Source: an optimization exercise on an open RTL-to-GDS flow (aim: small area, a short achievable clock period and few clock cycles). Production flows keep margins and buffers that such runs may drop.
Where RTL was checked, it was by simulation tests only, not by an equivalence proof against the original.
The series may have gaps, and a smaller design here may also do less where the tests do not look.
The RTL of runs 2 and 5 to 8 was laid out without a check of its function.

$ cat flow/config.mk
export PLATFORM = sky130hd
export DESIGN_NAME = FFT16_RTL
export DESIGN_NICKNAME = FFT16_RTL
export VERILOG_FILES = /design/flow/design.v
export SDC_FILE = /design/flow/constraint.sdc
export NUM_CORES = 8
export LEC_CHECK = 0
export CAP_MARGIN = 20
export CORE_MARGIN = 2
export CORE_UTILIZATION = 40
export SLEW_MARGIN = 30
$ cat flow/constraint.sdc
create_clock -name core_clock -period 10.0 [get_ports {clk}]
set_input_delay 2.0000 -clock core_clock [delete_from_list [all_inputs] [get_ports {clk}]]
set_output_delay 2.0000 -clock core_clock [all_outputs]
set_load 0.01 [all_outputs]
$ cat flow/design.v
module CmpAdd(A, B, Dout);
    input [31:0] A, B;
    output [31:0] Dout;
    wire signed [15:0] Ar, Ai, Br, Bi, Dr, Di;
    assign {Ar, Ai} = A;
    assign {Br, Bi} = B;
    assign Dr = Ar + Br;
    assign Di = Ai + Bi;
    assign Dout = {Dr, Di};
endmodule
module CmpSub(A, B, Dout);
    input [31:0] A, B;
    output [31:0] Dout;
    wire signed [15:0] Ar, Ai, Br, Bi, Dr, Di;
    assign {Ar, Ai} = A;
    assign {Br, Bi} = B;
    assign Dr = Ar - Br;
    assign Di = Ai - Bi;
    assign Dout = {Dr, Di};
endmodule
module CmpMul_SR10(A, B, Dout);
    input [31:0] A, B;
    output [31:0] Dout;
    wire signed [15:0] Ar, Ai, Br, Bi;
    wire signed [31:0] Tr, Ti, Tr1, Ti1, Tr2, Ti2;
    assign {Ar, Ai} = A;
    assign {Br, Bi} = B;
    assign Tr1 = Ar * Br;
    assign Ti1 = Ai * Bi;
    assign Tr2 = Ar * Bi;
    assign Ti2 = Ai * Br;
    assign Tr = Tr1 - Ti1;
    assign Ti = Tr2 + Ti2;
    assign Dout = {Tr[25:10], Ti[25:10]};
endmodule
module SandeTukey(A, B, W, Aout, Bout);
    input [31:0] A, B, W;
    output [31:0] Aout, Bout;
    wire [31:0] X;
    CmpAdd U0(A, B, Aout);
    CmpSub U1(A, B, X);
    CmpMul_SR10 U2(X, W, Bout);
endmodule
module Stag1(reset, clk, en, Bus_in, W_in, Bus_out);
    input reset, clk, en;
    input [16*32-1:0] Bus_in;
    input [8*32-1:0] W_in;
    output [16*32-1:0] Bus_out;
    wire [31:0] Din[0:15], nDout[0:15], W[0:7];
    reg [31:0] Dout[0:15];
    integer i;
    always @(posedge clk) begin
        if(reset) begin
            for(i = 0; i <= 15; i = i + 1) begin
                Dout[i] <= 32'd0;
            end
        end
        else begin
            if(en) begin
                for(i = 0; i <= 15; i = i + 1) begin
                    Dout[i] <= nDout[i];
                end
            end
        end
    end
    assign Bus_out = {Dout[15], Dout[14], Dout[13], Dout[12],
                      Dout[11], Dout[10], Dout[9],  Dout[8],
                      Dout[7],  Dout[6],  Dout[5],  Dout[4],
                      Dout[3],  Dout[2],  Dout[1],  Dout[0]};
    assign {Din[15], Din[14], Din[13], Din[12],
            Din[11], Din[10], Din[9],  Din[8],
            Din[7],  Din[6],  Din[5],  Din[4],
            Din[3],  Din[2],  Din[1],  Din[0]} = Bus_in;
    assign {W[7], W[6], W[5], W[4],
            W[3], W[2], W[1], W[0]} = W_in;
    genvar gi;
    generate
        for(gi = 0; gi <= 7; gi = gi + 1) begin : TK_Loop1
            SandeTukey UTK(
                Din[gi],
                Din[gi + 8],
                W[gi],
                nDout[gi],
                nDout[gi + 8]
            );
        end
    endgenerate
endmodule
module Stag2(reset, clk, en, Bus_in, W_in, Bus_out);
    input reset, clk, en;
    input [16*32-1:0] Bus_in;
    input [8*32-1:0] W_in;
    output [16*32-1:0] Bus_out;
    wire [31:0] Din[0:15], nDout[0:15], W[0:7];
    reg [31:0] Dout[0:15];
    integer i;
    always @(posedge clk) begin
        if(reset) begin
            for(i = 0; i <= 15; i = i + 1) begin
                Dout[i] <= 32'd0;
            end
        end
        else begin
            if(en) begin
                for(i = 0; i <= 15; i = i + 1) begin
                    Dout[i] <= nDout[i];
                end
            end
        end
    end
    assign Bus_out = {Dout[15], Dout[14], Dout[13], Dout[12],
                      Dout[11], Dout[10], Dout[9],  Dout[8],
                      Dout[7],  Dout[6],  Dout[5],  Dout[4],
                      Dout[3],  Dout[2],  Dout[1],  Dout[0]};
    assign {Din[15], Din[14], Din[13], Din[12],
            Din[11], Din[10], Din[9],  Din[8],
            Din[7],  Din[6],  Din[5],  Din[4],
            Din[3],  Din[2],  Din[1],  Din[0]} = Bus_in;
    assign {W[7], W[6], W[5], W[4],
            W[3], W[2], W[1], W[0]} = W_in;
    genvar gii;
    generate
        for(gii = 0; gii <= 3; gii = gii + 1) begin : TK_Loop2
            SandeTukey UTK_A(
                Din[gii],
                Din[gii + 4],
                W[gii],
                nDout[gii],
                nDout[gii + 4]
            );
            SandeTukey UTK_B(
                Din[gii + 8],
                Din[gii + 12],
                W[gii + 4],
                nDout[gii + 8],
                nDout[gii + 12]
            );
        end
    endgenerate
endmodule
module Stag3(reset, clk, en, Bus_in, W_in, Bus_out);
    input reset, clk, en;
    input [16*32-1:0] Bus_in;
    input [8*32-1:0] W_in;
    output [16*32-1:0] Bus_out;
    wire [31:0] Din[0:15], nDout[0:15], W[0:7];
    reg [31:0] Dout[0:15];
    integer i;
    always @(posedge clk) begin
        if(reset) begin
            for(i = 0; i <= 15; i = i + 1) begin
                Dout[i] <= 32'd0;
            end
        end
        else begin
            if(en) begin
                for(i = 0; i <= 15; i = i + 1) begin
                    Dout[i] <= nDout[i];
                end
            end
        end
    end
    assign Bus_out = {Dout[15], Dout[14], Dout[13], Dout[12],
                      Dout[11], Dout[10], Dout[9],  Dout[8],
                      Dout[7],  Dout[6],  Dout[5],  Dout[4],
                      Dout[3],  Dout[2],  Dout[1],  Dout[0]};
    assign {Din[15], Din[14], Din[13], Din[12],
            Din[11], Din[10], Din[9],  Din[8],
            Din[7],  Din[6],  Din[5],  Din[4],
            Din[3],  Din[2],  Din[1],  Din[0]} = Bus_in;
    assign {W[7], W[6], W[5], W[4],
            W[3], W[2], W[1], W[0]} = W_in;
    genvar giii;
    generate
        for(giii = 0; giii <= 1; giii = giii + 1) begin : TK_Loop3
			  SandeTukey U0(Din[giii],Din[giii+2],W[giii],nDout[giii],nDout[giii+2]);
			  SandeTukey U1(Din[giii+4],Din[giii+6],W[giii+2],nDout[giii+4],nDout[giii+6]);
			  SandeTukey U2(Din[giii+8],Din[giii+10],W[giii+4],nDout[giii+8],nDout[giii+10]);
			  SandeTukey U3(Din[giii+12],Din[giii+14],W[giii+6],nDout[giii+12],nDout[giii+14]);
        end
    endgenerate
endmodule
module Stag4(reset, clk, en, Bus_in, W_in, Bus_out);
    input reset, clk, en;
    input [16*32-1:0] Bus_in;
    input [8*32-1:0] W_in;
    output [16*32-1:0] Bus_out;
    wire [31:0] Din[0:15], nDout[0:15], W[0:7];
    reg [31:0] Dout[0:15];
    integer i;
    always @(posedge clk) begin
        if(reset) begin
            for(i = 0; i <= 15; i = i + 1) begin
                Dout[i] <= 32'd0;
            end
        end
        else begin
            if(en) begin
                for(i = 0; i <= 15; i = i + 1) begin
                    Dout[i]<= nDout[i];
                end
            end
        end
    end
    assign Bus_out = {Dout[15], Dout[14], Dout[13], Dout[12],
                      Dout[11], Dout[10], Dout[9],  Dout[8],
                      Dout[7],  Dout[6],  Dout[5],  Dout[4],
                      Dout[3],  Dout[2],  Dout[1],  Dout[0]};
    assign {Din[15], Din[14], Din[13], Din[12],
            Din[11], Din[10], Din[9],  Din[8],
            Din[7],  Din[6],  Din[5],  Din[4],
            Din[3],  Din[2],  Din[1],  Din[0]} = Bus_in;
    assign {W[7], W[6], W[5], W[4],
            W[3], W[2], W[1], W[0]} = W_in;
    SandeTukey UTK0(Din[0],  Din[1],  W[0], nDout[0],  nDout[8]);    
    SandeTukey UTK1(Din[2],  Din[3],  W[1], nDout[4],  nDout[12]);   
    SandeTukey UTK2(Din[4],  Din[5],  W[2], nDout[2],  nDout[10]);   
    SandeTukey UTK3(Din[6],  Din[7],  W[3], nDout[6],  nDout[14]);   
    SandeTukey UTK4(Din[8],  Din[9],  W[4], nDout[1],  nDout[9]);    
    SandeTukey UTK5(Din[10], Din[11], W[5], nDout[5],  nDout[13]);   
    SandeTukey UTK6(Din[12], Din[13], W[6], nDout[3],  nDout[11]);   
    SandeTukey UTK7(Din[14], Din[15], W[7], nDout[7],  nDout[15]);   
endmodule
module FFT16(reset, clk, en, Bus_in, Bus_out);
    input reset, clk, en;
    input [16*32-1:0] Bus_in;
    output [16*32-1:0] Bus_out;
    wire [8*32-1:0] W1, W2, W3, W4;
    wire [16*32-1:0] BS1_out, BS2_out, BS3_out, BS4_out;
    assign W1 = {
        32'hFC4EFE78,   
        32'hFD2CFD2C,   
        32'hFE78FC4E,   
        32'h0000FC00,   
        32'h0188FC4E,   
        32'h02D4FD2C,   
        32'h03B2FE78,   
        32'h04000000    
    };
    assign W2 = {
        32'hFD2CFD2C,   
        32'h0000FC00,   
        32'h02D4FD2C,   
        32'h04000000,   
        32'hFD2CFD2C,   
        32'h0000FC00,   
        32'h02D4FD2C,   
        32'h04000000    
    };
    assign W3 = {
		 32'h0000FC00,   
		 32'h04000000,   
		 32'h0000FC00,   
		 32'h04000000,   
		 32'h0000FC00,   
		 32'h04000000,   
		 32'h0000FC00,   
		 32'h04000000    
	};
    assign W4 = {
        32'h04000000, 32'h04000000,
        32'h04000000, 32'h04000000,
        32'h04000000, 32'h04000000,
        32'h04000000, 32'h04000000
    };
    Stag1 SU0(reset, clk, en, Bus_in,   W1, BS1_out);
    Stag2 SU1(reset, clk, en, BS1_out,  W2, BS2_out);
    Stag3 SU2(reset, clk, en, BS2_out,  W3, BS3_out);
    Stag4 SU3(reset, clk, en, BS3_out,  W4, BS4_out);
    assign Bus_out = BS4_out;
endmodule
module FFT16_RTL (
    input clk,
    input reset,
    input             load_en,         
    input [31:0]      serial_data_in,  
    output reg [31:0] serial_data_out,  
    output reg        data_out_valid,   
    output reg        fft_done,         
    output reg        fft_core_en         
);
    wire [16*32-1:0] internal_bus_in;   
    wire [16*32-1:0] internal_bus_out;  
    reg [31:0] buffer_ram [0:15];       
    reg [3:0] load_counter;             
    integer   i;                        
    reg       trigger_fft_next_cycle;   
    reg       fft_start;              
    reg start_pipe_s0, start_pipe_s1, start_pipe_s2, start_pipe_s3;
    reg [16*32-1:0] internal_result_reg; 
    reg [3:0]       unload_counter;      
    reg             unloading_active;    
    FFT16 uut_fft_core (
        .reset(reset),
        .clk(clk),
        .en(fft_core_en),  
        .Bus_in(internal_bus_in),
        .Bus_out(internal_bus_out)
    );
    genvar gi;
    generate
        for (gi = 0; gi < 16; gi = gi + 1) begin : RAM_PACK_LOOP
            assign internal_bus_in[gi*32 +: 32] = buffer_ram[gi];
        end
    endgenerate
    always @(posedge clk) begin
        if (reset) begin
            load_counter           <= 4'd0;
            fft_start              <= 1'b0;
            fft_done               <= 1'b0;
            data_out_valid         <= 1'b0;
            serial_data_out        <= 32'd0;
            unloading_active       <= 1'b0;
            unload_counter         <= 4'd0;
            trigger_fft_next_cycle <= 1'b0;
            start_pipe_s0          <= 1'b0;
            start_pipe_s1          <= 1'b0;
            start_pipe_s2          <= 1'b0;
            start_pipe_s3          <= 1'b0;
            fft_core_en            <= 1'b0;  
        end
        else begin
            fft_start              <= trigger_fft_next_cycle;
            trigger_fft_next_cycle <= 1'b0;  
            fft_done               <= 1'b0;
            data_out_valid         <= 1'b0;
            if (trigger_fft_next_cycle) begin
                fft_core_en <= 1'b1;
            end
            if (unloading_active) begin
                data_out_valid  <= 1'b1; 
                serial_data_out <= internal_result_reg[unload_counter*32 +: 32];
                if (unload_counter == 4'd15) begin
                    unloading_active <= 1'b0;  
                    fft_done         <= 1'b1;  
                    fft_core_en      <= 1'b0;  
                end
                else begin
                    unload_counter <= unload_counter + 1;
                end
            end
            else if (load_en && !fft_core_en) begin
                buffer_ram[load_counter] <= serial_data_in;
                if (load_counter == 4'd15) begin
                    load_counter <= 4'd0;     
                    trigger_fft_next_cycle <= 1'b1;  
                end
                else begin
                    load_counter <= load_counter + 1;
                end
            end
            start_pipe_s0 <= fft_start;  
            start_pipe_s1 <= start_pipe_s0;
            start_pipe_s2 <= start_pipe_s1;
            start_pipe_s3 <= start_pipe_s2;
            if (start_pipe_s3) begin
                internal_result_reg <= internal_bus_out;
                unloading_active    <= 1'b1;
                unload_counter      <= 4'd0;
            end
        end
    end
endmodule
$ cat flow/run.sh
#!/bin/bash
# synth_recipe.tcl (not shown) runs the flow's synth.tcl, then flattens the netlist and writes it again
# the make line also repeats each setting of config.mk as NAME=value (left out here)
make -C /OpenROAD-flow-scripts/flow DESIGN_CONFIG=/design/flow/config.mk WORK_HOME=/design/flow/orfs CLKGATE_MAP_FILE= SYNTH_SCRIPT=/design/flow/synth_recipe.tcl finish
==> impl_metrics.py, run 1 <==
metrics = {
    "synthesis": {
        "ys_async_sr_fraction_pct": 0,
        "synthTopCellsByArea": "ha_1 21%, dfxtp_1 14%, edfxtp_1 10%, fa_1 10%, inv_1 6.7%",
        "synthCells": 32400,
        "synth_top_family_by_area": "adder cells",
        "synth-main-ff-cell": "dfxtp_1",
        "yosys.area_share.simple_pct": 11.2,
        "synthAdderAreaFrac_pct": 31.2,
        "synth_nets": 38900,
        "yosysSeqAreaShare_pct": 24.5,
        "synth_area_um2": 291000,
        "synth_top_area_cell": "ha_1",
        "synth_area_per_cell_um2": 8.98,
        "yosysMostFrequentCell": "inv_1",
        "synth-xor-area-share_pct": 6.91,
        "synth-compound-area-share_pct": 15.1,
        "synth_top_area_share_pct": 21.2,
        "yosysWarnings": 13,
        "synthMuxAreaShare_pct": 3.22,
    },
    "global_routing": {
        "grt_overflow_total": 0,
        "grt_pass1_vias": 219000,
        "antenna_found_initial": 105,
        "grt_pass1_wl_um": 1450000,
        "grt_max_degree": 205,
    },
    "drt": {
        "vias_per_cell": 5.41,
        "drt.antenna.violating_nets": 0,
        "drt_pass1_iterations": 8,
        "drc": 0,
    },
    "sta": {
        "maxSlewViolCount": 0,
        "fin_crit_sh_pct": 94.1,
        "fmax_mhz": 106,
        "clock-skew-final_ps": 87.0,
        "layout_setup_ws_ps": 594,
        "maxSlewHeadroom_pct": 24.8,
    },
    "critical_path": {
        "max_stage_delay_ps": 690,
        "reg2reg_slack_ps": 590,
        "r2r_end": "uut_fft_core.SU0.Dout[11][14]",
        "worst-path-stages": 35,
        "cp_num_buf_inv": 5,
        "slowest_stage": "a2111oi_0",
        "critical_path.top_delay_family": "adder cells",
        "critPathCapture": "uut_fft_core.SU0.Dout[11][14]",
        "ff2ff_path_depth": 35,
        "critical_path.startpoint": "buffer_ram[3][16]",
    },
    "die": {
        "die_w_um": 857,
        "core-area_um2": 726000,
        "fp-row-count": 313,
        "die_height_um": 857,
        "ios": 70,
        "die-area_um2": 735000,
    },
    "placement": {
        "hpwlAfterDp_um": 821000,
        "finalWeightedCongestion": 0.971,
        "pre_cts_ws_ps": 430,
        "portBuffers": 69,
    },
    "layout": {
        "fin_util_pct": 43.8,
        "final_cell_mix": "5169 x inv_1, 4929 x ha_1, 3034 x nor2_1, 2109 x a21oi_1, 2048 x dfxtp_1",
        "regMostFlops": "buffer_ram",
        "nFillCells": 70800,
        "largest_reg_flops": 512,
        "final-seq-area_um2": 71400,
        "multiInputGateArea_um2": 198000,
        "reg_top3": "buffer_ram (512), uut_fft_core.SU0.Dout (508), uut_fft_core.SU1.Dout (504)",
        "final_common_cell": "inv_1",
        "num-nets-final": 38800,
    },
    "hold_path": {
        "min_from": "uut_fft_core.SU3.Dout[10][31]",
        "hold_end": "internal_result_reg[351]",
        "hold_path_class": "register to register",
    },
    "clock_network": {
        "post_cts_buffers": 0,
        "cts_tree": "yes",
        "clk_path_buf_depth": 4,
        "ctsHoldBuffers": 0,
    },
    "flow_run": {
        "drv_cap": 0,
    },
    "run_status": {
        "outcome": "finished clean",
    },
}
Testbench counts for the RTL of run 1, summed over its fixed seeds: cycles 19,464.
[run 1: layout make-up]
cell class / instances / share of cell area (%)
Multi-Input combinational cell: 23200 / 62.2
Sequential cell: 3062 / 22.4
Antenna cell: 52 / 0.0409
Clock buffer: 464 / 3.07
Inverter: 5182 / 6.11
Clock inverter: 198 / 0.848
Tap cell: 9607 / 3.78
Timing Repair Buffer: 547 / 1.49
[run 1: through the flow]
stage	hold slack (ps)	cell area, um2	setup TNS [ps]	cells
final	380	318000	0	42300
after global routing	397	318000	0	42300
after CTS	371	318000	0	42300
after detailed placement	413	306000	0	41600
after global placement	413	305000	0	41600
after floorplan	408	291000	-87710	32400
[run 1: per-layer routing]
layer	vias up	GRT usage, %	share of wire, %
met2	5853	41.9	44
li1	110000	-	-
met1	112000	36.1	45
met3	1195	3.33	5.8
met4	42	10.7	4.9
met5	-	0	0.029
Figure 1. Clock network drawn from the DEF (run 1).
Bar = 200 um.
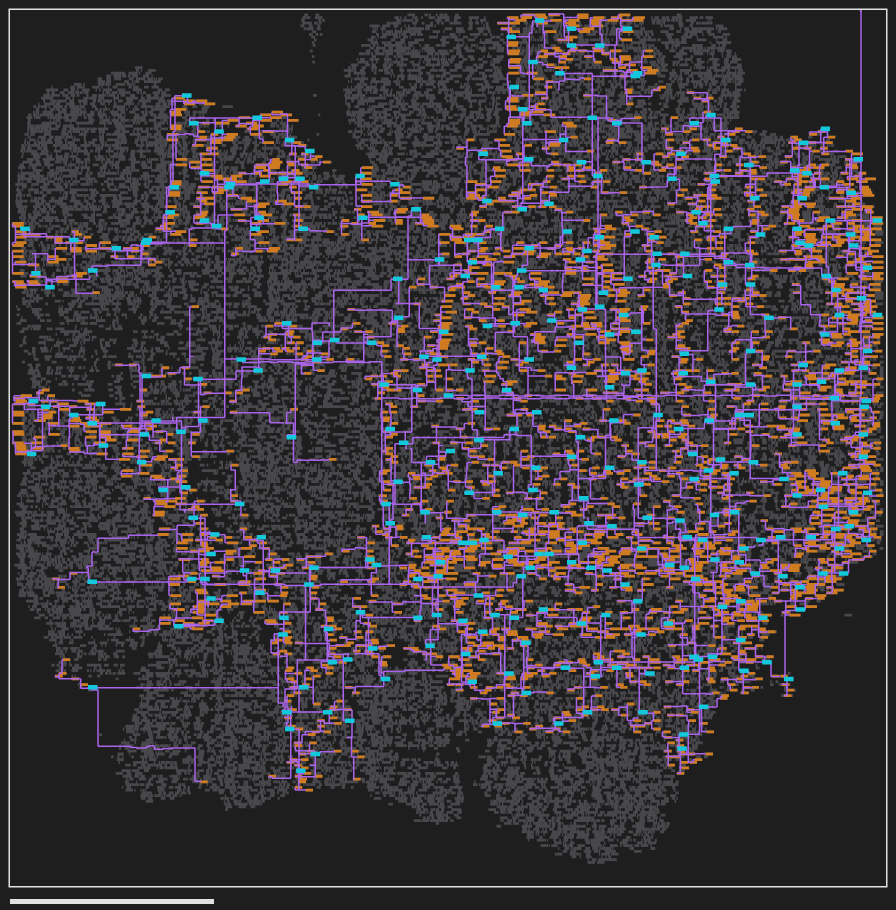
Key: cyan = clock drivers [count 353]; orange = flip-flops [count 3062]; purple = clock wires [length 46.7 mm]
There are 354 routed clock nets.

Figure 2. Close-up of the layout (run 1).
Bar = 10 um. Region (199, 199) to (229, 229) um. Cells in gray, sequential cells in the stronger gray; small squares are vias.
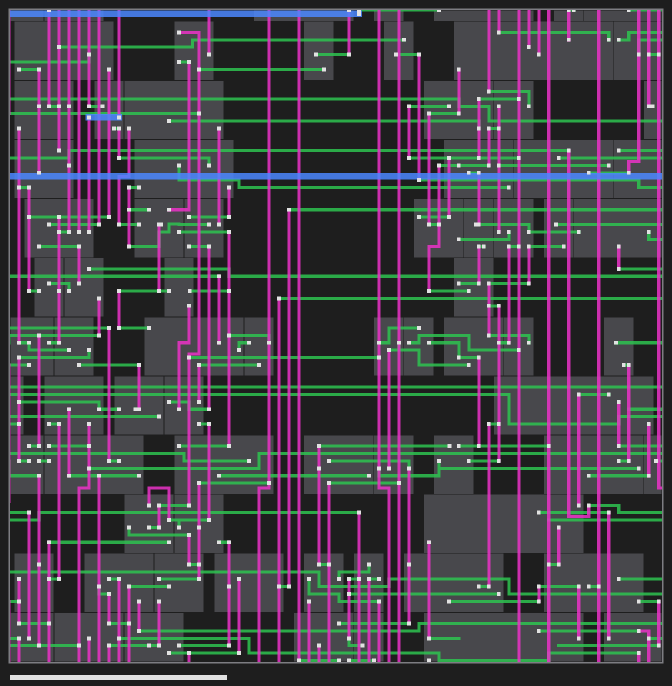
Key: blue = metal 3; magenta = metal 2; green = metal 1
66 logic cells have their middle in the window. Sequential cells in the window: 0. Most frequent: ha_1 (12), inv_1 (9), a21oi_1 (6).

Figure 3. The clock tree on the layout (run 1).
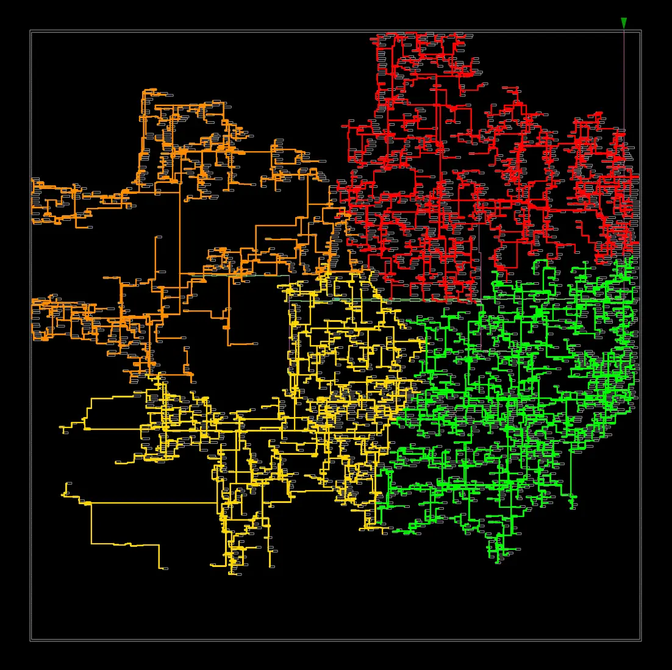
CTS H-tree lvls: 5
Root Driver: clkbuf_16
FFs & Latches: 3062
clock sink count: 3062
Num CTS Buffers: 353

Figure 4. Met3 routing (run 1).
Bar = 200 um.
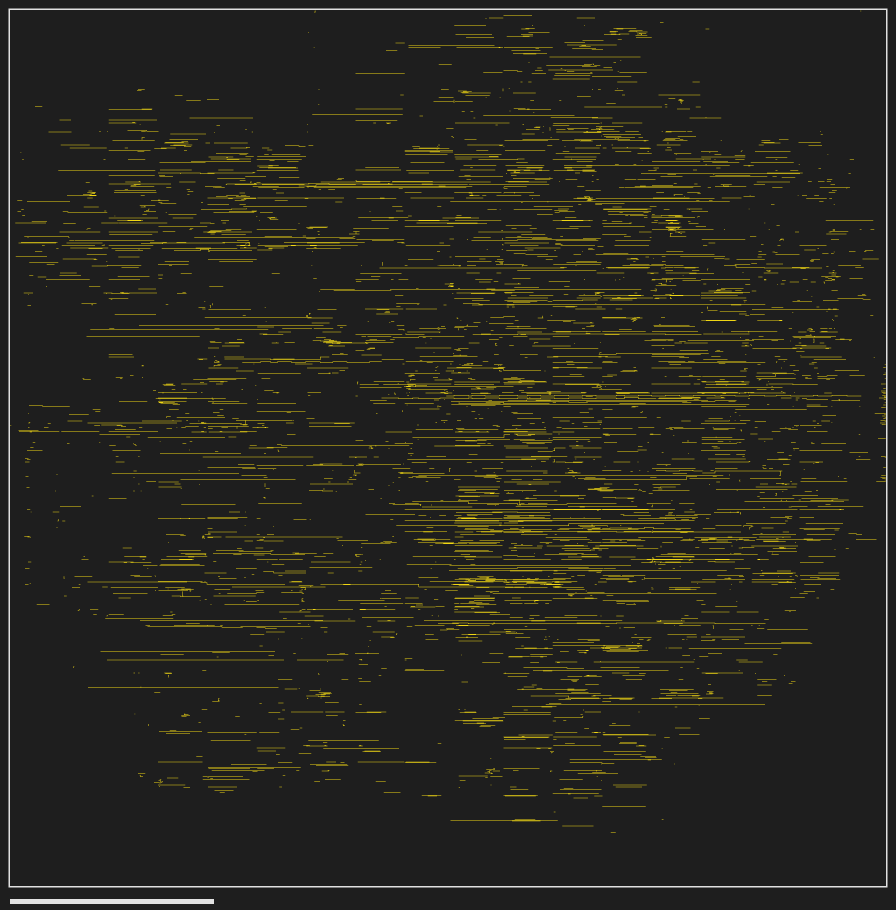
The layer carries 57.7 mm of wire. 2012 nets have wire on it. The layer holds 5.8% of the routed length.
total number of vias: 229000
Post-Route WL: 999000 um
GR Layer Usage met3: 3.33%

## Run 2: files that changed since run 1, shown whole
==> flow/design.v <==
module fft_csa26 (input [25:0] a, input [25:0] b, input [25:0] c,
                  output [25:0] s, output [25:0] y);
    wire [25:0] m = (a & b) | (a & c) | (b & c);
    assign s = a ^ b ^ c;
    assign y = {m[24:0], 1'b0};
endmodule
module fft_odd_tree (input [15:0] xu, input nu, input [15:0] xv, input nv,
                     output [25:0] s, output [25:0] c);
    wire [15:0] yu = xu ^ {16{nu}};
    wire [15:0] yv = xv ^ {16{nv}};
    wire [15:0] fp = {~yu[15], yu[14:0]};
    wire [15:0] fn = { yu[15], ~yu[14:0]};
    wire [15:0] gp = {~yv[15], yv[14:0]};
    wire [15:0] gn = { yv[15], ~yv[14:0]};
    wire [25:0] t0 = {fp, 10'b0};           
    wire [25:0] t1 = {4'b0, fn, 6'b0};      
    wire [25:0] t2 = {6'b0, fn, 4'b0};      
    wire [25:0] t3 = {9'b0, fp, 1'b0};      
    wire [25:0] t4 = {1'b0, gp, 9'b0};      
    wire [25:0] t5 = {3'b0, gn, 7'b0};      
    wire [25:0] t6 = {7'b0, gp, 3'b0};      
    wire [25:0] k  = nu ? (nv ? 26'h093060a : 26'h0930482)
                        : (nv ? 26'h0930258 : 26'h09300d0);
    wire [25:0] s1, y1, s2, y2, s3, y3, s4, y4, s5, y5;
    fft_csa26 c1 (t0, t1, t2, s1, y1);
    fft_csa26 c2 (t3, t4, t5, s2, y2);
    fft_csa26 c3 (s1, y1, s2, s3, y3);
    fft_csa26 c4 (y2, t6, k,  s4, y4);
    fft_csa26 c5 (s3, y3, s4, s5, y5);
    fft_csa26 c6 (s5, y5, y4, s, c);
endmodule
module fft_p724 #(parameter [25:0] K = 26'h0) (input [15:0] x, output [25:0] s, output [25:0] c);
    wire [15:0] f = {~x[15], x[14:0]};
    wire [25:0] t0 = {1'b0, f, 9'b0};
    wire [25:0] t1 = {3'b0, f, 7'b0};
    wire [25:0] t2 = {4'b0, f, 6'b0};
    wire [25:0] t3 = {6'b0, f, 4'b0};
    wire [25:0] t4 = {8'b0, f, 2'b0};
    wire [25:0] s1, y1, s2, y2, s3, y3;
    fft_csa26 c1 (t0, t1, t2, s1, y1);
    fft_csa26 c2 (t3, t4, K,  s2, y2);
    fft_csa26 c3 (s1, y1, s2, s3, y3);
    fft_csa26 c4 (s3, y3, y2, s, c);
endmodule
module fft_t724 (input [15:0] xr, input [15:0] xi, input w6,
                 output [25:0] sr, output [25:0] cr, output [25:0] si, output [25:0] ci);
    wire [25:0] pas, pac, pbs, pbc;
    fft_p724 #(26'h295fffe) pa (xr, pas, pac);
    fft_p724 #(26'h2960000) pb (xi, pbs, pbc);
    wire [25:0] ar_s = pas ^ {26{w6}}, ar_c = pac ^ {26{w6}};
    wire [25:0] u1, v1;
    fft_csa26 c1 (pbs, pbc, ar_s, u1, v1);
    wire [25:0] u2, v2;
    fft_csa26 c2 (u1, {v1[25:1], ~w6}, ar_c, u2, v2);
    assign sr = u2;
    assign cr = {v2[25:1], ~w6};
    wire [25:0] bi_s = pbs ^ {26{w6}}, bi_c = pbc ^ {26{w6}};
    wire [25:0] u3, v3;
    fft_csa26 c3 (~pas, ~pac, bi_s, u3, v3);
    wire [25:0] u4, v4;
    fft_csa26 c4 (u3, {v3[25:1], w6}, bi_c, u4, v4);
    assign si = u4;
    assign ci = {v4[25:1], w6};
endmodule
module FFT16_RTL (
    input             clk,
    input             reset,
    input             load_en,
    input      [31:0] serial_data_in,
    output reg [31:0] serial_data_out,
    output reg        data_out_valid,
    output reg        fft_done,
    output reg        fft_core_en
);
    reg [31:0] xr;
    reg        xv;                        
    reg [3:0]  idx;                       
    reg        g8, g12, xlast;            
    reg [2:0]  xj;
    always @(posedge clk) begin
        xr    <= serial_data_in;
        g8    <= idx[3];
        g12   <= idx[3] & idx[2];
        xlast <= (idx == 4'd15);
        xj    <= idx[2:0];
        if (reset) begin
            xv  <= 1'b0;
            idx <= 4'd0;
        end else begin
            xv <= load_en;
            if (load_en) idx <= idx + 4'd1;
        end
    end
    reg [31:0] Alo0, Alo1, Alo2, Alo3;    
    reg [31:0] Ahi0, Ahi1, Ahi2, Ahi3;    
    reg [31:0] B0, B1, B2, B3;            
    reg [31:0] Bd0, Bd1, Bd2, Bd3;        
    reg [31:0] Bt;                        
    wire [15:0] xre = xr[31:16], xim = xr[15:0];
    wire [15:0] lre = Alo0[31:16], lim = Alo0[15:0];
    wire [15:0] hre = Ahi0[31:16], him = Ahi0[15:0];
    wire [15:0] s3r = xre + (g8 ? lre : 16'd0) + (g12 ? hre : 16'd0);
    wire [15:0] s3i = xim + (g8 ? lim : 16'd0) + (g12 ? him : 16'd0);
    wire [31:0] sum3 = {s3r, s3i};
    wire [31:0] d1 = {lre - xre, lim - xim};
    wire [15:0] sa = hre ^ ~lre ^ ~xre;
    wire [15:0] ma = (hre & ~lre) | (hre & ~xre) | (~lre & ~xre);
    wire [15:0] sb = him ^ ~lim ^ ~xim;
    wire [15:0] mb = (him & ~lim) | (him & ~xim) | (~lim & ~xim);
    wire [31:0] d2a = {sa - ~{ma[14:0], 1'b1}, sb - ~{mb[14:0], 1'b1}};
    reg       run;
    reg [4:0] pc;
    always @(posedge clk) begin
        if (reset) begin
            run <= 1'b0;
            pc  <= 5'd0;
        end else if (xv & xlast) begin
            run <= 1'b1;
            pc  <= 5'd1;
        end else if (run) begin
            pc <= pc + 5'd1;
            if (pc == 5'd20) run <= 1'b0;
        end
    end
    reg        e2v;
    reg        e2last;                    
    wire [15:0] bre = B0[31:16], bim = B0[15:0];
    wire [15:0] tre = Bt[31:16], tim = Bt[15:0];
    wire [31:0] e2sum = {bre + tre, bim + tim};
    wire [31:0] e2dif = {bre - tre, bim - tim};
    reg [31:0] Min;
    reg        Mv;
    reg        f_a, f_b, f_w, f_p, f_pj;   
    reg        f_sw;                       
    reg        f_na1, f_na2, f_nb1, f_nb2, f_w6;
    reg [6:0]  Mdst;    
    reg [2:0]  k;
    reg [31:0] msrc;
    reg [6:0]  mdst;
    wire ld_s1 = xv & g8;
    wire ld_a3 = run & (pc == 5'd1);
    wire ld_a1 = run & (pc == 5'd2);
    wire ld_b3 = e2v & e2last;
    wire ld_b1 = run & (pc == 5'd4);
    always @(*) begin
        if (ld_s1) begin
            msrc = d1; k = xj;
            mdst = xj[2] ? 7'b000_0010 : 7'b000_0001;
        end else if (ld_a3) begin
            msrc = Alo3; k = 3'd6; mdst = 7'b000_0100;
        end else if (ld_a1) begin
            msrc = Alo1; k = 3'd2; mdst = 7'b000_1000;
        end else if (ld_b3) begin
            msrc = e2dif; k = 3'd6; mdst = 7'b001_0000;
        end else begin
            msrc = Bd1; k = 3'd2; mdst = 7'b010_0000;
        end
    end
    always @(posedge clk) begin
        if (reset) Mv <= 1'b0;
        else Mv <= ld_s1 | ld_a3 | ld_a1 | ld_b3 | ld_b1;
        Min   <= msrc;
        Mdst  <= mdst;
        f_a   <= k[0];
        f_w   <= (k == 3'd2) | (k == 3'd6);
        f_p   <= (k == 3'd0);
        f_pj  <= (k == 3'd4);
        f_sw  <= (k == 3'd3) | (k == 3'd5);
        f_na1 <= (k != 3'd1);
        f_na2 <= (k == 3'd5);
        f_nb1 <= (k == 3'd7);
        f_nb2 <= (k != 3'd3);
        f_w6  <= (k == 3'd6);
    end
    wire [15:0] mr = Min[31:16], mi = Min[15:0];
    wire [25:0] oas, oac, obs, obc;
    fft_odd_tree ota (.xu(mr), .nu(f_na1), .xv(mi), .nv(f_na2), .s(oas), .c(oac));
    fft_odd_tree otb (.xu(mi), .nu(f_nb1), .xv(mr), .nv(f_nb2), .s(obs), .c(obc));
    wire [25:0] wsr, wcr, wsi, wci;
    fft_t724 wt (.xr(mr), .xi(mi), .w6(f_w6), .sr(wsr), .cr(wcr), .si(wsi), .ci(wci));
    wire sa_r = f_a & ~f_sw, sb_r = f_a & f_sw;
    wire [25:0] csr = ({26{sa_r}} & oas) | ({26{sb_r}} & obs) | ({26{f_w}} & wsr) |
                      ({26{f_p}} & {mr, 10'b0}) | ({26{f_pj}} & {mi, 10'b0});
    wire [25:0] ccr = ({26{sa_r}} & oac) | ({26{sb_r}} & obc) | ({26{f_w}} & wcr);
    wire [25:0] csi = ({26{sb_r}} & oas) | ({26{sa_r}} & obs) | ({26{f_w}} & wsi) |
                      ({26{f_p}} & {mi, 10'b0}) | ({26{f_pj}} & {~mr, 10'b0});
    wire [25:0] cci = ({26{sb_r}} & oac) | ({26{sa_r}} & obc) | ({26{f_w}} & wci) |
                      ({26{f_pj}} & 26'h400);
    reg [25:0] Sr, Cr, Si, Ci;
    reg [6:0]  Tdst;
    always @(posedge clk) begin
        Sr <= csr; Cr <= ccr;
        Si <= csi; Ci <= cci;
        Tdst <= (reset | ~Mv) ? 7'd0 : Mdst;
    end
    wire [25:0] rr = Sr + Cr;
    wire [25:0] ri = Si + Ci;
    wire [31:0] mres = {rr[25:10], ri[25:10]};
    reg [1:0] e2c;
    always @(posedge clk) begin
        if (reset) begin
            e2v <= 1'b0;
            e2c <= 2'd0;
        end else begin
            e2v <= Tdst[1];
            if (e2v) e2c <= e2c + 2'd1;
        end
        e2last <= Tdst[1] & (e2c == 2'd3 - {1'b0, e2v});
    end
    always @(posedge clk) begin
        if (xv) begin
            Ahi0 <= Ahi1; Ahi1 <= Ahi2; Ahi2 <= Ahi3; Ahi3 <= sum3;
            Alo0 <= Alo1; Alo1 <= Alo2; Alo2 <= Alo3; Alo3 <= g12 ? d2a : Ahi0;
        end else begin
            if (Tdst[3]) Alo1 <= mres;
            if (Tdst[2]) Alo3 <= mres;
        end
        if (Tdst[1]) Bt <= mres;
        if (Tdst[0] | e2v) begin
            B0 <= B1; B1 <= B2; B2 <= B3; B3 <= Tdst[0] ? mres : e2sum;
        end
        if (e2v & e2c == 2'd0) Bd0 <= e2dif;
        if (Tdst[5] | (e2v & e2c == 2'd1)) Bd1 <= Tdst[5] ? mres : e2dif;
        if (e2v & e2c == 2'd2) Bd2 <= e2dif;
        if (Tdst[4]) Bd3 <= mres;
    end
    reg        oact;                      
    reg [3:0]  ok;                        
    reg [3:0]  orow;                      
    reg        rj;                        
    reg        xsel, ngr, ngq_r, ngs_r, ngq_i, ngs_i, ngr_i, k2r, kia, kib, kic, olast_n;
    wire [3:0] okn = oact ? ok + 4'd1 : 4'd0;
    wire [1:0] mdn = okn[3:2];            
    wire       rjn = okn[1];
    wire [1:0] nim = {1'b0, mdn[0] ^ rjn} + {1'b0, mdn[0] ^ mdn[1]} + {1'b0, mdn[1]};
    always @(posedge clk) begin
        if (reset) oact <= 1'b0;
        else if (run & pc == 5'd3) oact <= 1'b1;
        else if (ok == 4'd15) oact <= 1'b0;
        ok      <= okn;
        orow    <= 4'b0001 << okn[1:0];
        rj      <= rjn;
        xsel    <= mdn[0];
        ngr     <= mdn[0];
        ngr_i   <= mdn[0] ^ rjn;
        ngq_r   <= mdn[1];
        ngs_r   <= mdn[0] ^ mdn[1];
        ngq_i   <= mdn[0] ^ mdn[1];
        ngs_i   <= mdn[1];
        k2r     <= mdn[0] | mdn[1];
        kia     <= nim != 2'd0;
        kib     <= nim[1];
        kic     <= nim == 2'd3;
        olast_n <= (okn == 4'd15);
    end
    wire [31:0] P = ({32{orow[0]}} & Ahi0) | ({32{orow[1]}} & B0) |
                    ({32{orow[2]}} & Alo0) | ({32{orow[3]}} & Bd0);
    wire [31:0] Q = ({32{orow[0]}} & Ahi1) | ({32{orow[1]}} & B1) |
                    ({32{orow[2]}} & Alo1) | ({32{orow[3]}} & Bd1);
    wire [31:0] R = ({32{orow[0]}} & Ahi2) | ({32{orow[1]}} & B2) |
                    ({32{orow[2]}} & Alo2) | ({32{orow[3]}} & Bd2);
    wire [31:0] S = ({32{orow[0]}} & Ahi3) | ({32{orow[1]}} & B3) |
                    ({32{orow[2]}} & Alo3) | ({32{orow[3]}} & Bd3);
    wire [15:0] ar_ = P[31:16];
    wire [15:0] br_ = (rj ? R[15:0] : R[31:16]) ^ {16{ngr}};
    wire [15:0] cr_ = (xsel ? Q[15:0] : Q[31:16]) ^ {16{ngq_r}};
    wire [15:0] dr_ = (xsel ? S[15:0] : S[31:16]) ^ {16{ngs_r}};
    wire [15:0] ai_ = P[15:0];
    wire [15:0] bi_ = (rj ? R[31:16] : R[15:0]) ^ {16{ngr_i}};
    wire [15:0] ci_ = (xsel ? Q[31:16] : Q[15:0]) ^ {16{ngq_i}};
    wire [15:0] di_ = (xsel ? S[31:16] : S[15:0]) ^ {16{ngs_i}};
    wire [15:0] s1r = ar_ ^ br_ ^ cr_;
    wire [15:0] m1r = (ar_ & br_) | (ar_ & cr_) | (br_ & cr_);
    wire [15:0] c1r = {m1r[14:0], k2r};
    wire [15:0] s1i = ai_ ^ bi_ ^ ci_;
    wire [15:0] m1i = (ai_ & bi_) | (ai_ & ci_) | (bi_ & ci_);
    wire [15:0] c1i = {m1i[14:0], kia};
    wire [15:0] m2r = (s1r & c1r) | (s1r & dr_) | (c1r & dr_);
    wire [15:0] m2i = (s1i & c1i) | (s1i & di_) | (c1i & di_);
    wire [15:0] s2r = s1r ^ c1r ^ dr_;
    wire [15:0] c2r = {m2r[14:0], k2r};
    wire [15:0] s2i = s1i ^ c1i ^ di_;
    wire [15:0] c2i = {m2i[14:0], kib};
    always @(posedge clk) begin
        if (oact) serial_data_out <= {s2r + c2r, s2i + c2i + {15'd0, kic}};
        if (reset) begin
            data_out_valid <= 1'b0;
            fft_done       <= 1'b0;
            fft_core_en    <= 1'b0;
        end else begin
            data_out_valid <= oact;
            fft_done       <= oact & olast_n;
            if (load_en && idx == 4'd15) fft_core_en <= 1'b1;
            else if (oact & olast_n)     fft_core_en <= 1'b0;
        end
    end
endmodule
==> flow/config.mk <==
export PLATFORM = sky130hd
export DESIGN_NAME = FFT16_RTL
export DESIGN_NICKNAME = FFT16_RTL
export VERILOG_FILES = /design/flow/design.v
export SDC_FILE = /design/flow/constraint.sdc
export NUM_CORES = 8
export LEC_CHECK = 0
export ABC_CLOCK_PERIOD_IN_PS = 3000
export CAP_MARGIN = 20
export CORE_MARGIN = 2
export CORE_UTILIZATION = 60
export SETUP_SLACK_MARGIN = 5
export SLEW_MARGIN = 30
Figure 5. Met3 routing (run 2).
Bar = 100 um.
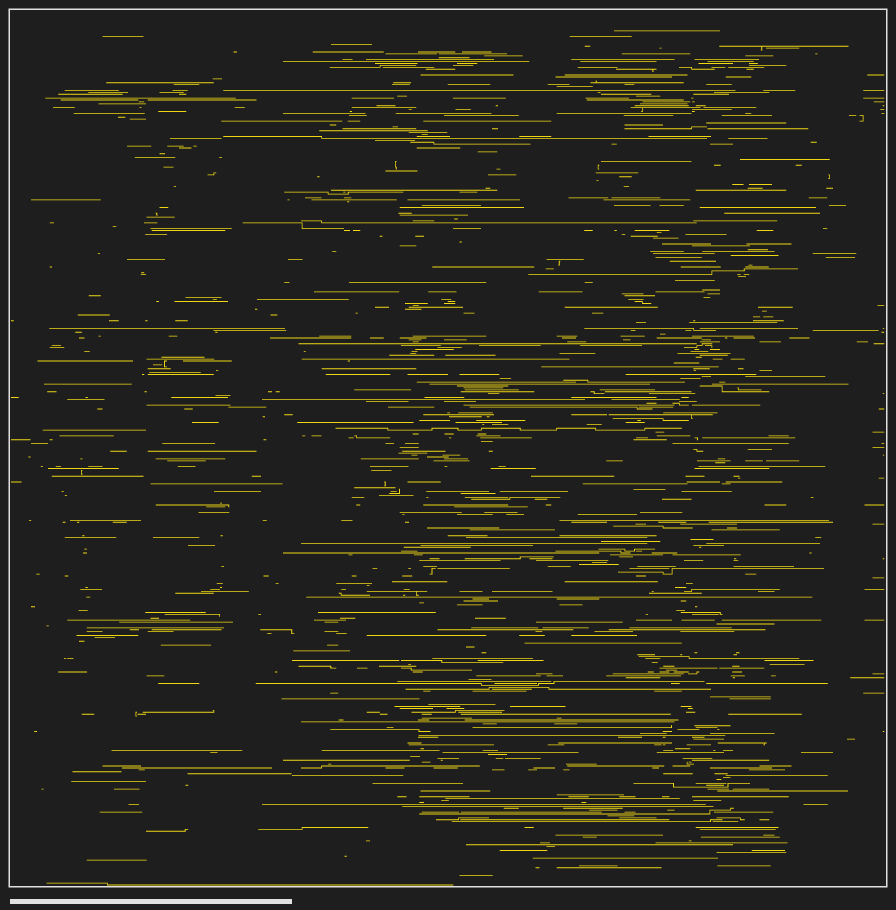
The layer carries 15600 um of wire. 533 nets have wire on it. The longest straight run is 181 um. The layer holds 9.2% of the routed length.

Figure 6. The clock tree on the layout (run 2).
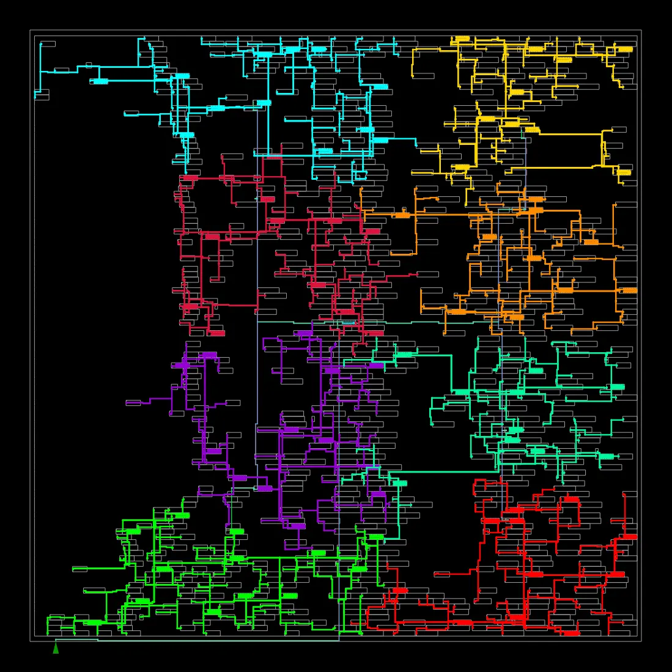
CTS H-tree lvls: 3
clock sink count: 802

==> impl_metrics.py, run 2 <==
metrics = {
    "layout": {
        "num-multi-input-gates": 3529,
        "clk_share_pct": 5.13,
        "buffers_excl_clock": 136,
        "multi_input_area_share_pct": 51.0,
        "multiInputGateArea_um2": 31500,
        "antenna_cells": 1,
        "final_cell_mix": "576 x edfxtp_1, 575 x inv_1, 425 x fa_1, 404 x ha_1, 319 x xnor2_1",
    },
    "synthesis": {
        "synth-main-ff-cell": "edfxtp_1",
        "synthTopCellsByArea": "edfxtp_1 31%, fa_1 15%, ha_1 9.0%, dfxtp_1 8.0%, xnor2_1 5.0%",
        "synth-xor-area-share_pct": 7.47,
        "synthCells": 5150,
        "synthMuxAreaShare_pct": 2.80,
        "yosysMostFrequentCell": "inv_1",
        "ys_async_sr_fraction_pct": 0,
        "synth-compound-area-share_pct": 13.1,
        "synth_area_um2": 56300,
        "synth_nets": 6014,
        "yosysWarnings": 1,
        "synth_top_area_share_pct": 30.7,
    },
    "die": {
        "die_height_um": 310,
        "fp-row-count": 112,
        "die_w_um": 310,
        "ios": 70,
        "die-area_um2": 96300,
    },
    "clock_network": {
        "ctsHoldBuffers": 0,
        "cts_tree": "yes",
        "numCtsBuffers": 92,
        "clk_path_buf_depth": 3,
    },
    "drt": {
        "vias_per_cell": 6.17,
        "wl_um": 169000,
        "wl_met2_um": 78900,
        "wl_met1_um": 68600,
    },
    "hold_path": {
        "min_from": "idx[3]",
        "hold_end": "g8",
        "hold_path_class": "register to register",
    },
    "global_routing": {
        "grt_util_met2_pct": 57.1,
        "antenna_found_initial": 2,
        "grt_use_met1_pct": 47.9,
        "grt_busiest_layer": "met2",
        "grt_pass1_wl_um": 248000,
        "grt_pass1_vias": 39600,
    },
    "placement": {
        "hpwlAfterDp_um": 122000,
        "finalWeightedCongestion": 0.934,
        "portBuffers": 69,
    },
    "sta": {
        "maxSlewHeadroom_pct": 29.1,
        "maxSlewViolCount": 0,
        "fin_crit_sh_pct": 47.8,
        "tns_ps": 0,
        "clock-skew-final_ps": 22.9,
    },
    "critical_path": {
        "r2r_end": "serial_data_out[30]",
        "cp_num_buf_inv": 3,
        "max_stage_delay_ps": 590,
        "ff2ff_path_depth": 17,
    },
    "run_status": {
        "outcome": "finished clean",
    },
}
Figure 7. Clock network drawn from the DEF (run 2).
Bar = 100 um.
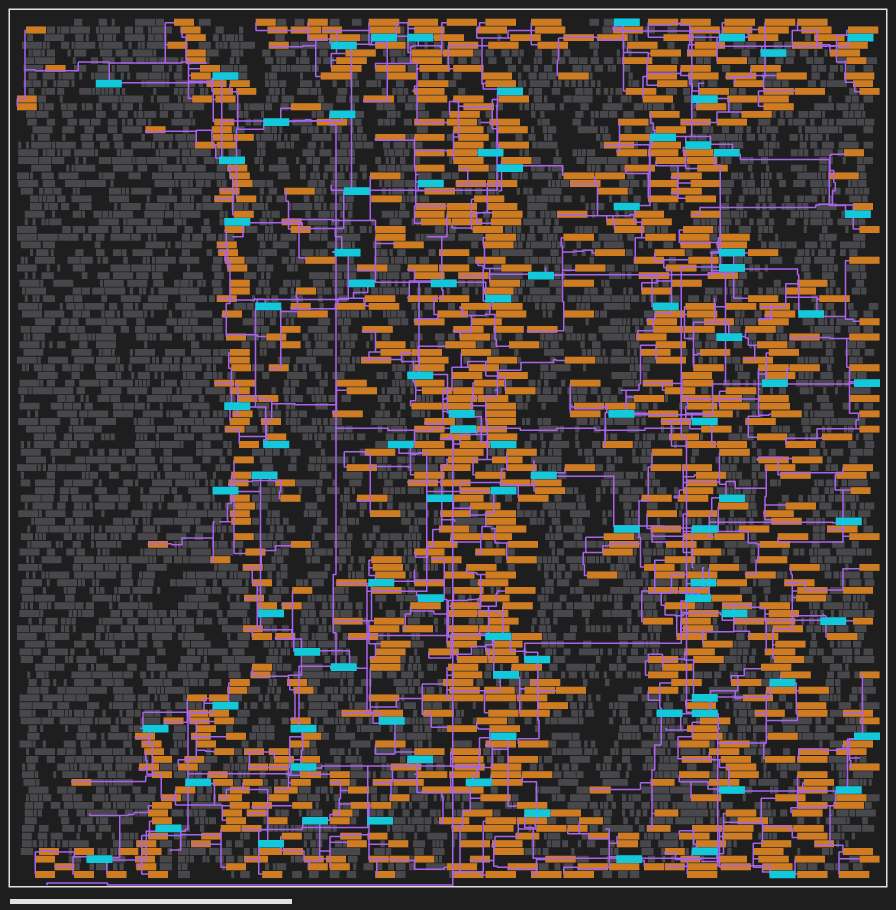
Key: orange = flip-flops [count 802]; purple = clock wires [length 10700 um]; cyan = clock drivers [count 92]
Position of the flops: all over the die. There are 93 routed clock nets.

[run 2: cell count changes in the layout (fill, tap and decap cells not counted), moves of 724 or more]
cell and change:
a211oi_1 -822, a21oi_1 -1933, dfxtp_1 -1838, fa_1 -1037, ha_1 -4525, inv_1 -4594
nand2_1 -724, nor2_1 -2860, o21ai_0 -1269, xnor2_1 -1339
[run 2: what timing repair did]
| item | CTS | global route |
|---|---|---|
| gates cloned | 2 | 1 |
| pin swaps | 0 | 2 |
| endpoints found under the setup margin | 24 | 9 |
| setup buffers | 8 | 2 |
| resized for setup | 21 | 19 |
[run 2: metrics by stage]
step	utilization (%)	hold WS [ps]	instances	worst slack (ps)	cell area [um2]
2_1_floorplan	-	329	5150	5050	56300
3_3_place_gp	62.4	376	6290	3910	58100
3_5_place_dp	62.4	379	6290	3790	58200
4_1_cts	66.1	385	6472	5020	61600
5_1_grt	66.3	408	6475	5010	61800
6_report	66.3	383	6476	5220	61800
Figure 8. Close-up of the layout (run 2).
Bar = 10 um. Region (63, 63) to (93, 93) um. Cells in gray, sequential cells in the stronger gray; small squares are vias.
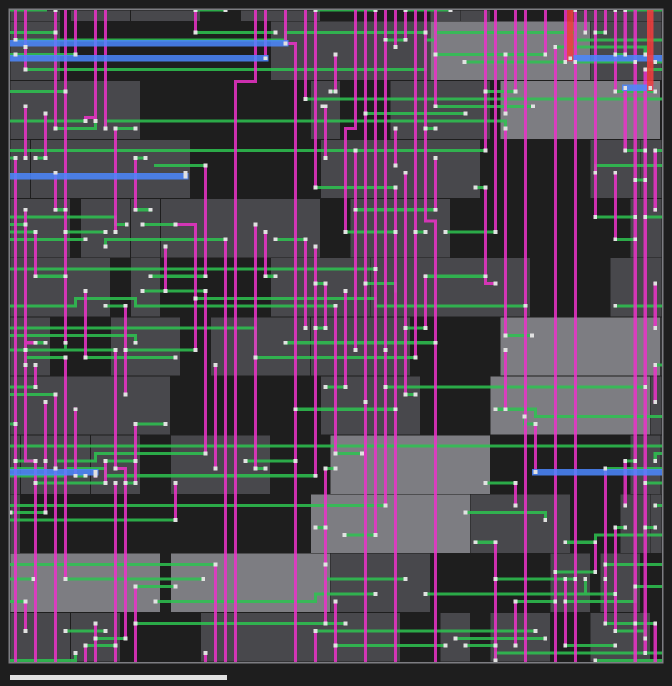

==> run 3, diff against run 2 <==
--- a/flow/design.v
+++ b/flow/design.v
@@ -76,13 +76,11 @@
     reg        xv;                        
     reg [3:0]  idx;                       
     reg        g8, g12, xlast;            
-    reg [2:0]  xj;
     always @(posedge clk) begin
         xr    <= serial_data_in;
         g8    <= idx[3];
         g12   <= idx[3] & idx[2];
         xlast <= (idx == 4'd15);
-        xj    <= idx[2:0];
         if (reset) begin
             xv  <= 1'b0;
             idx <= 4'd0;
@@ -102,7 +100,8 @@
     wire [15:0] s3r = xre + (g8 ? lre : 16'd0) + (g12 ? hre : 16'd0);
     wire [15:0] s3i = xim + (g8 ? lim : 16'd0) + (g12 ? him : 16'd0);
     wire [31:0] sum3 = {s3r, s3i};
-    wire [31:0] d1 = {lre - xre, lim - xim};
+    wire [31:0] lsel = xv ? Alo1 : Alo0;
+    wire [31:0] d1 = {lsel[31:16] - serial_data_in[31:16], lsel[15:0] - serial_data_in[15:0]};
     wire [15:0] sa = hre ^ ~lre ^ ~xre;
     wire [15:0] ma = (hre & ~lre) | (hre & ~xre) | (~lre & ~xre);
     wire [15:0] sb = him ^ ~lim ^ ~xim;
@@ -137,17 +136,17 @@
     reg [2:0]  k;
     reg [31:0] msrc;
     reg [6:0]  mdst;
-    wire ld_s1 = xv & g8;
-    wire ld_a3 = run & (pc == 5'd1);
-    wire ld_a1 = run & (pc == 5'd2);
+    wire ld_s1 = load_en & idx[3];
+    wire ld_a3 = xv & xlast;
+    wire ld_a1 = run & (pc == 5'd1);
     wire ld_b3 = e2v & e2last;
-    wire ld_b1 = run & (pc == 5'd4);
+    wire ld_b1 = run & (pc == 5'd3);
     always @(*) begin
         if (ld_s1) begin
-            msrc = d1; k = xj;
-            mdst = xj[2] ? 7'b000_0010 : 7'b000_0001;
+            msrc = d1; k = idx[2:0];
+            mdst = idx[2] ? 7'b000_0010 : 7'b000_0001;
         end else if (ld_a3) begin
-            msrc = Alo3; k = 3'd6; mdst = 7'b000_0100;
+            msrc = d2a; k = 3'd6; mdst = 7'b000_0100;
         end else if (ld_a1) begin
             msrc = Alo1; k = 3'd2; mdst = 7'b000_1000;
         end else if (ld_b3) begin
@@ -235,7 +234,7 @@
     wire [1:0] nim = {1'b0, mdn[0] ^ rjn} + {1'b0, mdn[0] ^ mdn[1]} + {1'b0, mdn[1]};
     always @(posedge clk) begin
         if (reset) oact <= 1'b0;
-        else if (run & pc == 5'd3) oact <= 1'b1;
+        else if (run & pc == 5'd2) oact <= 1'b1;
         else if (ok == 4'd15) oact <= 1'b0;
         ok      <= okn;
         orow    <= 4'b0001 << okn[1:0];
Figure 9. Close-up of the layout (run 3).
Bar = 10 um. Region (62, 62) to (92, 92) um. Cells in gray, sequential cells in the stronger gray; small squares are vias.
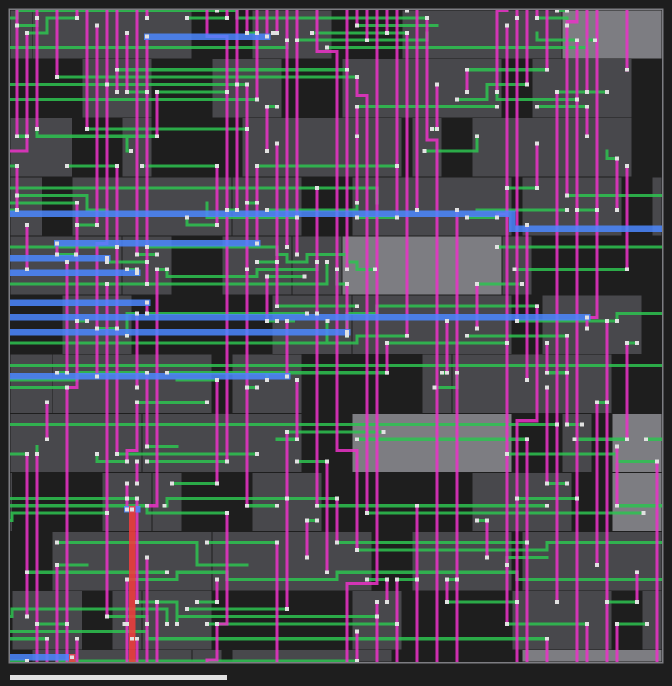
Key: magenta = metal 2; red = metal 4; blue = metal 3; green = metal 1
Most frequent: fa_1 (16), inv_1 (7), ha_1 (6). 48 logic cells have their middle in the window. Netlist names of flops here include Ci (2), Si (1). Sequential cells in the window: 3.

Figure 10. Clock network drawn from the DEF (run 3).
Bar = 100 um.
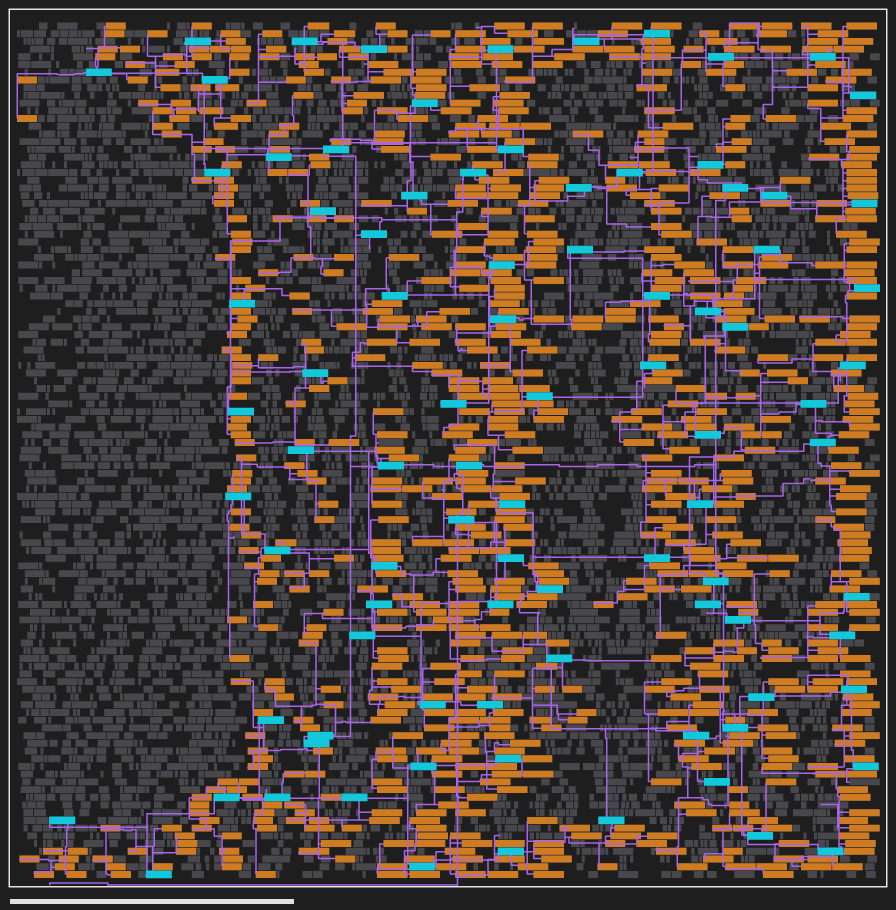
Key: orange = flip-flops [count 799]; cyan = clock drivers [count 89]; purple = clock wires [length 10500 um]
There are 90 routed clock nets.
clk_skew: 24.5 ps
Worst-Skew Late Latency: 670 ps

Figure 11. The clock tree on the layout (run 3).
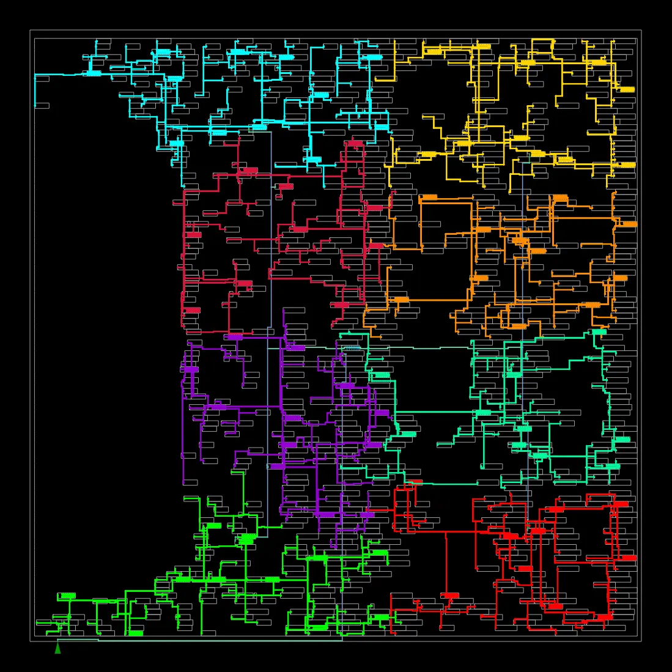
clock sink count: 799
Num CTS Buffers: 89
FFs & Latches: 799

==> impl_metrics.py, run 3 <==
metrics = {
    "sta": {
        "layout_setup_ws_ps": 5130,
        "fin_crit_sh_pct": 48.7,
        "whs_ps": 428,
    },
    "hold_path": {
        "hold_path_class": "register to register",
        "min_from": "Mdst[4]",
    },
    "synthesis": {
        "yosysWarnings": 1,
        "yosys.area_share.simple_pct": 8.30,
        "synth_top_area_cell": "edfxtp_1",
        "synth-compound-area-share_pct": 13.1,
        "synthAdderAreaFrac_pct": 23.7,
        "synth-main-ff-cell": "edfxtp_1",
        "yosysMostFrequentCell": "inv_1",
        "synth_nets": 6058,
        "synthMuxAreaShare_pct": 2.81,
        "synthTopCellsByArea": "edfxtp_1 29%, fa_1 15%, dfxtp_1 9.2%, ha_1 8.4%, xnor2_1 5.1%",
        "synth_area_per_cell_um2": 10.7,
    },
    "flow_run": {
        "drv_cap": 0,
    },
    "layout": {
        "nNonClkInverters": 622,
        "num-multi-input-gates": 3555,
        "dominant-cell-class": "multi-input combinational cells",
        "final_cells": 6531,
        "final-seq-area_um2": 21500,
        "buffers_excl_clock": 149,
        "nClkBuffers": 123,
    },
    "die": {
        "die_w_um": 309,
        "ios": 70,
    },
    "placement": {
        "portBuffers": 69,
        "hpwlAfterDp_um": 128000,
    },
    "clock_network": {
        "clk_path_buf_depth": 3,
        "ctsHoldBuffers": 0,
    },
    "critical_path": {
        "critPathCapture": "serial_data_out[30]",
        "r2r_end": "serial_data_out[30]",
    },
    "global_routing": {
        "antenna_found_initial": 4,
        "grt_pass1_vias": 40400,
        "grt_max_degree": 132,
    },
    "drt": {
        "wl_um": 173000,
    },
    "run_status": {
        "outcome": "finished clean",
    },
}
Testbench counts for the RTL of run 3, summed over its fixed seeds: cycles 17,928.
-- run 3: changes by cell type in the layout (fill, tap and decap cells not counted), sizes merged, moves of 10 or more --
cell,change
o21ai,+53
nand2,+44
inv,+36
edfxtp,-32
ha,-30
dfxtp,+29
a21oi,+28
a222oi,-18
o31ai,-18
buf,+15
a211oi,-13
clkinv,-13
nand3,-12
clkbuf,+10
-- run 3: timing repair --
item                       4_1_cts  5_1_grt
pin swaps                        2        3
resized for setup               19       38
gates cloned                     1        1
setup endpoints to repair       16        9
buffers inserted                10        6
-- run 3: per-layer routing --
metal / vias up / GRT usage, % / wire length [um]
li1: 18100 / - / -
met1: 20000 / 49.2 / 69500
met2: 2017 / 58.9 / 79700
met3: 352 / 7.64 / 17300
met4: 6 / 13.1 / 6830
met5: - / 0 / 42
-- run 3: critical path, cell delays in order (launching register included) --
cell	delay, ps
dfxtp_4	520
buf_16	240
a22oi_1	120
nand3_1	110
o21ai_0	110
xnor2_1	170
fa_1	580
fa_1	460
fa_1	450
a21o_1	200
a21oi_2	170
o21ai_1	130
a211o_1	350
nand3_1	140
nand4_1	270
a31o_2	330
a21oi_1	170
xnor2_1	80
Figure 12. Logic cells by family (run 3).
Bar = 100 um.
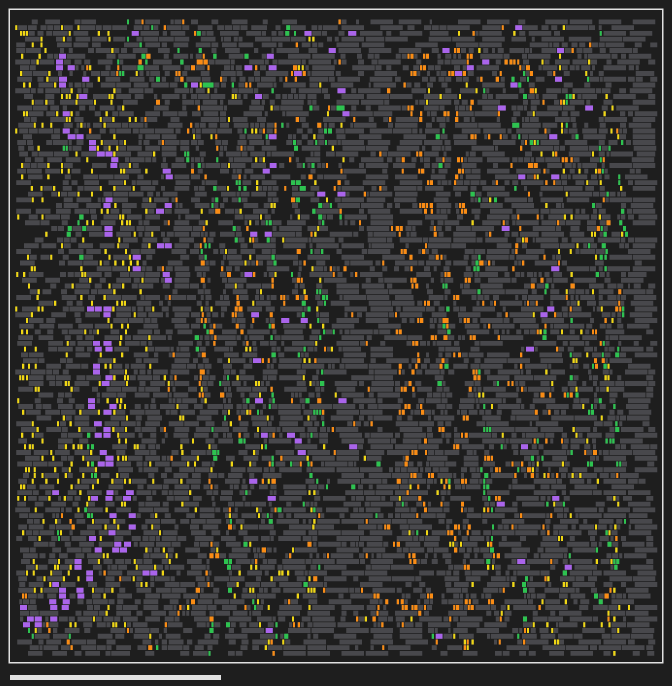

==> run 4, diff against run 3 <==
--- a/flow/config.mk
+++ b/flow/config.mk
@@ -5,9 +5,11 @@
 export SDC_FILE = /design/flow/constraint.sdc
 export NUM_CORES = 8
 export LEC_CHECK = 0
-export ABC_CLOCK_PERIOD_IN_PS = 3000
 export CAP_MARGIN = 20
 export CORE_MARGIN = 2
 export CORE_UTILIZATION = 60
+export CTS_BUF_LIST = sky130_fd_sc_hd__clkbuf_8
+export CTS_CLUSTER_DIAMETER = 50
+export CTS_CLUSTER_SIZE = 20
 export SETUP_SLACK_MARGIN = 5
 export SLEW_MARGIN = 30
Figure 13. Logic cells by family (run 4).
Bar = 100 um.
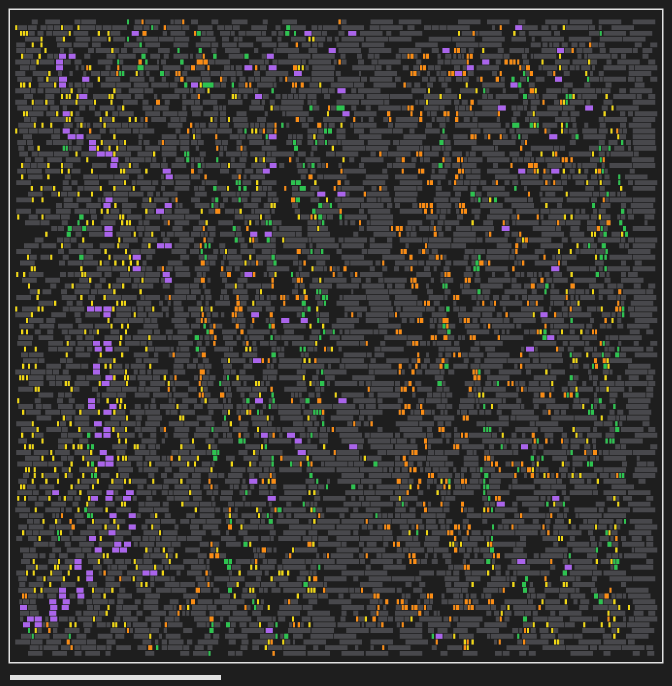
Key: yellow = inverters [cells 622, most used inv_1, where all over the die]; purple = multiplexers [cells 151, most used mux2i_1, where all over the die]; orange = NAND gates [cells 540, most used nand2_1]; green = NOR gates [cells 309, most used nor2_1, where all over the die]

Figure 14. The clock tree on the layout (run 4).
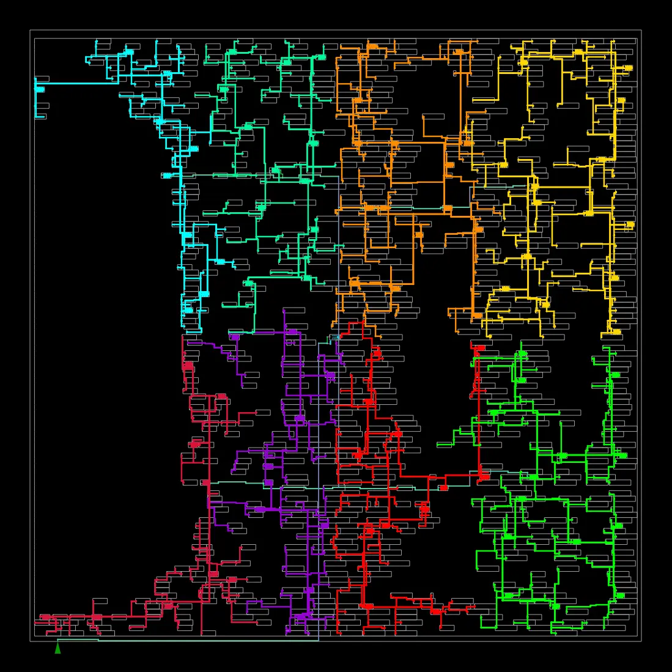
Root Driver: clkbuf_8
Num CTS Buffers: 98

Figure 15. Met3 routing (run 4).
Bar = 100 um.
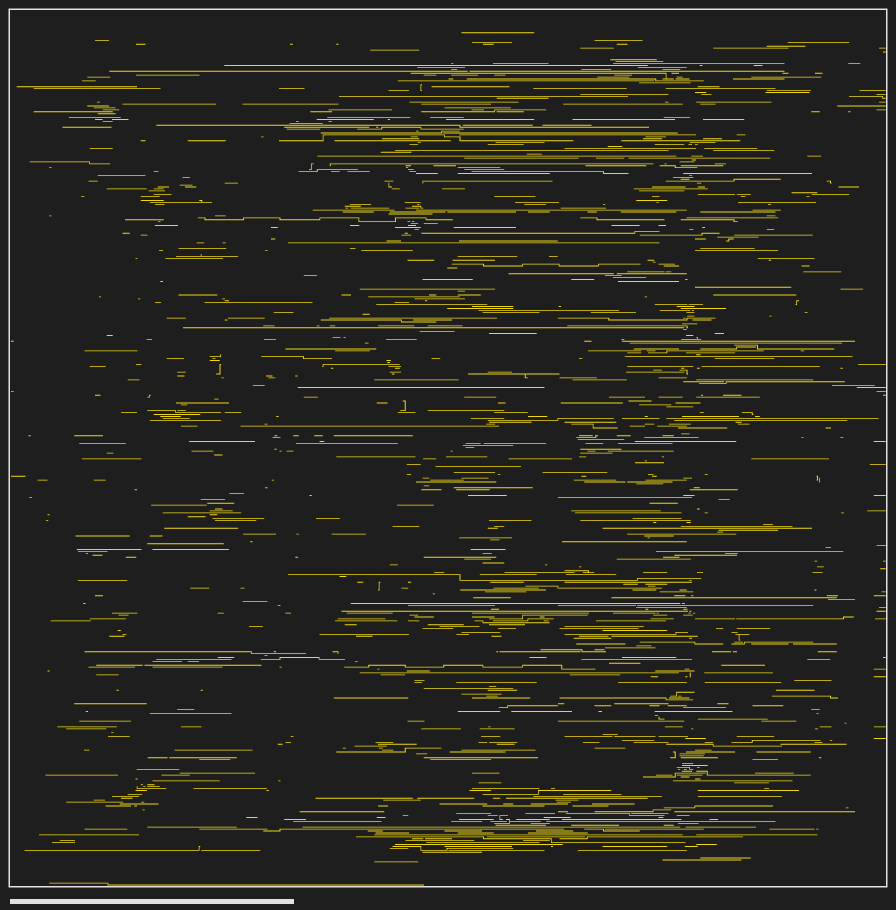
The longest straight run is 176 um. The layer carries 16800 um of wire. The layer holds 9.8% of the routed length.

==> impl_metrics.py, run 4 <==
metrics = {
    "synthesis": {
        "synth_top_area_share_pct": 29.3,
        "synth-main-ff-cell": "edfxtp_1",
        "synthTopCellsByArea": "edfxtp_1 29%, fa_1 15%, dfxtp_1 9.2%, ha_1 8.4%, xnor2_1 5.1%",
        "yosysSeqAreaShare_pct": 38.4,
        "synth_area_um2": 55800,
        "yosysWarnings": 1,
        "ys_async_sr_fraction_pct": 0,
        "synth_top_area_cell": "edfxtp_1",
    },
    "run_status": {
        "outcome": "finished clean",
    },
    "global_routing": {
        "grt_overflow_total": 0,
        "grt_util_met2_pct": 58.4,
        "antenna_found_initial": 5,
        "grt_busiest_layer": "met2",
        "grt_use_met1_pct": 48.8,
        "grt_max_degree": 132,
        "grt_pass1_vias": 40300,
    },
    "critical_path": {
        "worst-path-stages": 18,
        "critical_path.top_delay_family": "adder cells",
        "ff2ff_path_depth": 18,
        "cp_common_cell": "fa_1",
    },
    "layout": {
        "seq_cells": 799,
        "fin_util_pct": 65.7,
        "buffers_excl_clock": 150,
        "multiInputGateArea_um2": 31200,
        "final-seq-area_um2": 21500,
        "final_area_um2": 60400,
        "multi_input_area_share_pct": 51.7,
        "final_cells": 6557,
        "final_common_cell": "inv_1",
        "dominant-cell-class": "multi-input combinational cells",
        "final_cell_mix": "625 x inv_1, 544 x edfxtp_1, 425 x fa_1, 374 x ha_1, 359 x nand2_1",
        "buf_share_pct": 2.53,
        "antenna_cells": 3,
        "nClkBuffers": 102,
    },
    "clock_network": {
        "cts_tree": "yes",
        "ctsHoldBuffers": 0,
        "htree_levels": 3,
        "clk_path_buf_depth": 3,
    },
    "drt": {
        "wl_met3_um": 16800,
        "vias": 40500,
        "drt.antenna.violating_nets": 0,
        "top_layer_used": "met5",
        "vias_per_cell": 6.18,
    },
    "die": {
        "die_w_um": 309,
        "die_height_um": 309,
        "die-area_um2": 95400,
        "ios": 70,
    },
    "sta": {
        "fin_crit_sh_pct": 48.8,
        "maxSlewViolCount": 0,
        "fmax_mhz": 205,
        "clock-skew-final_ps": 61.9,
        "maxSlewHeadroom_pct": 23.6,
    },
    "placement": {
        "dpl.cell_count": 6350,
        "hpwlAfterDp_um": 128000,
        "finalWeightedCongestion": 0.968,
    },
    "hold_path": {
        "hold_path_class": "register to register",
    },
}
==> run 4: per-stage QoR <==
stage / worst slack [ps] / hold WS (ps)
after CTS: 4980 / 410
after floorplan: 5040 / 329
after global routing: 4990 / 430
after detailed placement: 4120 / 416
final: 5120 / 411
after global placement: 4180 / 409
==> run 4: timing repair <==
item                       CTS  global route
setup endpoints to repair   16             8
buffers inserted            10             8
pin swaps                    1             4
gates resized for setup     19            30
hold endpoints to repair     0             0
gates cloned                 0             1
==> run 4: final timing paths <==
path / start / to / slack, ps
worst min-delay path: B3[17] / B2[17] / 410
worst max-delay path: orow[1] / serial_data_out[30] / 5120
worst max register to register: orow[1] / serial_data_out[30] / 5120
worst min register to register: B3[17] / B2[17] / 410
==> run 4: logic make-up after synthesis <==
group                      count (synthesis)  synth area share (%)
xor gates and xnor gates                 491                  7.74
muxes                                    151                  2.81
buffers and inverters                    870                  5.87
adders and majority gates                805                  23.7
and+or+nand+nor                          990                  8.30
DFF                                      799                  38.4
AOI/OAI and AO/OA                       1118                  13.1
Figure 16. Close-up of the layout (run 4).
Bar = 10 um. Region (62, 62) to (92, 92) um. Cells in gray, sequential cells in the stronger gray; small squares are vias.
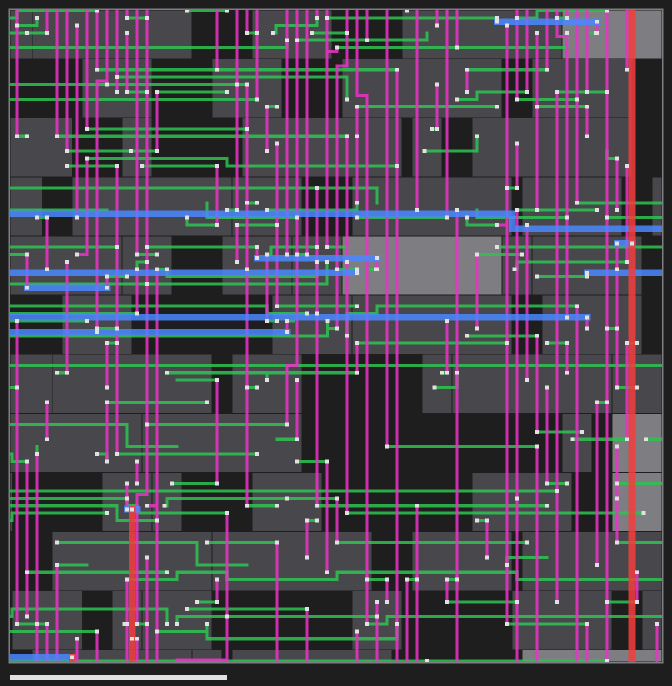

==> run 5, diff against run 4 <==
--- a/flow/design.v
+++ b/flow/design.v
@@ -214,7 +214,7 @@
             if (Tdst[3]) Alo1 <= mres;
             if (Tdst[2]) Alo3 <= mres;
         end
-        if (Tdst[1]) Bt <= mres;
+        Bt <= mres;
         if (Tdst[0] | e2v) begin
             B0 <= B1; B1 <= B2; B2 <= B3; B3 <= Tdst[0] ? mres : e2sum;
         end
@@ -281,7 +281,7 @@
     wire [15:0] s2i = s1i ^ c1i ^ di_;
     wire [15:0] c2i = {m2i[14:0], kib};
     always @(posedge clk) begin
-        if (oact) serial_data_out <= {s2r + c2r, s2i + c2i + {15'd0, kic}};
+        serial_data_out <= {s2r + c2r, s2i + c2i + {15'd0, kic}};
         if (reset) begin
             data_out_valid <= 1'b0;
             fft_done       <= 1'b0;
==> flow/flow/run.sh (new file) <==
#!/bin/bash
set -euo pipefail
bash standard.sh SETUP_SLACK_MARGIN=6.0 finish > standard.log 2>&1
==> flow/standard.sh (new file) <==
#!/bin/bash
# synth_recipe.tcl (not shown) runs the flow's synth.tcl, then flattens the netlist and writes it again
# the make line also repeats each setting of config.mk as NAME=value (left out here)
make -C /OpenROAD-flow-scripts/flow DESIGN_CONFIG=/design/flow/config.mk WORK_HOME=/design/flow/orfs CLKGATE_MAP_FILE= SYNTH_SCRIPT=/design/flow/synth_recipe.tcl "${@:-finish}"
removed: flow/run.sh
Figure 17. Close-up of the layout (run 5).
Bar = 10 um. Region (62, 62) to (92, 92) um. Cells in gray, sequential cells in the stronger gray; small squares are vias.
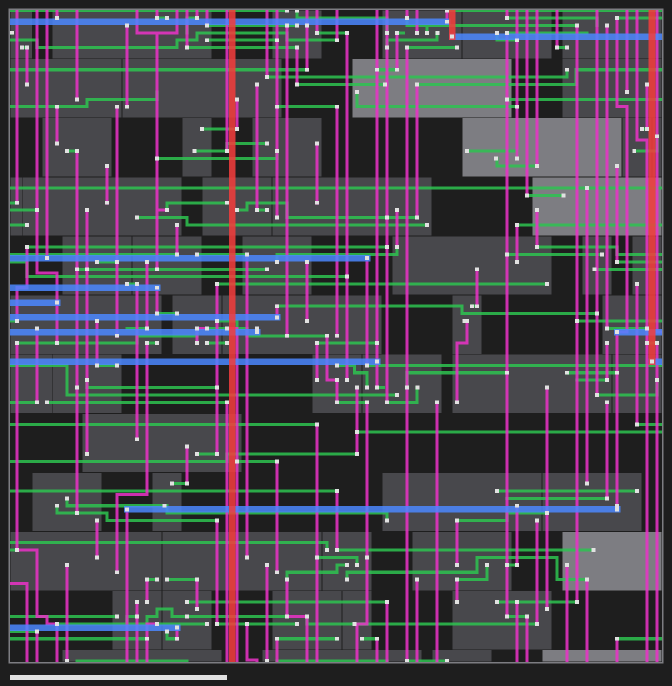
Key: magenta = metal 2; blue = metal 3; green = metal 1; red = metal 4
Netlist names of flops here include Cr (2), Sr (2). Most frequent: fa_1 (15), inv_1 (7), o22ai_1 (6). 48 logic cells have their middle in the window. Sequential cells in the window: 4.

Figure 18. Met3 routing (run 5).
Bar = 100 um.
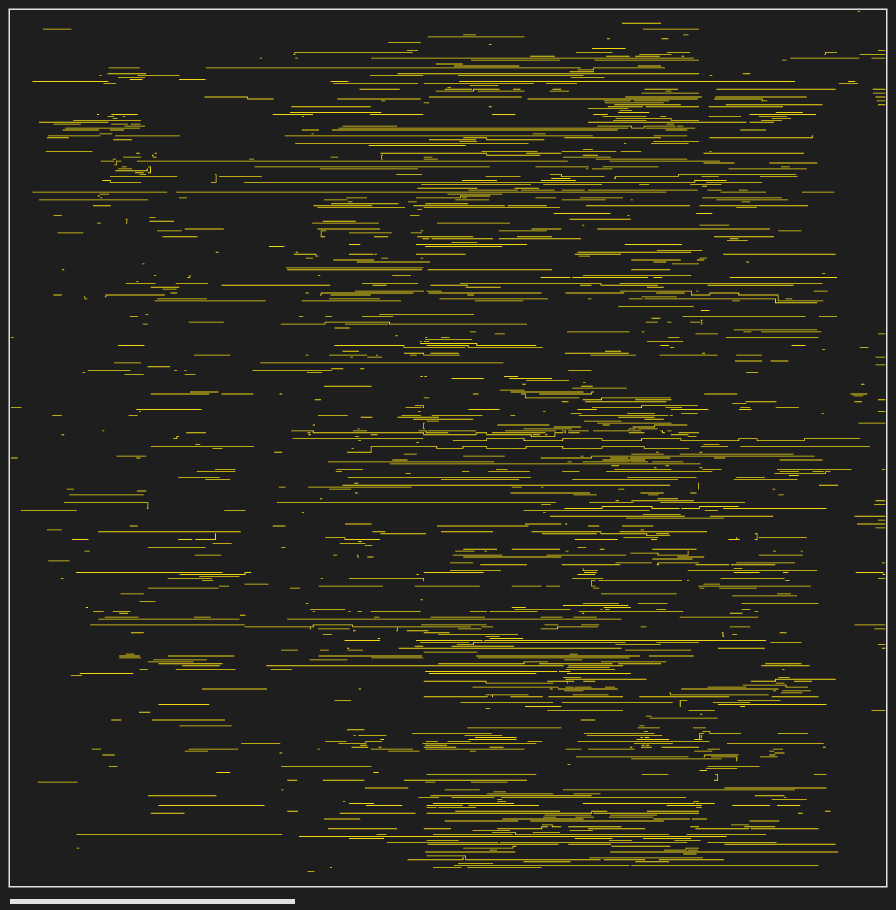
The wires run mostly horizontal. The layer carries 17900 um of wire. 607 nets have wire on it. The longest straight run is 171 um.
GR Layer Usage met3: 7.26%
total number of vias: 40700
Post-Route WL: 177000 um

Figure 19. Clock network drawn from the DEF (run 5).
Bar = 100 um.
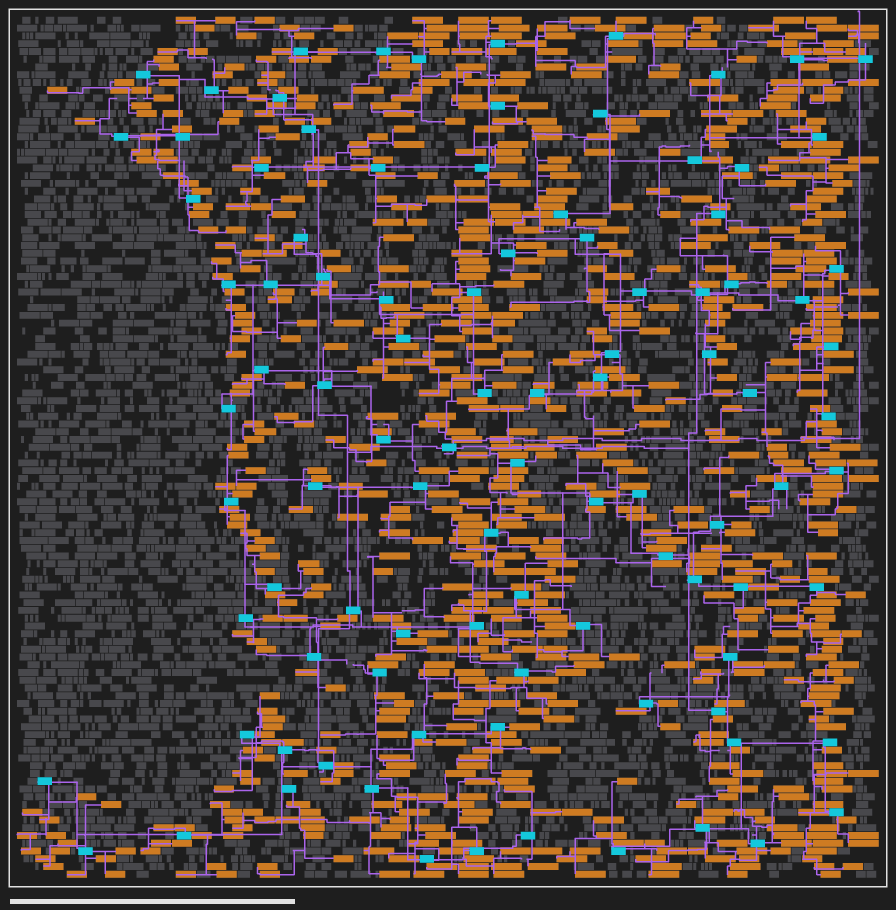
Key: purple = clock wires [length 10700 um]; cyan = clock drivers [count 98]; orange = flip-flops [count 799]
Position of the flops: all over the die.
clk_skew: 66.9 ps

==> impl_metrics.py, run 5 <==
metrics = {
    "die": {
        "ios": 70,
        "die-area_um2": 94200,
        "die_height_um": 307,
        "die_w_um": 307,
    },
    "clock_network": {
        "clk_path_buf_depth": 3,
        "clk-insertion-delay-late_ps": 800,
        "htree_levels": 3,
        "ctsHoldBuffers": 0,
        "cts_sinks": 799,
        "clock-root-buffer": "clkbuf_8",
        "numCtsBuffers": 98,
    },
    "drt": {
        "top_layer_used": "met5",
        "wl_met1_um": 70400,
        "drt_pass1_iterations": 5,
        "vias_per_cell": 6.25,
        "drt.antenna.violating_nets": 0,
        "wl_met2_um": 81600,
        "drc": 0,
    },
    "sta": {
        "fmax_mhz": 231,
        "layout_setup_ws_ps": 5670,
        "maxSlewViolCount": 0,
        "tns_ps": 0,
        "fin_crit_sh_pct": 43.3,
        "maxSlewHeadroom_pct": 28.9,
    },
    "layout": {
        "nFillCells": 7164,
        "final_cell_mix": "600 x inv_1, 480 x edfxtp_1, 418 x fa_1, 355 x ha_1, 340 x nand2_1",
        "fin_util_pct": 67.8,
        "final_common_cell": "inv_1",
    },
    "placement": {
        "finalWeightedCongestion": 0.938,
        "portBuffers": 69,
        "placed_area_um2": 56900,
        "dpl.cell_count": 6235,
    },
    "run_status": {
        "outcome": "finished clean",
    },
    "synthesis": {
        "ys_async_sr_fraction_pct": 0,
        "synthCells": 5173,
        "yosysMostFrequentCell": "inv_1",
        "synth_area_um2": 55100,
        "synth_nets": 6007,
        "yosysWarnings": 1,
        "yosysSeqAreaShare_pct": 37.8,
        "synth_top_area_share_pct": 26.2,
    },
    "global_routing": {
        "grt_busiest_layer": "met2",
        "grt_util_met2_pct": 59.5,
        "grt_use_met1_pct": 51.2,
        "grt_max_degree": 122,
    },
    "critical_path": {
        "max_stage_delay_ps": 570,
        "slowest_stage": "fa_1",
        "cp_num_buf_inv": 3,
    },
    "hold_path": {
        "hold_path_class": "register to register",
    },
}
[run 5: cells by family after synthesis]
group                    share of synthesized area (%)
AO/OA/AOI/OAI                                     13.8
XOR/XNOR                                          7.83
AND/OR/NAND/NOR                                   7.64
multiplexers                                      3.09
buffers and inverters                             5.85
flip-flops                                        37.8
adder cells (fa/ha/maj)                           24.0
[run 5: worst paths after layout]
path,startpoint,endpoint,slack (ps),depth (start not counted)
worst max-delay path,orow[3],serial_data_out[30],5670,19
worst min register to register,Mdst[5],Tdst[5],440,1
worst min-delay path,Mdst[5],Tdst[5],440,1
worst max register to register,orow[3],serial_data_out[30],5670,19
[run 5: cell type report]
type / count / area (um2) / area share [%]
Antenna cell: 4 / 10.0 / 0.0162
Clock buffer: 101 / 1390 / 2.25
Clock inverter: 85 / 1060 / 1.71
Inverter: 608 / 2280 / 3.69
Multi-Input combinational cell: 3519 / 32300 / 52.2
Sequential cell: 799 / 20900 / 33.9
Tap cell: 1186 / 1480 / 2.40
Timing Repair Buffer: 212 / 2400 / 3.88
[run 5: what timing repair did]
action,4_1_cts,5_1_grt
gates resized for setup,190,142
gates cloned,6,2
buffers inserted,41,40
setup endpoints to repair,107,72
hold endpoints to repair,0,0
pin swaps,31,38
==> run 6, diff against run 5 <==
--- a/flow/design.v
+++ b/flow/design.v
@@ -72,36 +72,26 @@
     output reg        fft_done,
     output reg        fft_core_en
 );
-    reg [31:0] xr;
-    reg        xv;                        
     reg [3:0]  idx;                       
-    reg        g8, g12, xlast;            
-    always @(posedge clk) begin
-        xr    <= serial_data_in;
-        g8    <= idx[3];
-        g12   <= idx[3] & idx[2];
-        xlast <= (idx == 4'd15);
-        if (reset) begin
-            xv  <= 1'b0;
-            idx <= 4'd0;
-        end else begin
-            xv <= load_en;
-            if (load_en) idx <= idx + 4'd1;
-        end
+    wire       g8    = idx[3];
+    wire       g12   = idx[3] & idx[2];
+    wire       xlast = load_en & (idx == 4'd15);
+    always @(posedge clk) begin
+        if (reset) idx <= 4'd0;
+        else if (load_en) idx <= idx + 4'd1;
     end
     reg [31:0] Alo0, Alo1, Alo2, Alo3;    
     reg [31:0] Ahi0, Ahi1, Ahi2, Ahi3;    
     reg [31:0] B0, B1, B2, B3;            
     reg [31:0] Bd0, Bd1, Bd2, Bd3;        
     reg [31:0] Bt;                        
-    wire [15:0] xre = xr[31:16], xim = xr[15:0];
+    wire [15:0] xre = serial_data_in[31:16], xim = serial_data_in[15:0];
     wire [15:0] lre = Alo0[31:16], lim = Alo0[15:0];
     wire [15:0] hre = Ahi0[31:16], him = Ahi0[15:0];
     wire [15:0] s3r = xre + (g8 ? lre : 16'd0) + (g12 ? hre : 16'd0);
     wire [15:0] s3i = xim + (g8 ? lim : 16'd0) + (g12 ? him : 16'd0);
     wire [31:0] sum3 = {s3r, s3i};
-    wire [31:0] lsel = xv ? Alo1 : Alo0;
-    wire [31:0] d1 = {lsel[31:16] - serial_data_in[31:16], lsel[15:0] - serial_data_in[15:0]};
+    wire [31:0] d1 = {lre - xre, lim - xim};
     wire [15:0] sa = hre ^ ~lre ^ ~xre;
     wire [15:0] ma = (hre & ~lre) | (hre & ~xre) | (~lre & ~xre);
     wire [15:0] sb = him ^ ~lim ^ ~xim;
@@ -113,9 +103,9 @@
         if (reset) begin
             run <= 1'b0;
             pc  <= 5'd0;
-        end else if (xv & xlast) begin
+        end else if (xlast) begin
             run <= 1'b1;
-            pc  <= 5'd1;
+            pc  <= 5'd0;
         end else if (run) begin
             pc <= pc + 5'd1;
             if (pc == 5'd20) run <= 1'b0;
@@ -137,7 +127,7 @@
     reg [31:0] msrc;
     reg [6:0]  mdst;
     wire ld_s1 = load_en & idx[3];
-    wire ld_a3 = xv & xlast;
+    wire ld_a3 = run & (pc == 5'd0);
     wire ld_a1 = run & (pc == 5'd1);
     wire ld_b3 = e2v & e2last;
     wire ld_b1 = run & (pc == 5'd3);
@@ -146,7 +136,7 @@
             msrc = d1; k = idx[2:0];
             mdst = idx[2] ? 7'b000_0010 : 7'b000_0001;
         end else if (ld_a3) begin
-            msrc = d2a; k = 3'd6; mdst = 7'b000_0100;
+            msrc = Alo3; k = 3'd6; mdst = 7'b000_0100;
         end else if (ld_a1) begin
             msrc = Alo1; k = 3'd2; mdst = 7'b000_1000;
         end else if (ld_b3) begin
@@ -207,14 +197,14 @@
         e2last <= Tdst[1] & (e2c == 2'd3 - {1'b0, e2v});
     end
     always @(posedge clk) begin
-        if (xv) begin
+        if (load_en) begin
             Ahi0 <= Ahi1; Ahi1 <= Ahi2; Ahi2 <= Ahi3; Ahi3 <= sum3;
             Alo0 <= Alo1; Alo1 <= Alo2; Alo2 <= Alo3; Alo3 <= g12 ? d2a : Ahi0;
         end else begin
             if (Tdst[3]) Alo1 <= mres;
             if (Tdst[2]) Alo3 <= mres;
         end
-        Bt <= mres;
+        if (Tdst[1]) Bt <= mres;
         if (Tdst[0] | e2v) begin
             B0 <= B1; B1 <= B2; B2 <= B3; B3 <= Tdst[0] ? mres : e2sum;
         end
@@ -281,7 +271,7 @@
     wire [15:0] s2i = s1i ^ c1i ^ di_;
     wire [15:0] c2i = {m2i[14:0], kib};
     always @(posedge clk) begin
-        serial_data_out <= {s2r + c2r, s2i + c2i + {15'd0, kic}};
+        if (oact) serial_data_out <= {s2r + c2r, s2i + c2i + {15'd0, kic}};
         if (reset) begin
             data_out_valid <= 1'b0;
             fft_done       <= 1'b0;
==> flow/run.sh (new file) <==
#!/bin/bash
# synth_recipe.tcl (not shown) runs the flow's synth.tcl, then flattens the netlist and writes it again
# the make line also repeats each setting of config.mk as NAME=value (left out here)
make -C /OpenROAD-flow-scripts/flow DESIGN_CONFIG=/design/flow/config.mk WORK_HOME=/design/flow/orfs CLKGATE_MAP_FILE= SYNTH_SCRIPT=/design/flow/synth_recipe.tcl finish
removed: flow/flow/run.sh
removed: flow/standard.sh
==> impl_metrics.py, run 6 <==
metrics = {
    "run_status": {
        "outcome": "finished clean",
    },
    "global_routing": {
        "grt_max_degree": 94,
        "grt_util_met2_pct": 58.2,
        "grt_use_met1_pct": 48.4,
        "grt_pass1_wl_um": 248000,
        "grt_busiest_layer": "met2",
        "grt_overflow_total": 0,
        "grt_pass1_vias": 39400,
        "antenna_found_initial": 4,
    },
    "critical_path": {
        "cp_num_buf_inv": 2,
        "slowest_stage": "clkdlybuf4s50_1",
        "max_stage_delay_ps": 650,
        "crit_chain": "clkdlybuf4s50_1 -> inv_1 -> fa_1 -> ha_1 -> nor3_1 -> and3_1 -> o31a_1 -> a211oi_1 -> a31oi_1 -> xor2_1 -> o211ai_1 -> o21a_1",
        "worst-path-stages": 12,
        "r2r_start": "orow[2]",
        "reg2reg_slack_ps": 5120,
        "critPathCapture": "Alo3[30]",
        "r2r_end": "serial_data_out[15]",
        "ff2ff_path_depth": 15,
        "critical_path.top_delay_family": "compound AO/OA/AOI/OAI gates",
        "critical_path.startpoint": "serial_data_in[22]",
    },
    "layout": {
        "dominant-cell-class": "multi-input combinational cells",
        "buffers_excl_clock": 162,
        "antenna_cells": 3,
        "buf_share_pct": 2.82,
        "final_common_cell": "inv_1",
        "multiInputGateArea_um2": 31100,
        "seq_area_share_pct": 35.3,
        "multi_input_area_share_pct": 51.9,
        "seq_cells": 763,
        "num-nets-final": 5926,
        "nClkBuffers": 94,
        "final_area_um2": 59800,
        "final-seq-area_um2": 21100,
        "nNonClkInverters": 594,
    },
    "synthesis": {
        "synth_area_um2": 55000,
        "yosysWarnings": 1,
        "synth_area_per_cell_um2": 10.9,
        "synth_top_area_cell": "edfxtp_1",
        "synth_commonest_cells": "590 x inv_1, 576 x edfxtp_1, 425 x fa_1",
        "synth-main-ff-cell": "edfxtp_1",
        "synthTopCellsByArea": "edfxtp_1 31%, fa_1 15%, ha_1 9.2%, dfxtp_1 6.8%, xnor2_1 5.1%",
        "ys_async_sr_fraction_pct": 0,
        "synthCells": 5048,
        "yosysSeqAreaShare_pct": 38.3,
        "synth_nets": 5912,
        "synth_top_area_share_pct": 31.4,
    },
    "drt": {
        "drt_pass1_iterations": 7,
        "vias_per_cell": 6.21,
        "wl_met3_um": 14800,
        "wl_met1_um": 68300,
        "drc": 0,
        "drt.antenna.violating_nets": 0,
        "wl_met2_um": 78900,
        "avgRoutedWirePerCell_um": 26.5,
    },
    "sta": {
        "maxSlewHeadroom_pct": 28.6,
        "fin_crit_sh_pct": 49.2,
        "maxSlewViolCount": 0,
        "fmax_mhz": 203,
        "tns_ps": 0,
        "whs_ps": 435,
    },
    "die": {
        "fp-row-count": 111,
        "die-area_um2": 94100,
        "ios": 70,
        "tap_cells": 1186,
    },
    "clock_network": {
        "cts_sinks": 763,
        "ctsHoldBuffers": 0,
        "numCtsBuffers": 92,
        "htree_levels": 3,
        "cts_tree": "yes",
        "post_cts_buffers": 20,
    },
    "placement": {
        "placed_area_um2": 56800,
        "finalWeightedCongestion": 0.955,
        "pre_cts_ws_ps": 3830,
        "portBuffers": 69,
    },
    "hold_path": {
        "hold_path_depth": 1,
        "hold_path_class": "register to register",
        "hold_end": "Tdst[3]",
    },
    "flow_run": {
        "drv_cap": 0,
    },
}
run 6: changes by cell type in the layout (fill, tap and decap cells not counted), sizes merged, moves of 22 or more:
cell | previous run | this run
and2 | 81 | 52
edfxtp | 480 | 576
and3 | 19 | 54
dfxtp | 319 | 187
o21ai | 297 | 263
ha | 374 | 404
a21oi | 238 | 172
o21bai | 15 | 37
buf | 138 | 88
run 6: cell families (layout without fill, tap and decap cells):
logic type / count (synthesis) / in the layout / share of synthesized area [%]
AOI/OAI and AO/OA: 1083 / 1083 / 13.1
DFF: 763 / 763 / 38.3
buffers and inverters: 836 / 930 / 5.72
adders and majority gates: 837 / 837 / 24.8
muxes: 134 / 134 / 2.53
and+or+nand+nor: 907 / 907 / 7.78
other: 0 / 3 / 0
xor gates and xnor gates: 488 / 488 / 7.77
run 6: metrics by stage:
stage,std cells,util (%)
CTS,6319,65.2
finish,6331,65.6
floorplan,5048,-
global route,6331,65.6
detailed placement,6121,62.3
global placement,6121,62.2
Figure 20. Met3 routing (run 6).
Bar = 100 um.
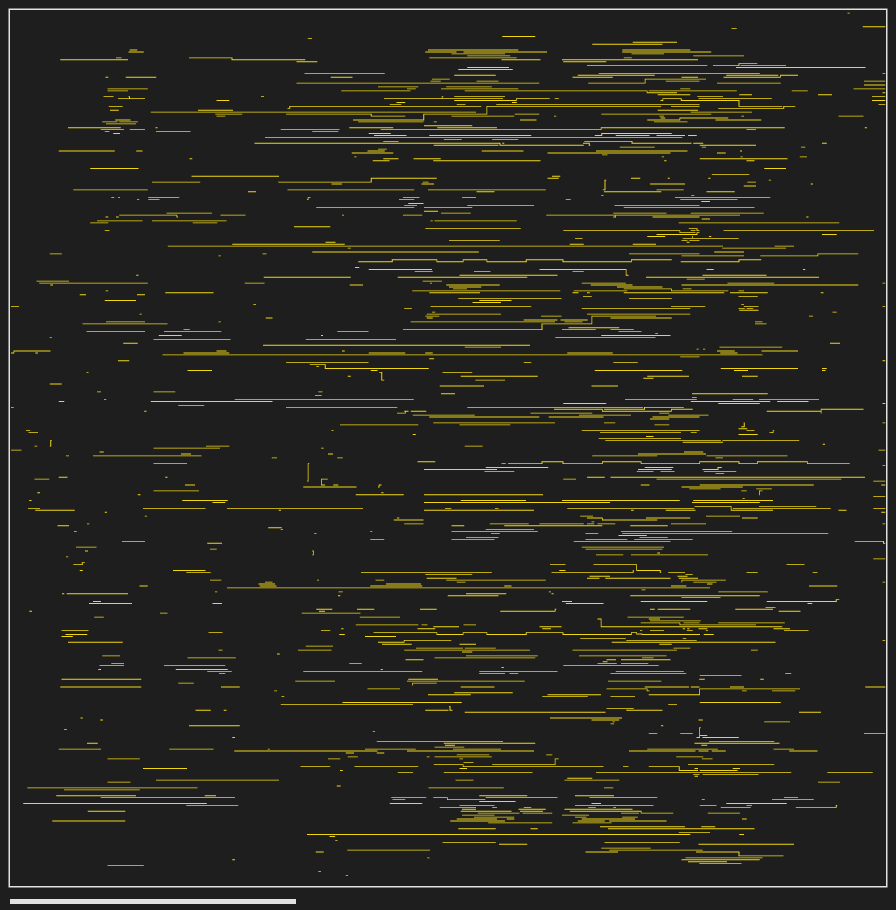
524 nets have wire on it. The layer holds 8.8% of the routed length. The longest straight run is 210 um.
Post-Route WL: 168000 um
total number of vias: 39300
GR Layer Usage met3: 6.37%

Figure 21. Close-up of the layout (run 6).
Bar = 10 um. Region (62, 62) to (92, 92) um. Cells in gray, sequential cells in the stronger gray; small squares are vias.
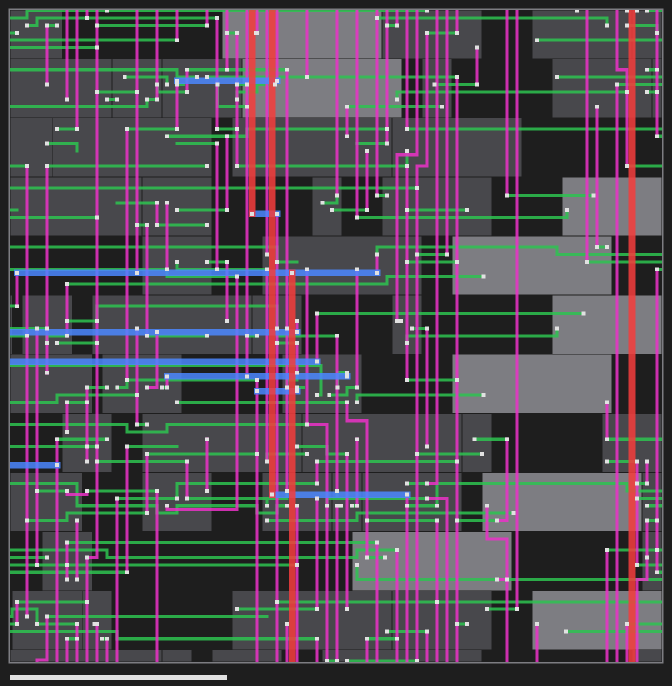
Key: blue = metal 3; red = metal 4; green = metal 1; magenta = metal 2
Netlist names of flops here include Si (3), Ci (2), Sr (2). Sequential cells in the window: 9. Most frequent: fa_1 (10), dfxtp_1 (9). 48 logic cells have their middle in the window.

Figure 22. Clock network drawn from the DEF (run 6).
Bar = 100 um.
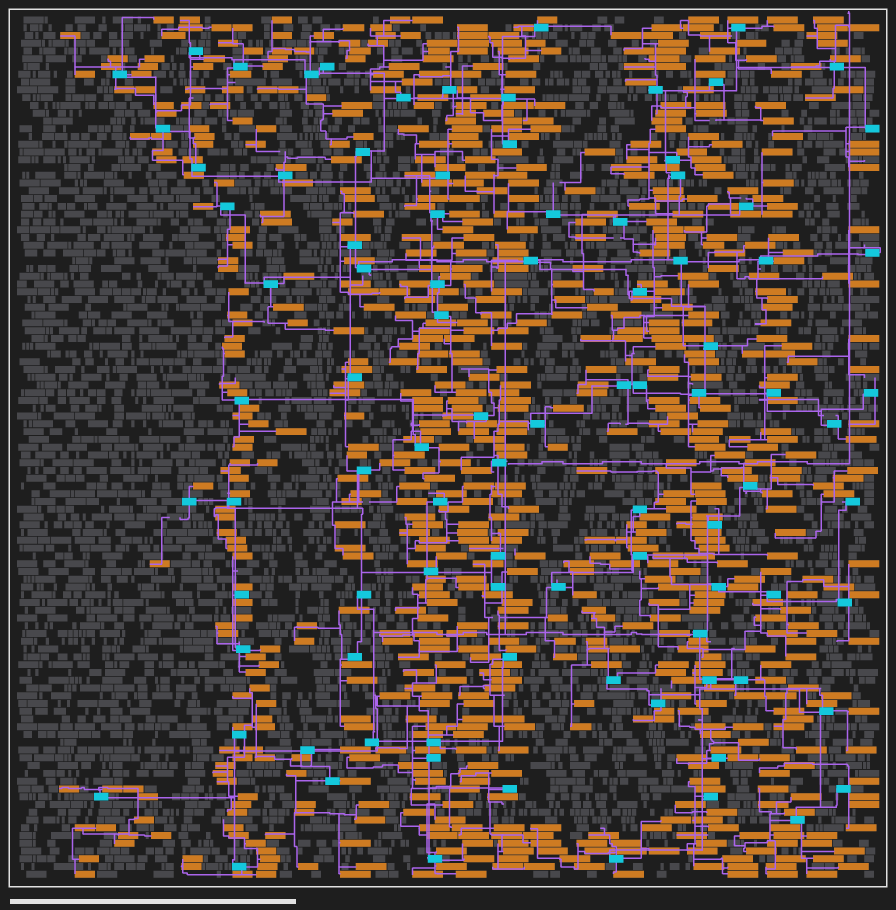
Key: cyan = clock drivers [count 92]; purple = clock wires [length 10100 um]; orange = flip-flops [count 763]
Position of the flops: all over the die. There are 93 routed clock nets.
clk_skew: 48.0 ps
Worst-Skew Late Latency: 770 ps

==> run 7, diff against run 6 <==
--- a/flow/design.v
+++ b/flow/design.v
@@ -204,7 +204,7 @@
             if (Tdst[3]) Alo1 <= mres;
             if (Tdst[2]) Alo3 <= mres;
         end
-        if (Tdst[1]) Bt <= mres;
+        Bt <= mres;
         if (Tdst[0] | e2v) begin
             B0 <= B1; B1 <= B2; B2 <= B3; B3 <= Tdst[0] ? mres : e2sum;
         end
@@ -271,7 +271,7 @@
     wire [15:0] s2i = s1i ^ c1i ^ di_;
     wire [15:0] c2i = {m2i[14:0], kib};
     always @(posedge clk) begin
-        if (oact) serial_data_out <= {s2r + c2r, s2i + c2i + {15'd0, kic}};
+        serial_data_out <= {s2r + c2r, s2i + c2i + {15'd0, kic}};
         if (reset) begin
             data_out_valid <= 1'b0;
             fft_done       <= 1'b0;
==> impl_metrics.py, run 7 <==
metrics = {
    "critical_path": {
        "critical_path_required_ps": 10680,
        "crit_chain": "a22oi_2 -> nand2_1 -> o21ai_0 -> xnor2_1 -> fa_1 -> inv_1 -> fa_1 -> fa_1 -> fa_1 -> nor2b_1 -> o21ai_0 -> a21boi_1 -> o21ai_1 -> a211oi_2 -> nor3_1 -> o41ai_1 -> a21oi_1 -> xnor2_1",
        "cp_data_arrival_time_ps": 5580,
        "cp_max_fo": 14,
        "cp_num_buf_inv": 1,
        "crit_type": "register to register",
        "r2r_start": "orow[2]",
        "worstSetupEndpointType": "register",
        "max_stage_delay_ps": 520,
        "slowest_stage": "fa_1",
        "critical_path.top_delay_family": "adder cells",
        "critical_path.startpoint": "orow[2]",
        "start_kind": "register",
        "cp_common_cell": "fa_1",
    },
    "placement": {
        "portBuffers": 69,
        "hpwlAfterDp_um": 122000,
        "placed_area_um2": 56200,
        "finalWeightedCongestion": 0.948,
        "pre_cts_ws_ps": 3850,
        "dpl.cell_count": 6129,
    },
    "sta": {
        "maxSlewHeadroom_pct": 28.8,
        "maxSlewViolCount": 0,
        "hold_viol": 0,
        "fin_crit_ps": 4900,
        "worst_pin_slew_ps": 1070,
        "setup_viol": 0,
        "rsz0062_at_grt": "yes",
        "fmax_mhz": 204,
        "tns_ps": 0,
        "layout_setup_ws_ps": 5100,
        "whs_ps": 425,
        "clock-skew-final_ps": 60.9,
        "fin_crit_sh_pct": 49.0,
    },
    "clock_network": {
        "ctsHoldBuffers": 0,
        "numCtsBuffers": 98,
        "htree_levels": 3,
        "clk-insertion-delay-late_ps": 820,
        "cts_sinks": 763,
        "clk_path_buf_depth": 3,
        "clock-root-buffer": "clkbuf_8",
        "path_clk_slew_ps": 100,
        "postCtsResizedCells": 25,
        "post_cts_buffers": 8,
        "cts_tree": "yes",
    },
    "hold_path": {
        "min_from": "Mdst[2]",
        "hold_path_class": "register to register",
    },
    "synthesis": {
        "ys_ff_latch": 763,
        "synth_area_um2": 54500,
        "yosysMostFrequentCell": "inv_1",
        "synthTopCellsByArea": "edfxtp_1 28%, fa_1 16%, ha_1 9.3%, dfxtp_1 9.2%, xnor2_1 5.1%",
        "synth-main-ff-cell": "edfxtp_1",
        "synthCells": 5077,
        "synth_top_area_cell": "edfxtp_1",
        "synth_edf_count": 512,
        "yosysWarnings": 1,
        "yosysSeqAreaShare_pct": 37.4,
        "synth_top_area_share_pct": 28.2,
        "synth_cell_types": 90,
        "ys_async_sr_fraction_pct": 0,
        "synth_area_per_cell_um2": 10.7,
        "synth_commonest_cells": "591 x inv_1, 512 x edfxtp_1, 425 x fa_1",
        "synth_nets": 5941,
    },
    "flow_run": {
        "drv_cap": 0,
    },
    "die": {
        "core-area_um2": 90000,
        "die_w_um": 305,
        "die_height_um": 305,
        "die-area_um2": 93300,
        "initial_core_util_pct": 60.5,
        "ios": 70,
        "fp-row-count": 110,
    },
    "global_routing": {
        "grt_util_met2_pct": 56.6,
        "grt_pass1_vias": 39800,
        "grt_use_met3_pct": 7.88,
        "grt_use_met1_pct": 48.6,
        "grt.total_usage_pct": 36.0,
        "grt_max_degree": 105,
        "grt_busiest_layer": "met2",
        "grt_pass1_wl_um": 249000,
        "antenna_found_initial": 5,
        "grt_overflow_total": 0,
    },
    "drt": {
        "avgRoutedWirePerCell_um": 26.5,
        "drt.antenna.violating_nets": 0,
        "drt_pass1_iterations": 9,
        "vias": 39500,
        "drc": 0,
        "drt_iter0_markers": 4291,
        "wl_met1_um": 67900,
        "top_layer_used": "met5",
        "wl_um": 168000,
        "wl_met2_um": 76300,
        "wl_met3_um": 16600,
        "vias_per_cell": 6.23,
    },
    "run_status": {
        "outcome": "finished clean",
    },
    "layout": {
        "num-nets-final": 5939,
        "final_area_um2": 59000,
        "final_cells": 6337,
        "final_common_cell": "inv_1",
        "syn_to_final_growth_pct": 8.30,
        "final_cell_mix": "597 x inv_1, 512 x edfxtp_1, 425 x fa_1, 404 x ha_1, 332 x nand2_1",
        "fin_util_pct": 65.6,
        "drive_gt1_share_pct": 7.36,
    },
}
==> run 7: cell type report <==
cell class	instances	area, um2
antenna	1	2.50
sequential	763	20400
fill	7280	31000
tap	1176	1470
timing repair buffer	141	1480
clock inverter	82	885
multi-input combinational	3470	31100
inverter	601	2260
clock buffer	103	1420
==> run 7: logic make-up (layout without fill, tap and decap cells) <==
| family | after synthesis | in the layout | synth area share, % |
|---|---|---|---|
| AOI/OAI and AO/OA | 1077 | 1077 | 13.2 |
| xor gates and xnor gates | 490 | 490 | 7.90 |
| adders and majority gates | 837 | 837 | 25.0 |
| buffers and inverters | 844 | 927 | 5.83 |
| DFF | 763 | 763 | 37.4 |
| muxes | 137 | 137 | 2.62 |
| other | 0 | 1 | 0 |
| and+or+nand+nor | 929 | 929 | 7.99 |
==> run 7: final timing paths <==
kind                                            end  slack, ps  cells past startpoint
worst min-delay path                        Tdst[2]        420                      1
worst min register to register              Tdst[2]        420                      1
worst max register to register  serial_data_out[14]       5100                     18
worst max-delay path            serial_data_out[14]       5100                     18
Figure 23. Close-up of the layout (run 7).
Bar = 10 um. Region (61, 61) to (91, 91) um. Cells in gray, sequential cells in the stronger gray; small squares are vias.
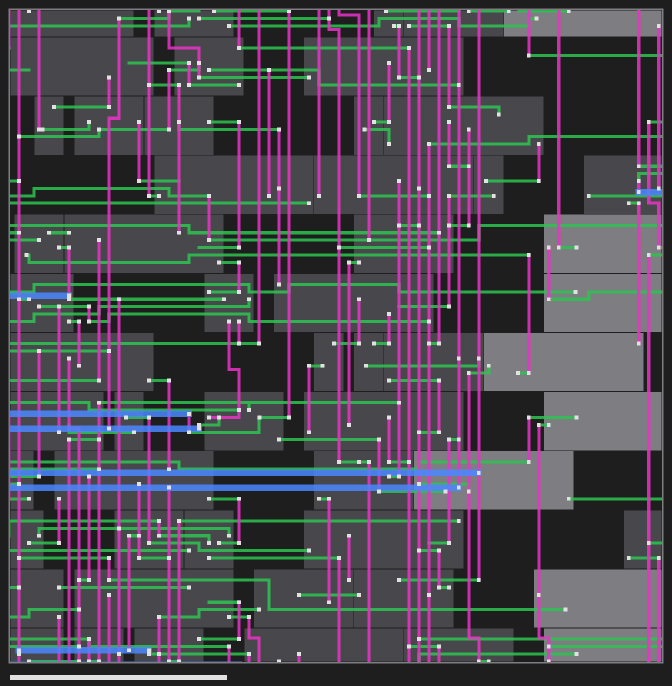
Key: magenta = metal 2; blue = metal 3; green = metal 1
Sequential cells in the window: 7. Most frequent: fa_1 (14), dfxtp_1 (7). Netlist names of flops here include Ci (2), Cr (2), Sr (2). 46 logic cells have their middle in the window.

Figure 24. Clock network drawn from the DEF (run 7).
Bar = 100 um.
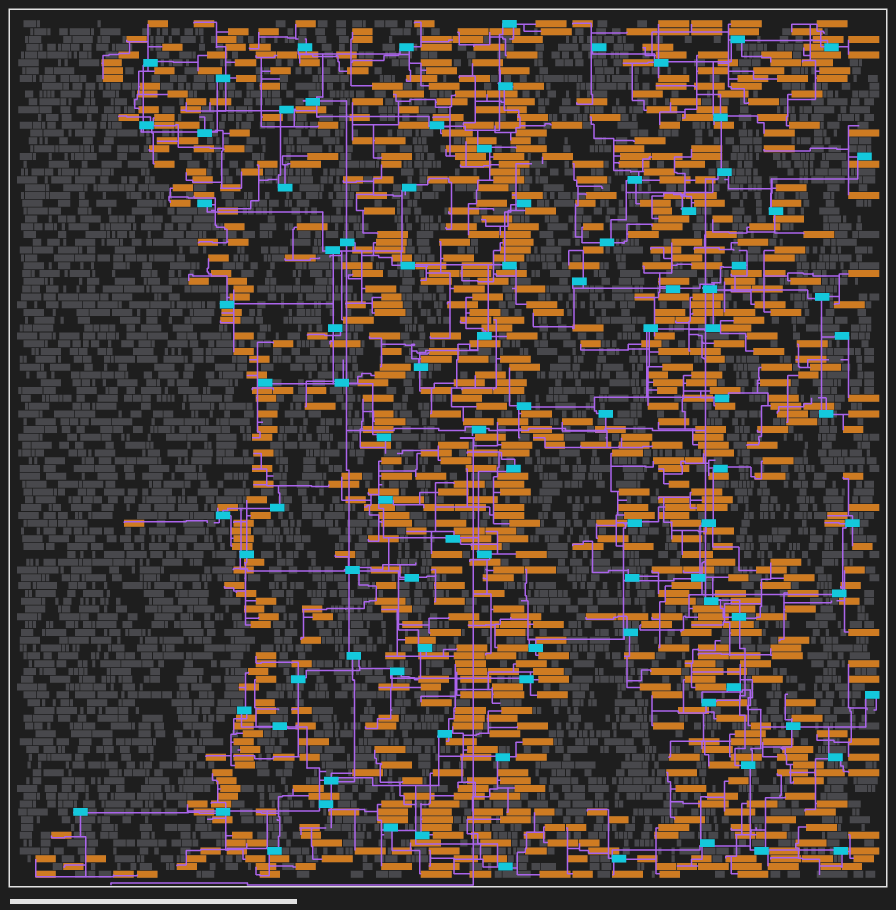
Key: orange = flip-flops [count 763]; cyan = clock drivers [count 98]; purple = clock wires [length 10300 um]
Position of the flops: all over the die.

Figure 25. Logic cells by family (run 7).
Bar = 100 um.
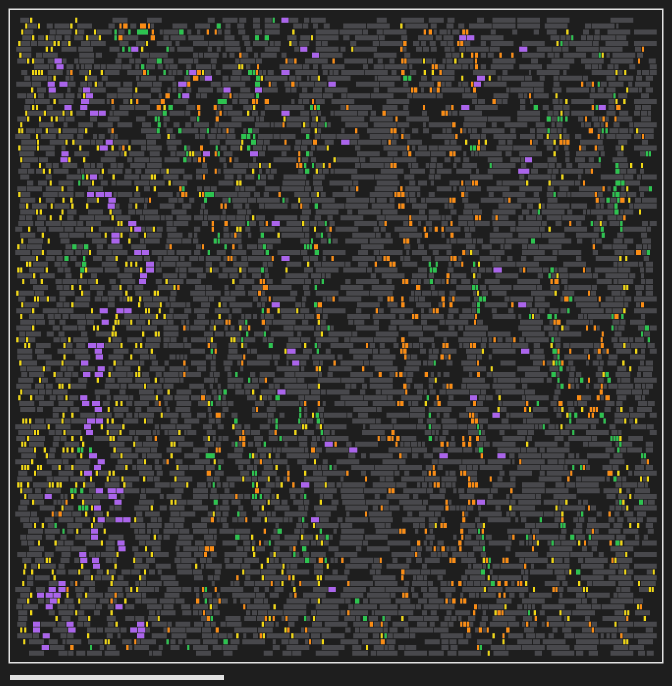
Key: green = NOR gates [cells 290, most used nor2_1, where all over the die]; orange = NAND gates [cells 501, most used nand2_1]; purple = multiplexers [cells 137, most used mux2i_1, where all over the die]; yellow = inverters [cells 601, most used inv_1, where all over the die]

==> run 8, diff against run 7 <==
==> flow/flow/run.sh (new file) <==
#!/bin/bash
set -euo pipefail
bash standard.sh SETUP_SLACK_MARGIN=6.0 finish > standard.log 2>&1
==> flow/standard.sh (new file) <==
#!/bin/bash
# synth_recipe.tcl (not shown) runs the flow's synth.tcl, then flattens the netlist and writes it again
# the make line also repeats each setting of config.mk as NAME=value (left out here)
make -C /OpenROAD-flow-scripts/flow DESIGN_CONFIG=/design/flow/config.mk WORK_HOME=/design/flow/orfs CLKGATE_MAP_FILE= SYNTH_SCRIPT=/design/flow/synth_recipe.tcl "${@:-finish}"
removed: flow/run.sh
==> impl_metrics.py, run 8 <==
metrics = {
    "drt": {
        "vias_per_cell": 6.18,
        "wl_um": 170000,
        "wl_met1_um": 67800,
        "avgRoutedWirePerCell_um": 26.4,
        "top_layer_used": "met5",
        "vias": 39900,
    },
    "critical_path": {
        "max_stage_delay_ps": 510,
        "r2r_end": "serial_data_out[30]",
        "worstSetupEndpointType": "register",
        "critical_path.startpoint": "orow[3]",
    },
    "synthesis": {
        "synth-main-ff-cell": "edfxtp_1",
        "synthTopCellsByArea": "edfxtp_1 28%, fa_1 16%, ha_1 9.3%, dfxtp_1 9.2%, xnor2_1 5.1%",
        "synth_area_um2": 54500,
        "yosysMostFrequentCell": "inv_1",
        "synthAdderAreaFrac_pct": 25.0,
        "synthCells": 5077,
        "synth_cell_types": 90,
        "synth_top_area_share_pct": 28.2,
        "yosys.area_share.simple_pct": 7.99,
        "yosysWarnings": 1,
    },
    "clock_network": {
        "cts_tree": "yes",
        "clk_path_buf_depth": 3,
        "htree_levels": 3,
    },
    "layout": {
        "drive_gt1_share_pct": 14.8,
        "buffers_excl_clock": 257,
        "fin_util_pct": 69.0,
        "nNonClkInverters": 601,
        "num-nets-final": 6059,
        "final-seq-area_um2": 20500,
        "multiInputGateArea_um2": 32600,
        "multi_input_area_share_pct": 52.4,
        "nClkBuffers": 106,
    },
    "global_routing": {
        "grt_use_met3_pct": 6.86,
        "grt_overflow_total": 0,
        "grt_util_met2_pct": 59.6,
        "grt_max_degree": 103,
    },
    "hold_path": {
        "hold_path_class": "register to register",
        "hold_end": "B2[18]",
    },
    "die": {
        "die_w_um": 305,
        "ios": 70,
    },
    "run_status": {
        "outcome": "finished clean",
    },
}
## run 8: cell types whose count changed in the layout (fill, tap and decap cells not counted), moves of 25 or more
cell / change
inv_1: -29
a22oi_2: +25
a22oi_1: -25
ha_1: -29
buf_4: +81
## run 8: what timing repair did
item | in CTS | in global routing
pin swaps | 98 | 82
buffers inserted | 62 | 54
gates cloned | 11 | 0
endpoints found under the setup margin | 145 | 67
gates resized for setup | 287 | 143
## run 8: worst max-delay path, delay by kind of cell, from the launching register on
family | cells | cell delay [ps]
fa+ha+maj | 3 | 1370
xor+xnor | 2 | 270
simple gates | 2 | 290
buf+inv | 3 | 380
flops | 1 | 390
compound gates | 9 | 1700
## run 8: stage by stage
stage	worst slack (ps)	hold slack [ps]	cell area, um2
6_report	5540	413	62100
5_1_grt	5380	435	62100
3_5_place_dp	4160	415	56700
3_3_place_gp	4200	409	56600
2_1_floorplan	5380	329	55100
4_1_cts	5440	402	61000
Figure 26. The clock tree on the layout (run 8).
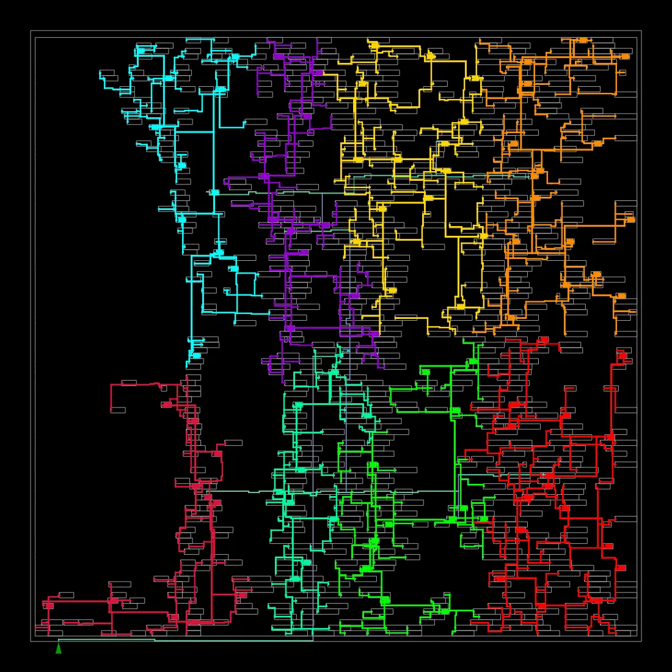
clock sink count: 763
Num CTS Buffers: 102

Figure 27. Logic cells by family (run 8).
Bar = 100 um.
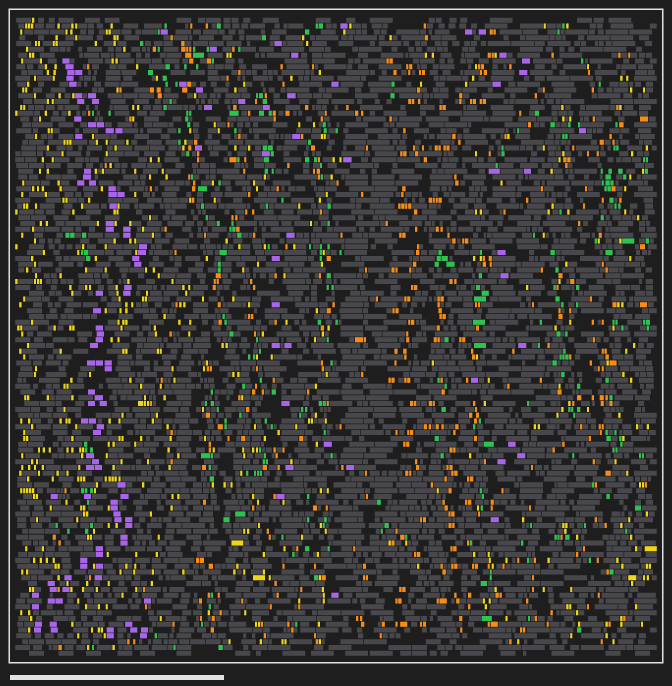
Key: purple = multiplexers [cells 137, most used mux2i_1, where all over the die]; yellow = inverters [cells 601, most used inv_1, where all over the die]; green = NOR gates [cells 290, most used nor2_1, where all over the die]; orange = NAND gates [cells 501, most used nand2_1]

Figure 28. Close-up of the layout (run 8).
Bar = 10 um. Region (61, 61) to (91, 91) um. Cells in gray, sequential cells in the stronger gray; small squares are vias.
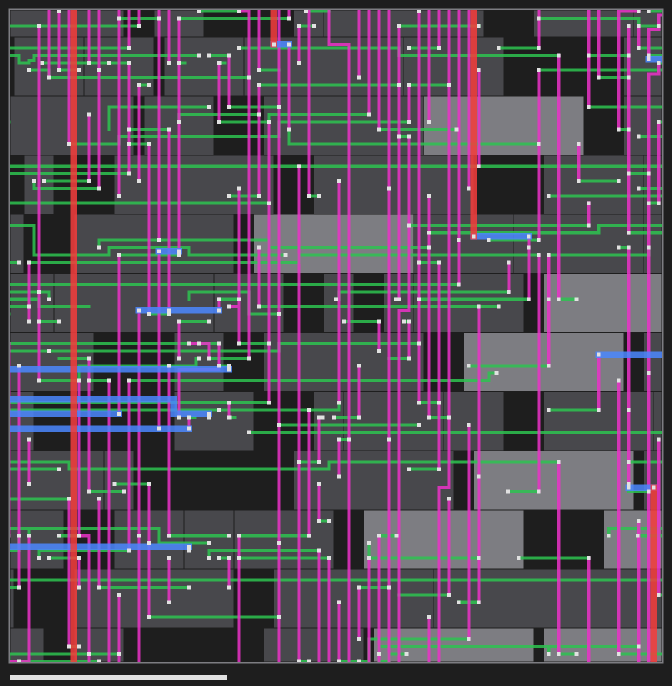
Key: red = metal 4; green = metal 1; magenta = metal 2; blue = metal 3
Most frequent: fa_1 (11), dfxtp_1 (8), ha_1 (6). Sequential cells in the window: 8. 51 logic cells have their middle in the window. Netlist names of flops here include Sr (3), Ci (2), Cr (2).

[re-timing with driven ports]
No port has a modelled driver above. Below, the same layouts with a new extraction and two added sets of constraints. Step 1, drivers: a clkbuf_16 drives clk and a buf_2 each remaining input, both assumed. Step 2 times the ports against the registers' clock, not the clock port: input delays grow and output delays shrink by t, the midpoint of the rising clock arrivals with the driver on. Three values: ideal ports, drivers, drivers and shift; two values: the first two.
| run | shift t [ns] | setup slack, ns | worst setup path at the end | latest minus earliest clock arrival (ns) | worst slew at a driven data input, ns |
|---|---|---|---|---|---|
| run 1 | 1.185 | 0.594 / 0.594 / 0.594 | register to register | 0.109 / 0.110 | 0.40 |
| run 2 | 0.731 | 5.216 / 5.216 / 5.216 | register to register | 0.025 / 0.026 | 0.05 |
| run 3 | 0.727 | 5.131 / 5.131 / 4.553 | input to register | 0.026 / 0.026 | 0.06 |
| run 4 | 0.835 | 5.124 / 5.124 / 4.428 | input to register | 0.067 / 0.066 | 0.07 |
| run 5 | 0.843 | 5.667 / 5.667 / 5.219 | input to register | 0.067 / 0.067 | 0.06 |
| run 6 | 0.820 | 5.082 / 5.123 / 4.308 | input to register | 0.050 / 0.049 | 0.05 |
| run 7 | 0.843 | 5.096 / 5.096 / 4.313 | input to register | 0.074 / 0.074 | 0.05 |
| run 8 | 0.847 | 5.535 / 5.535 / 4.985 | input to register | 0.088 / 0.087 | 0.08 |
After both steps setup and hold are still met in every run listed. The setup slack of run 7, which loses most, moves by 0.000 ns with the drivers and by -0.783 ns with both steps.
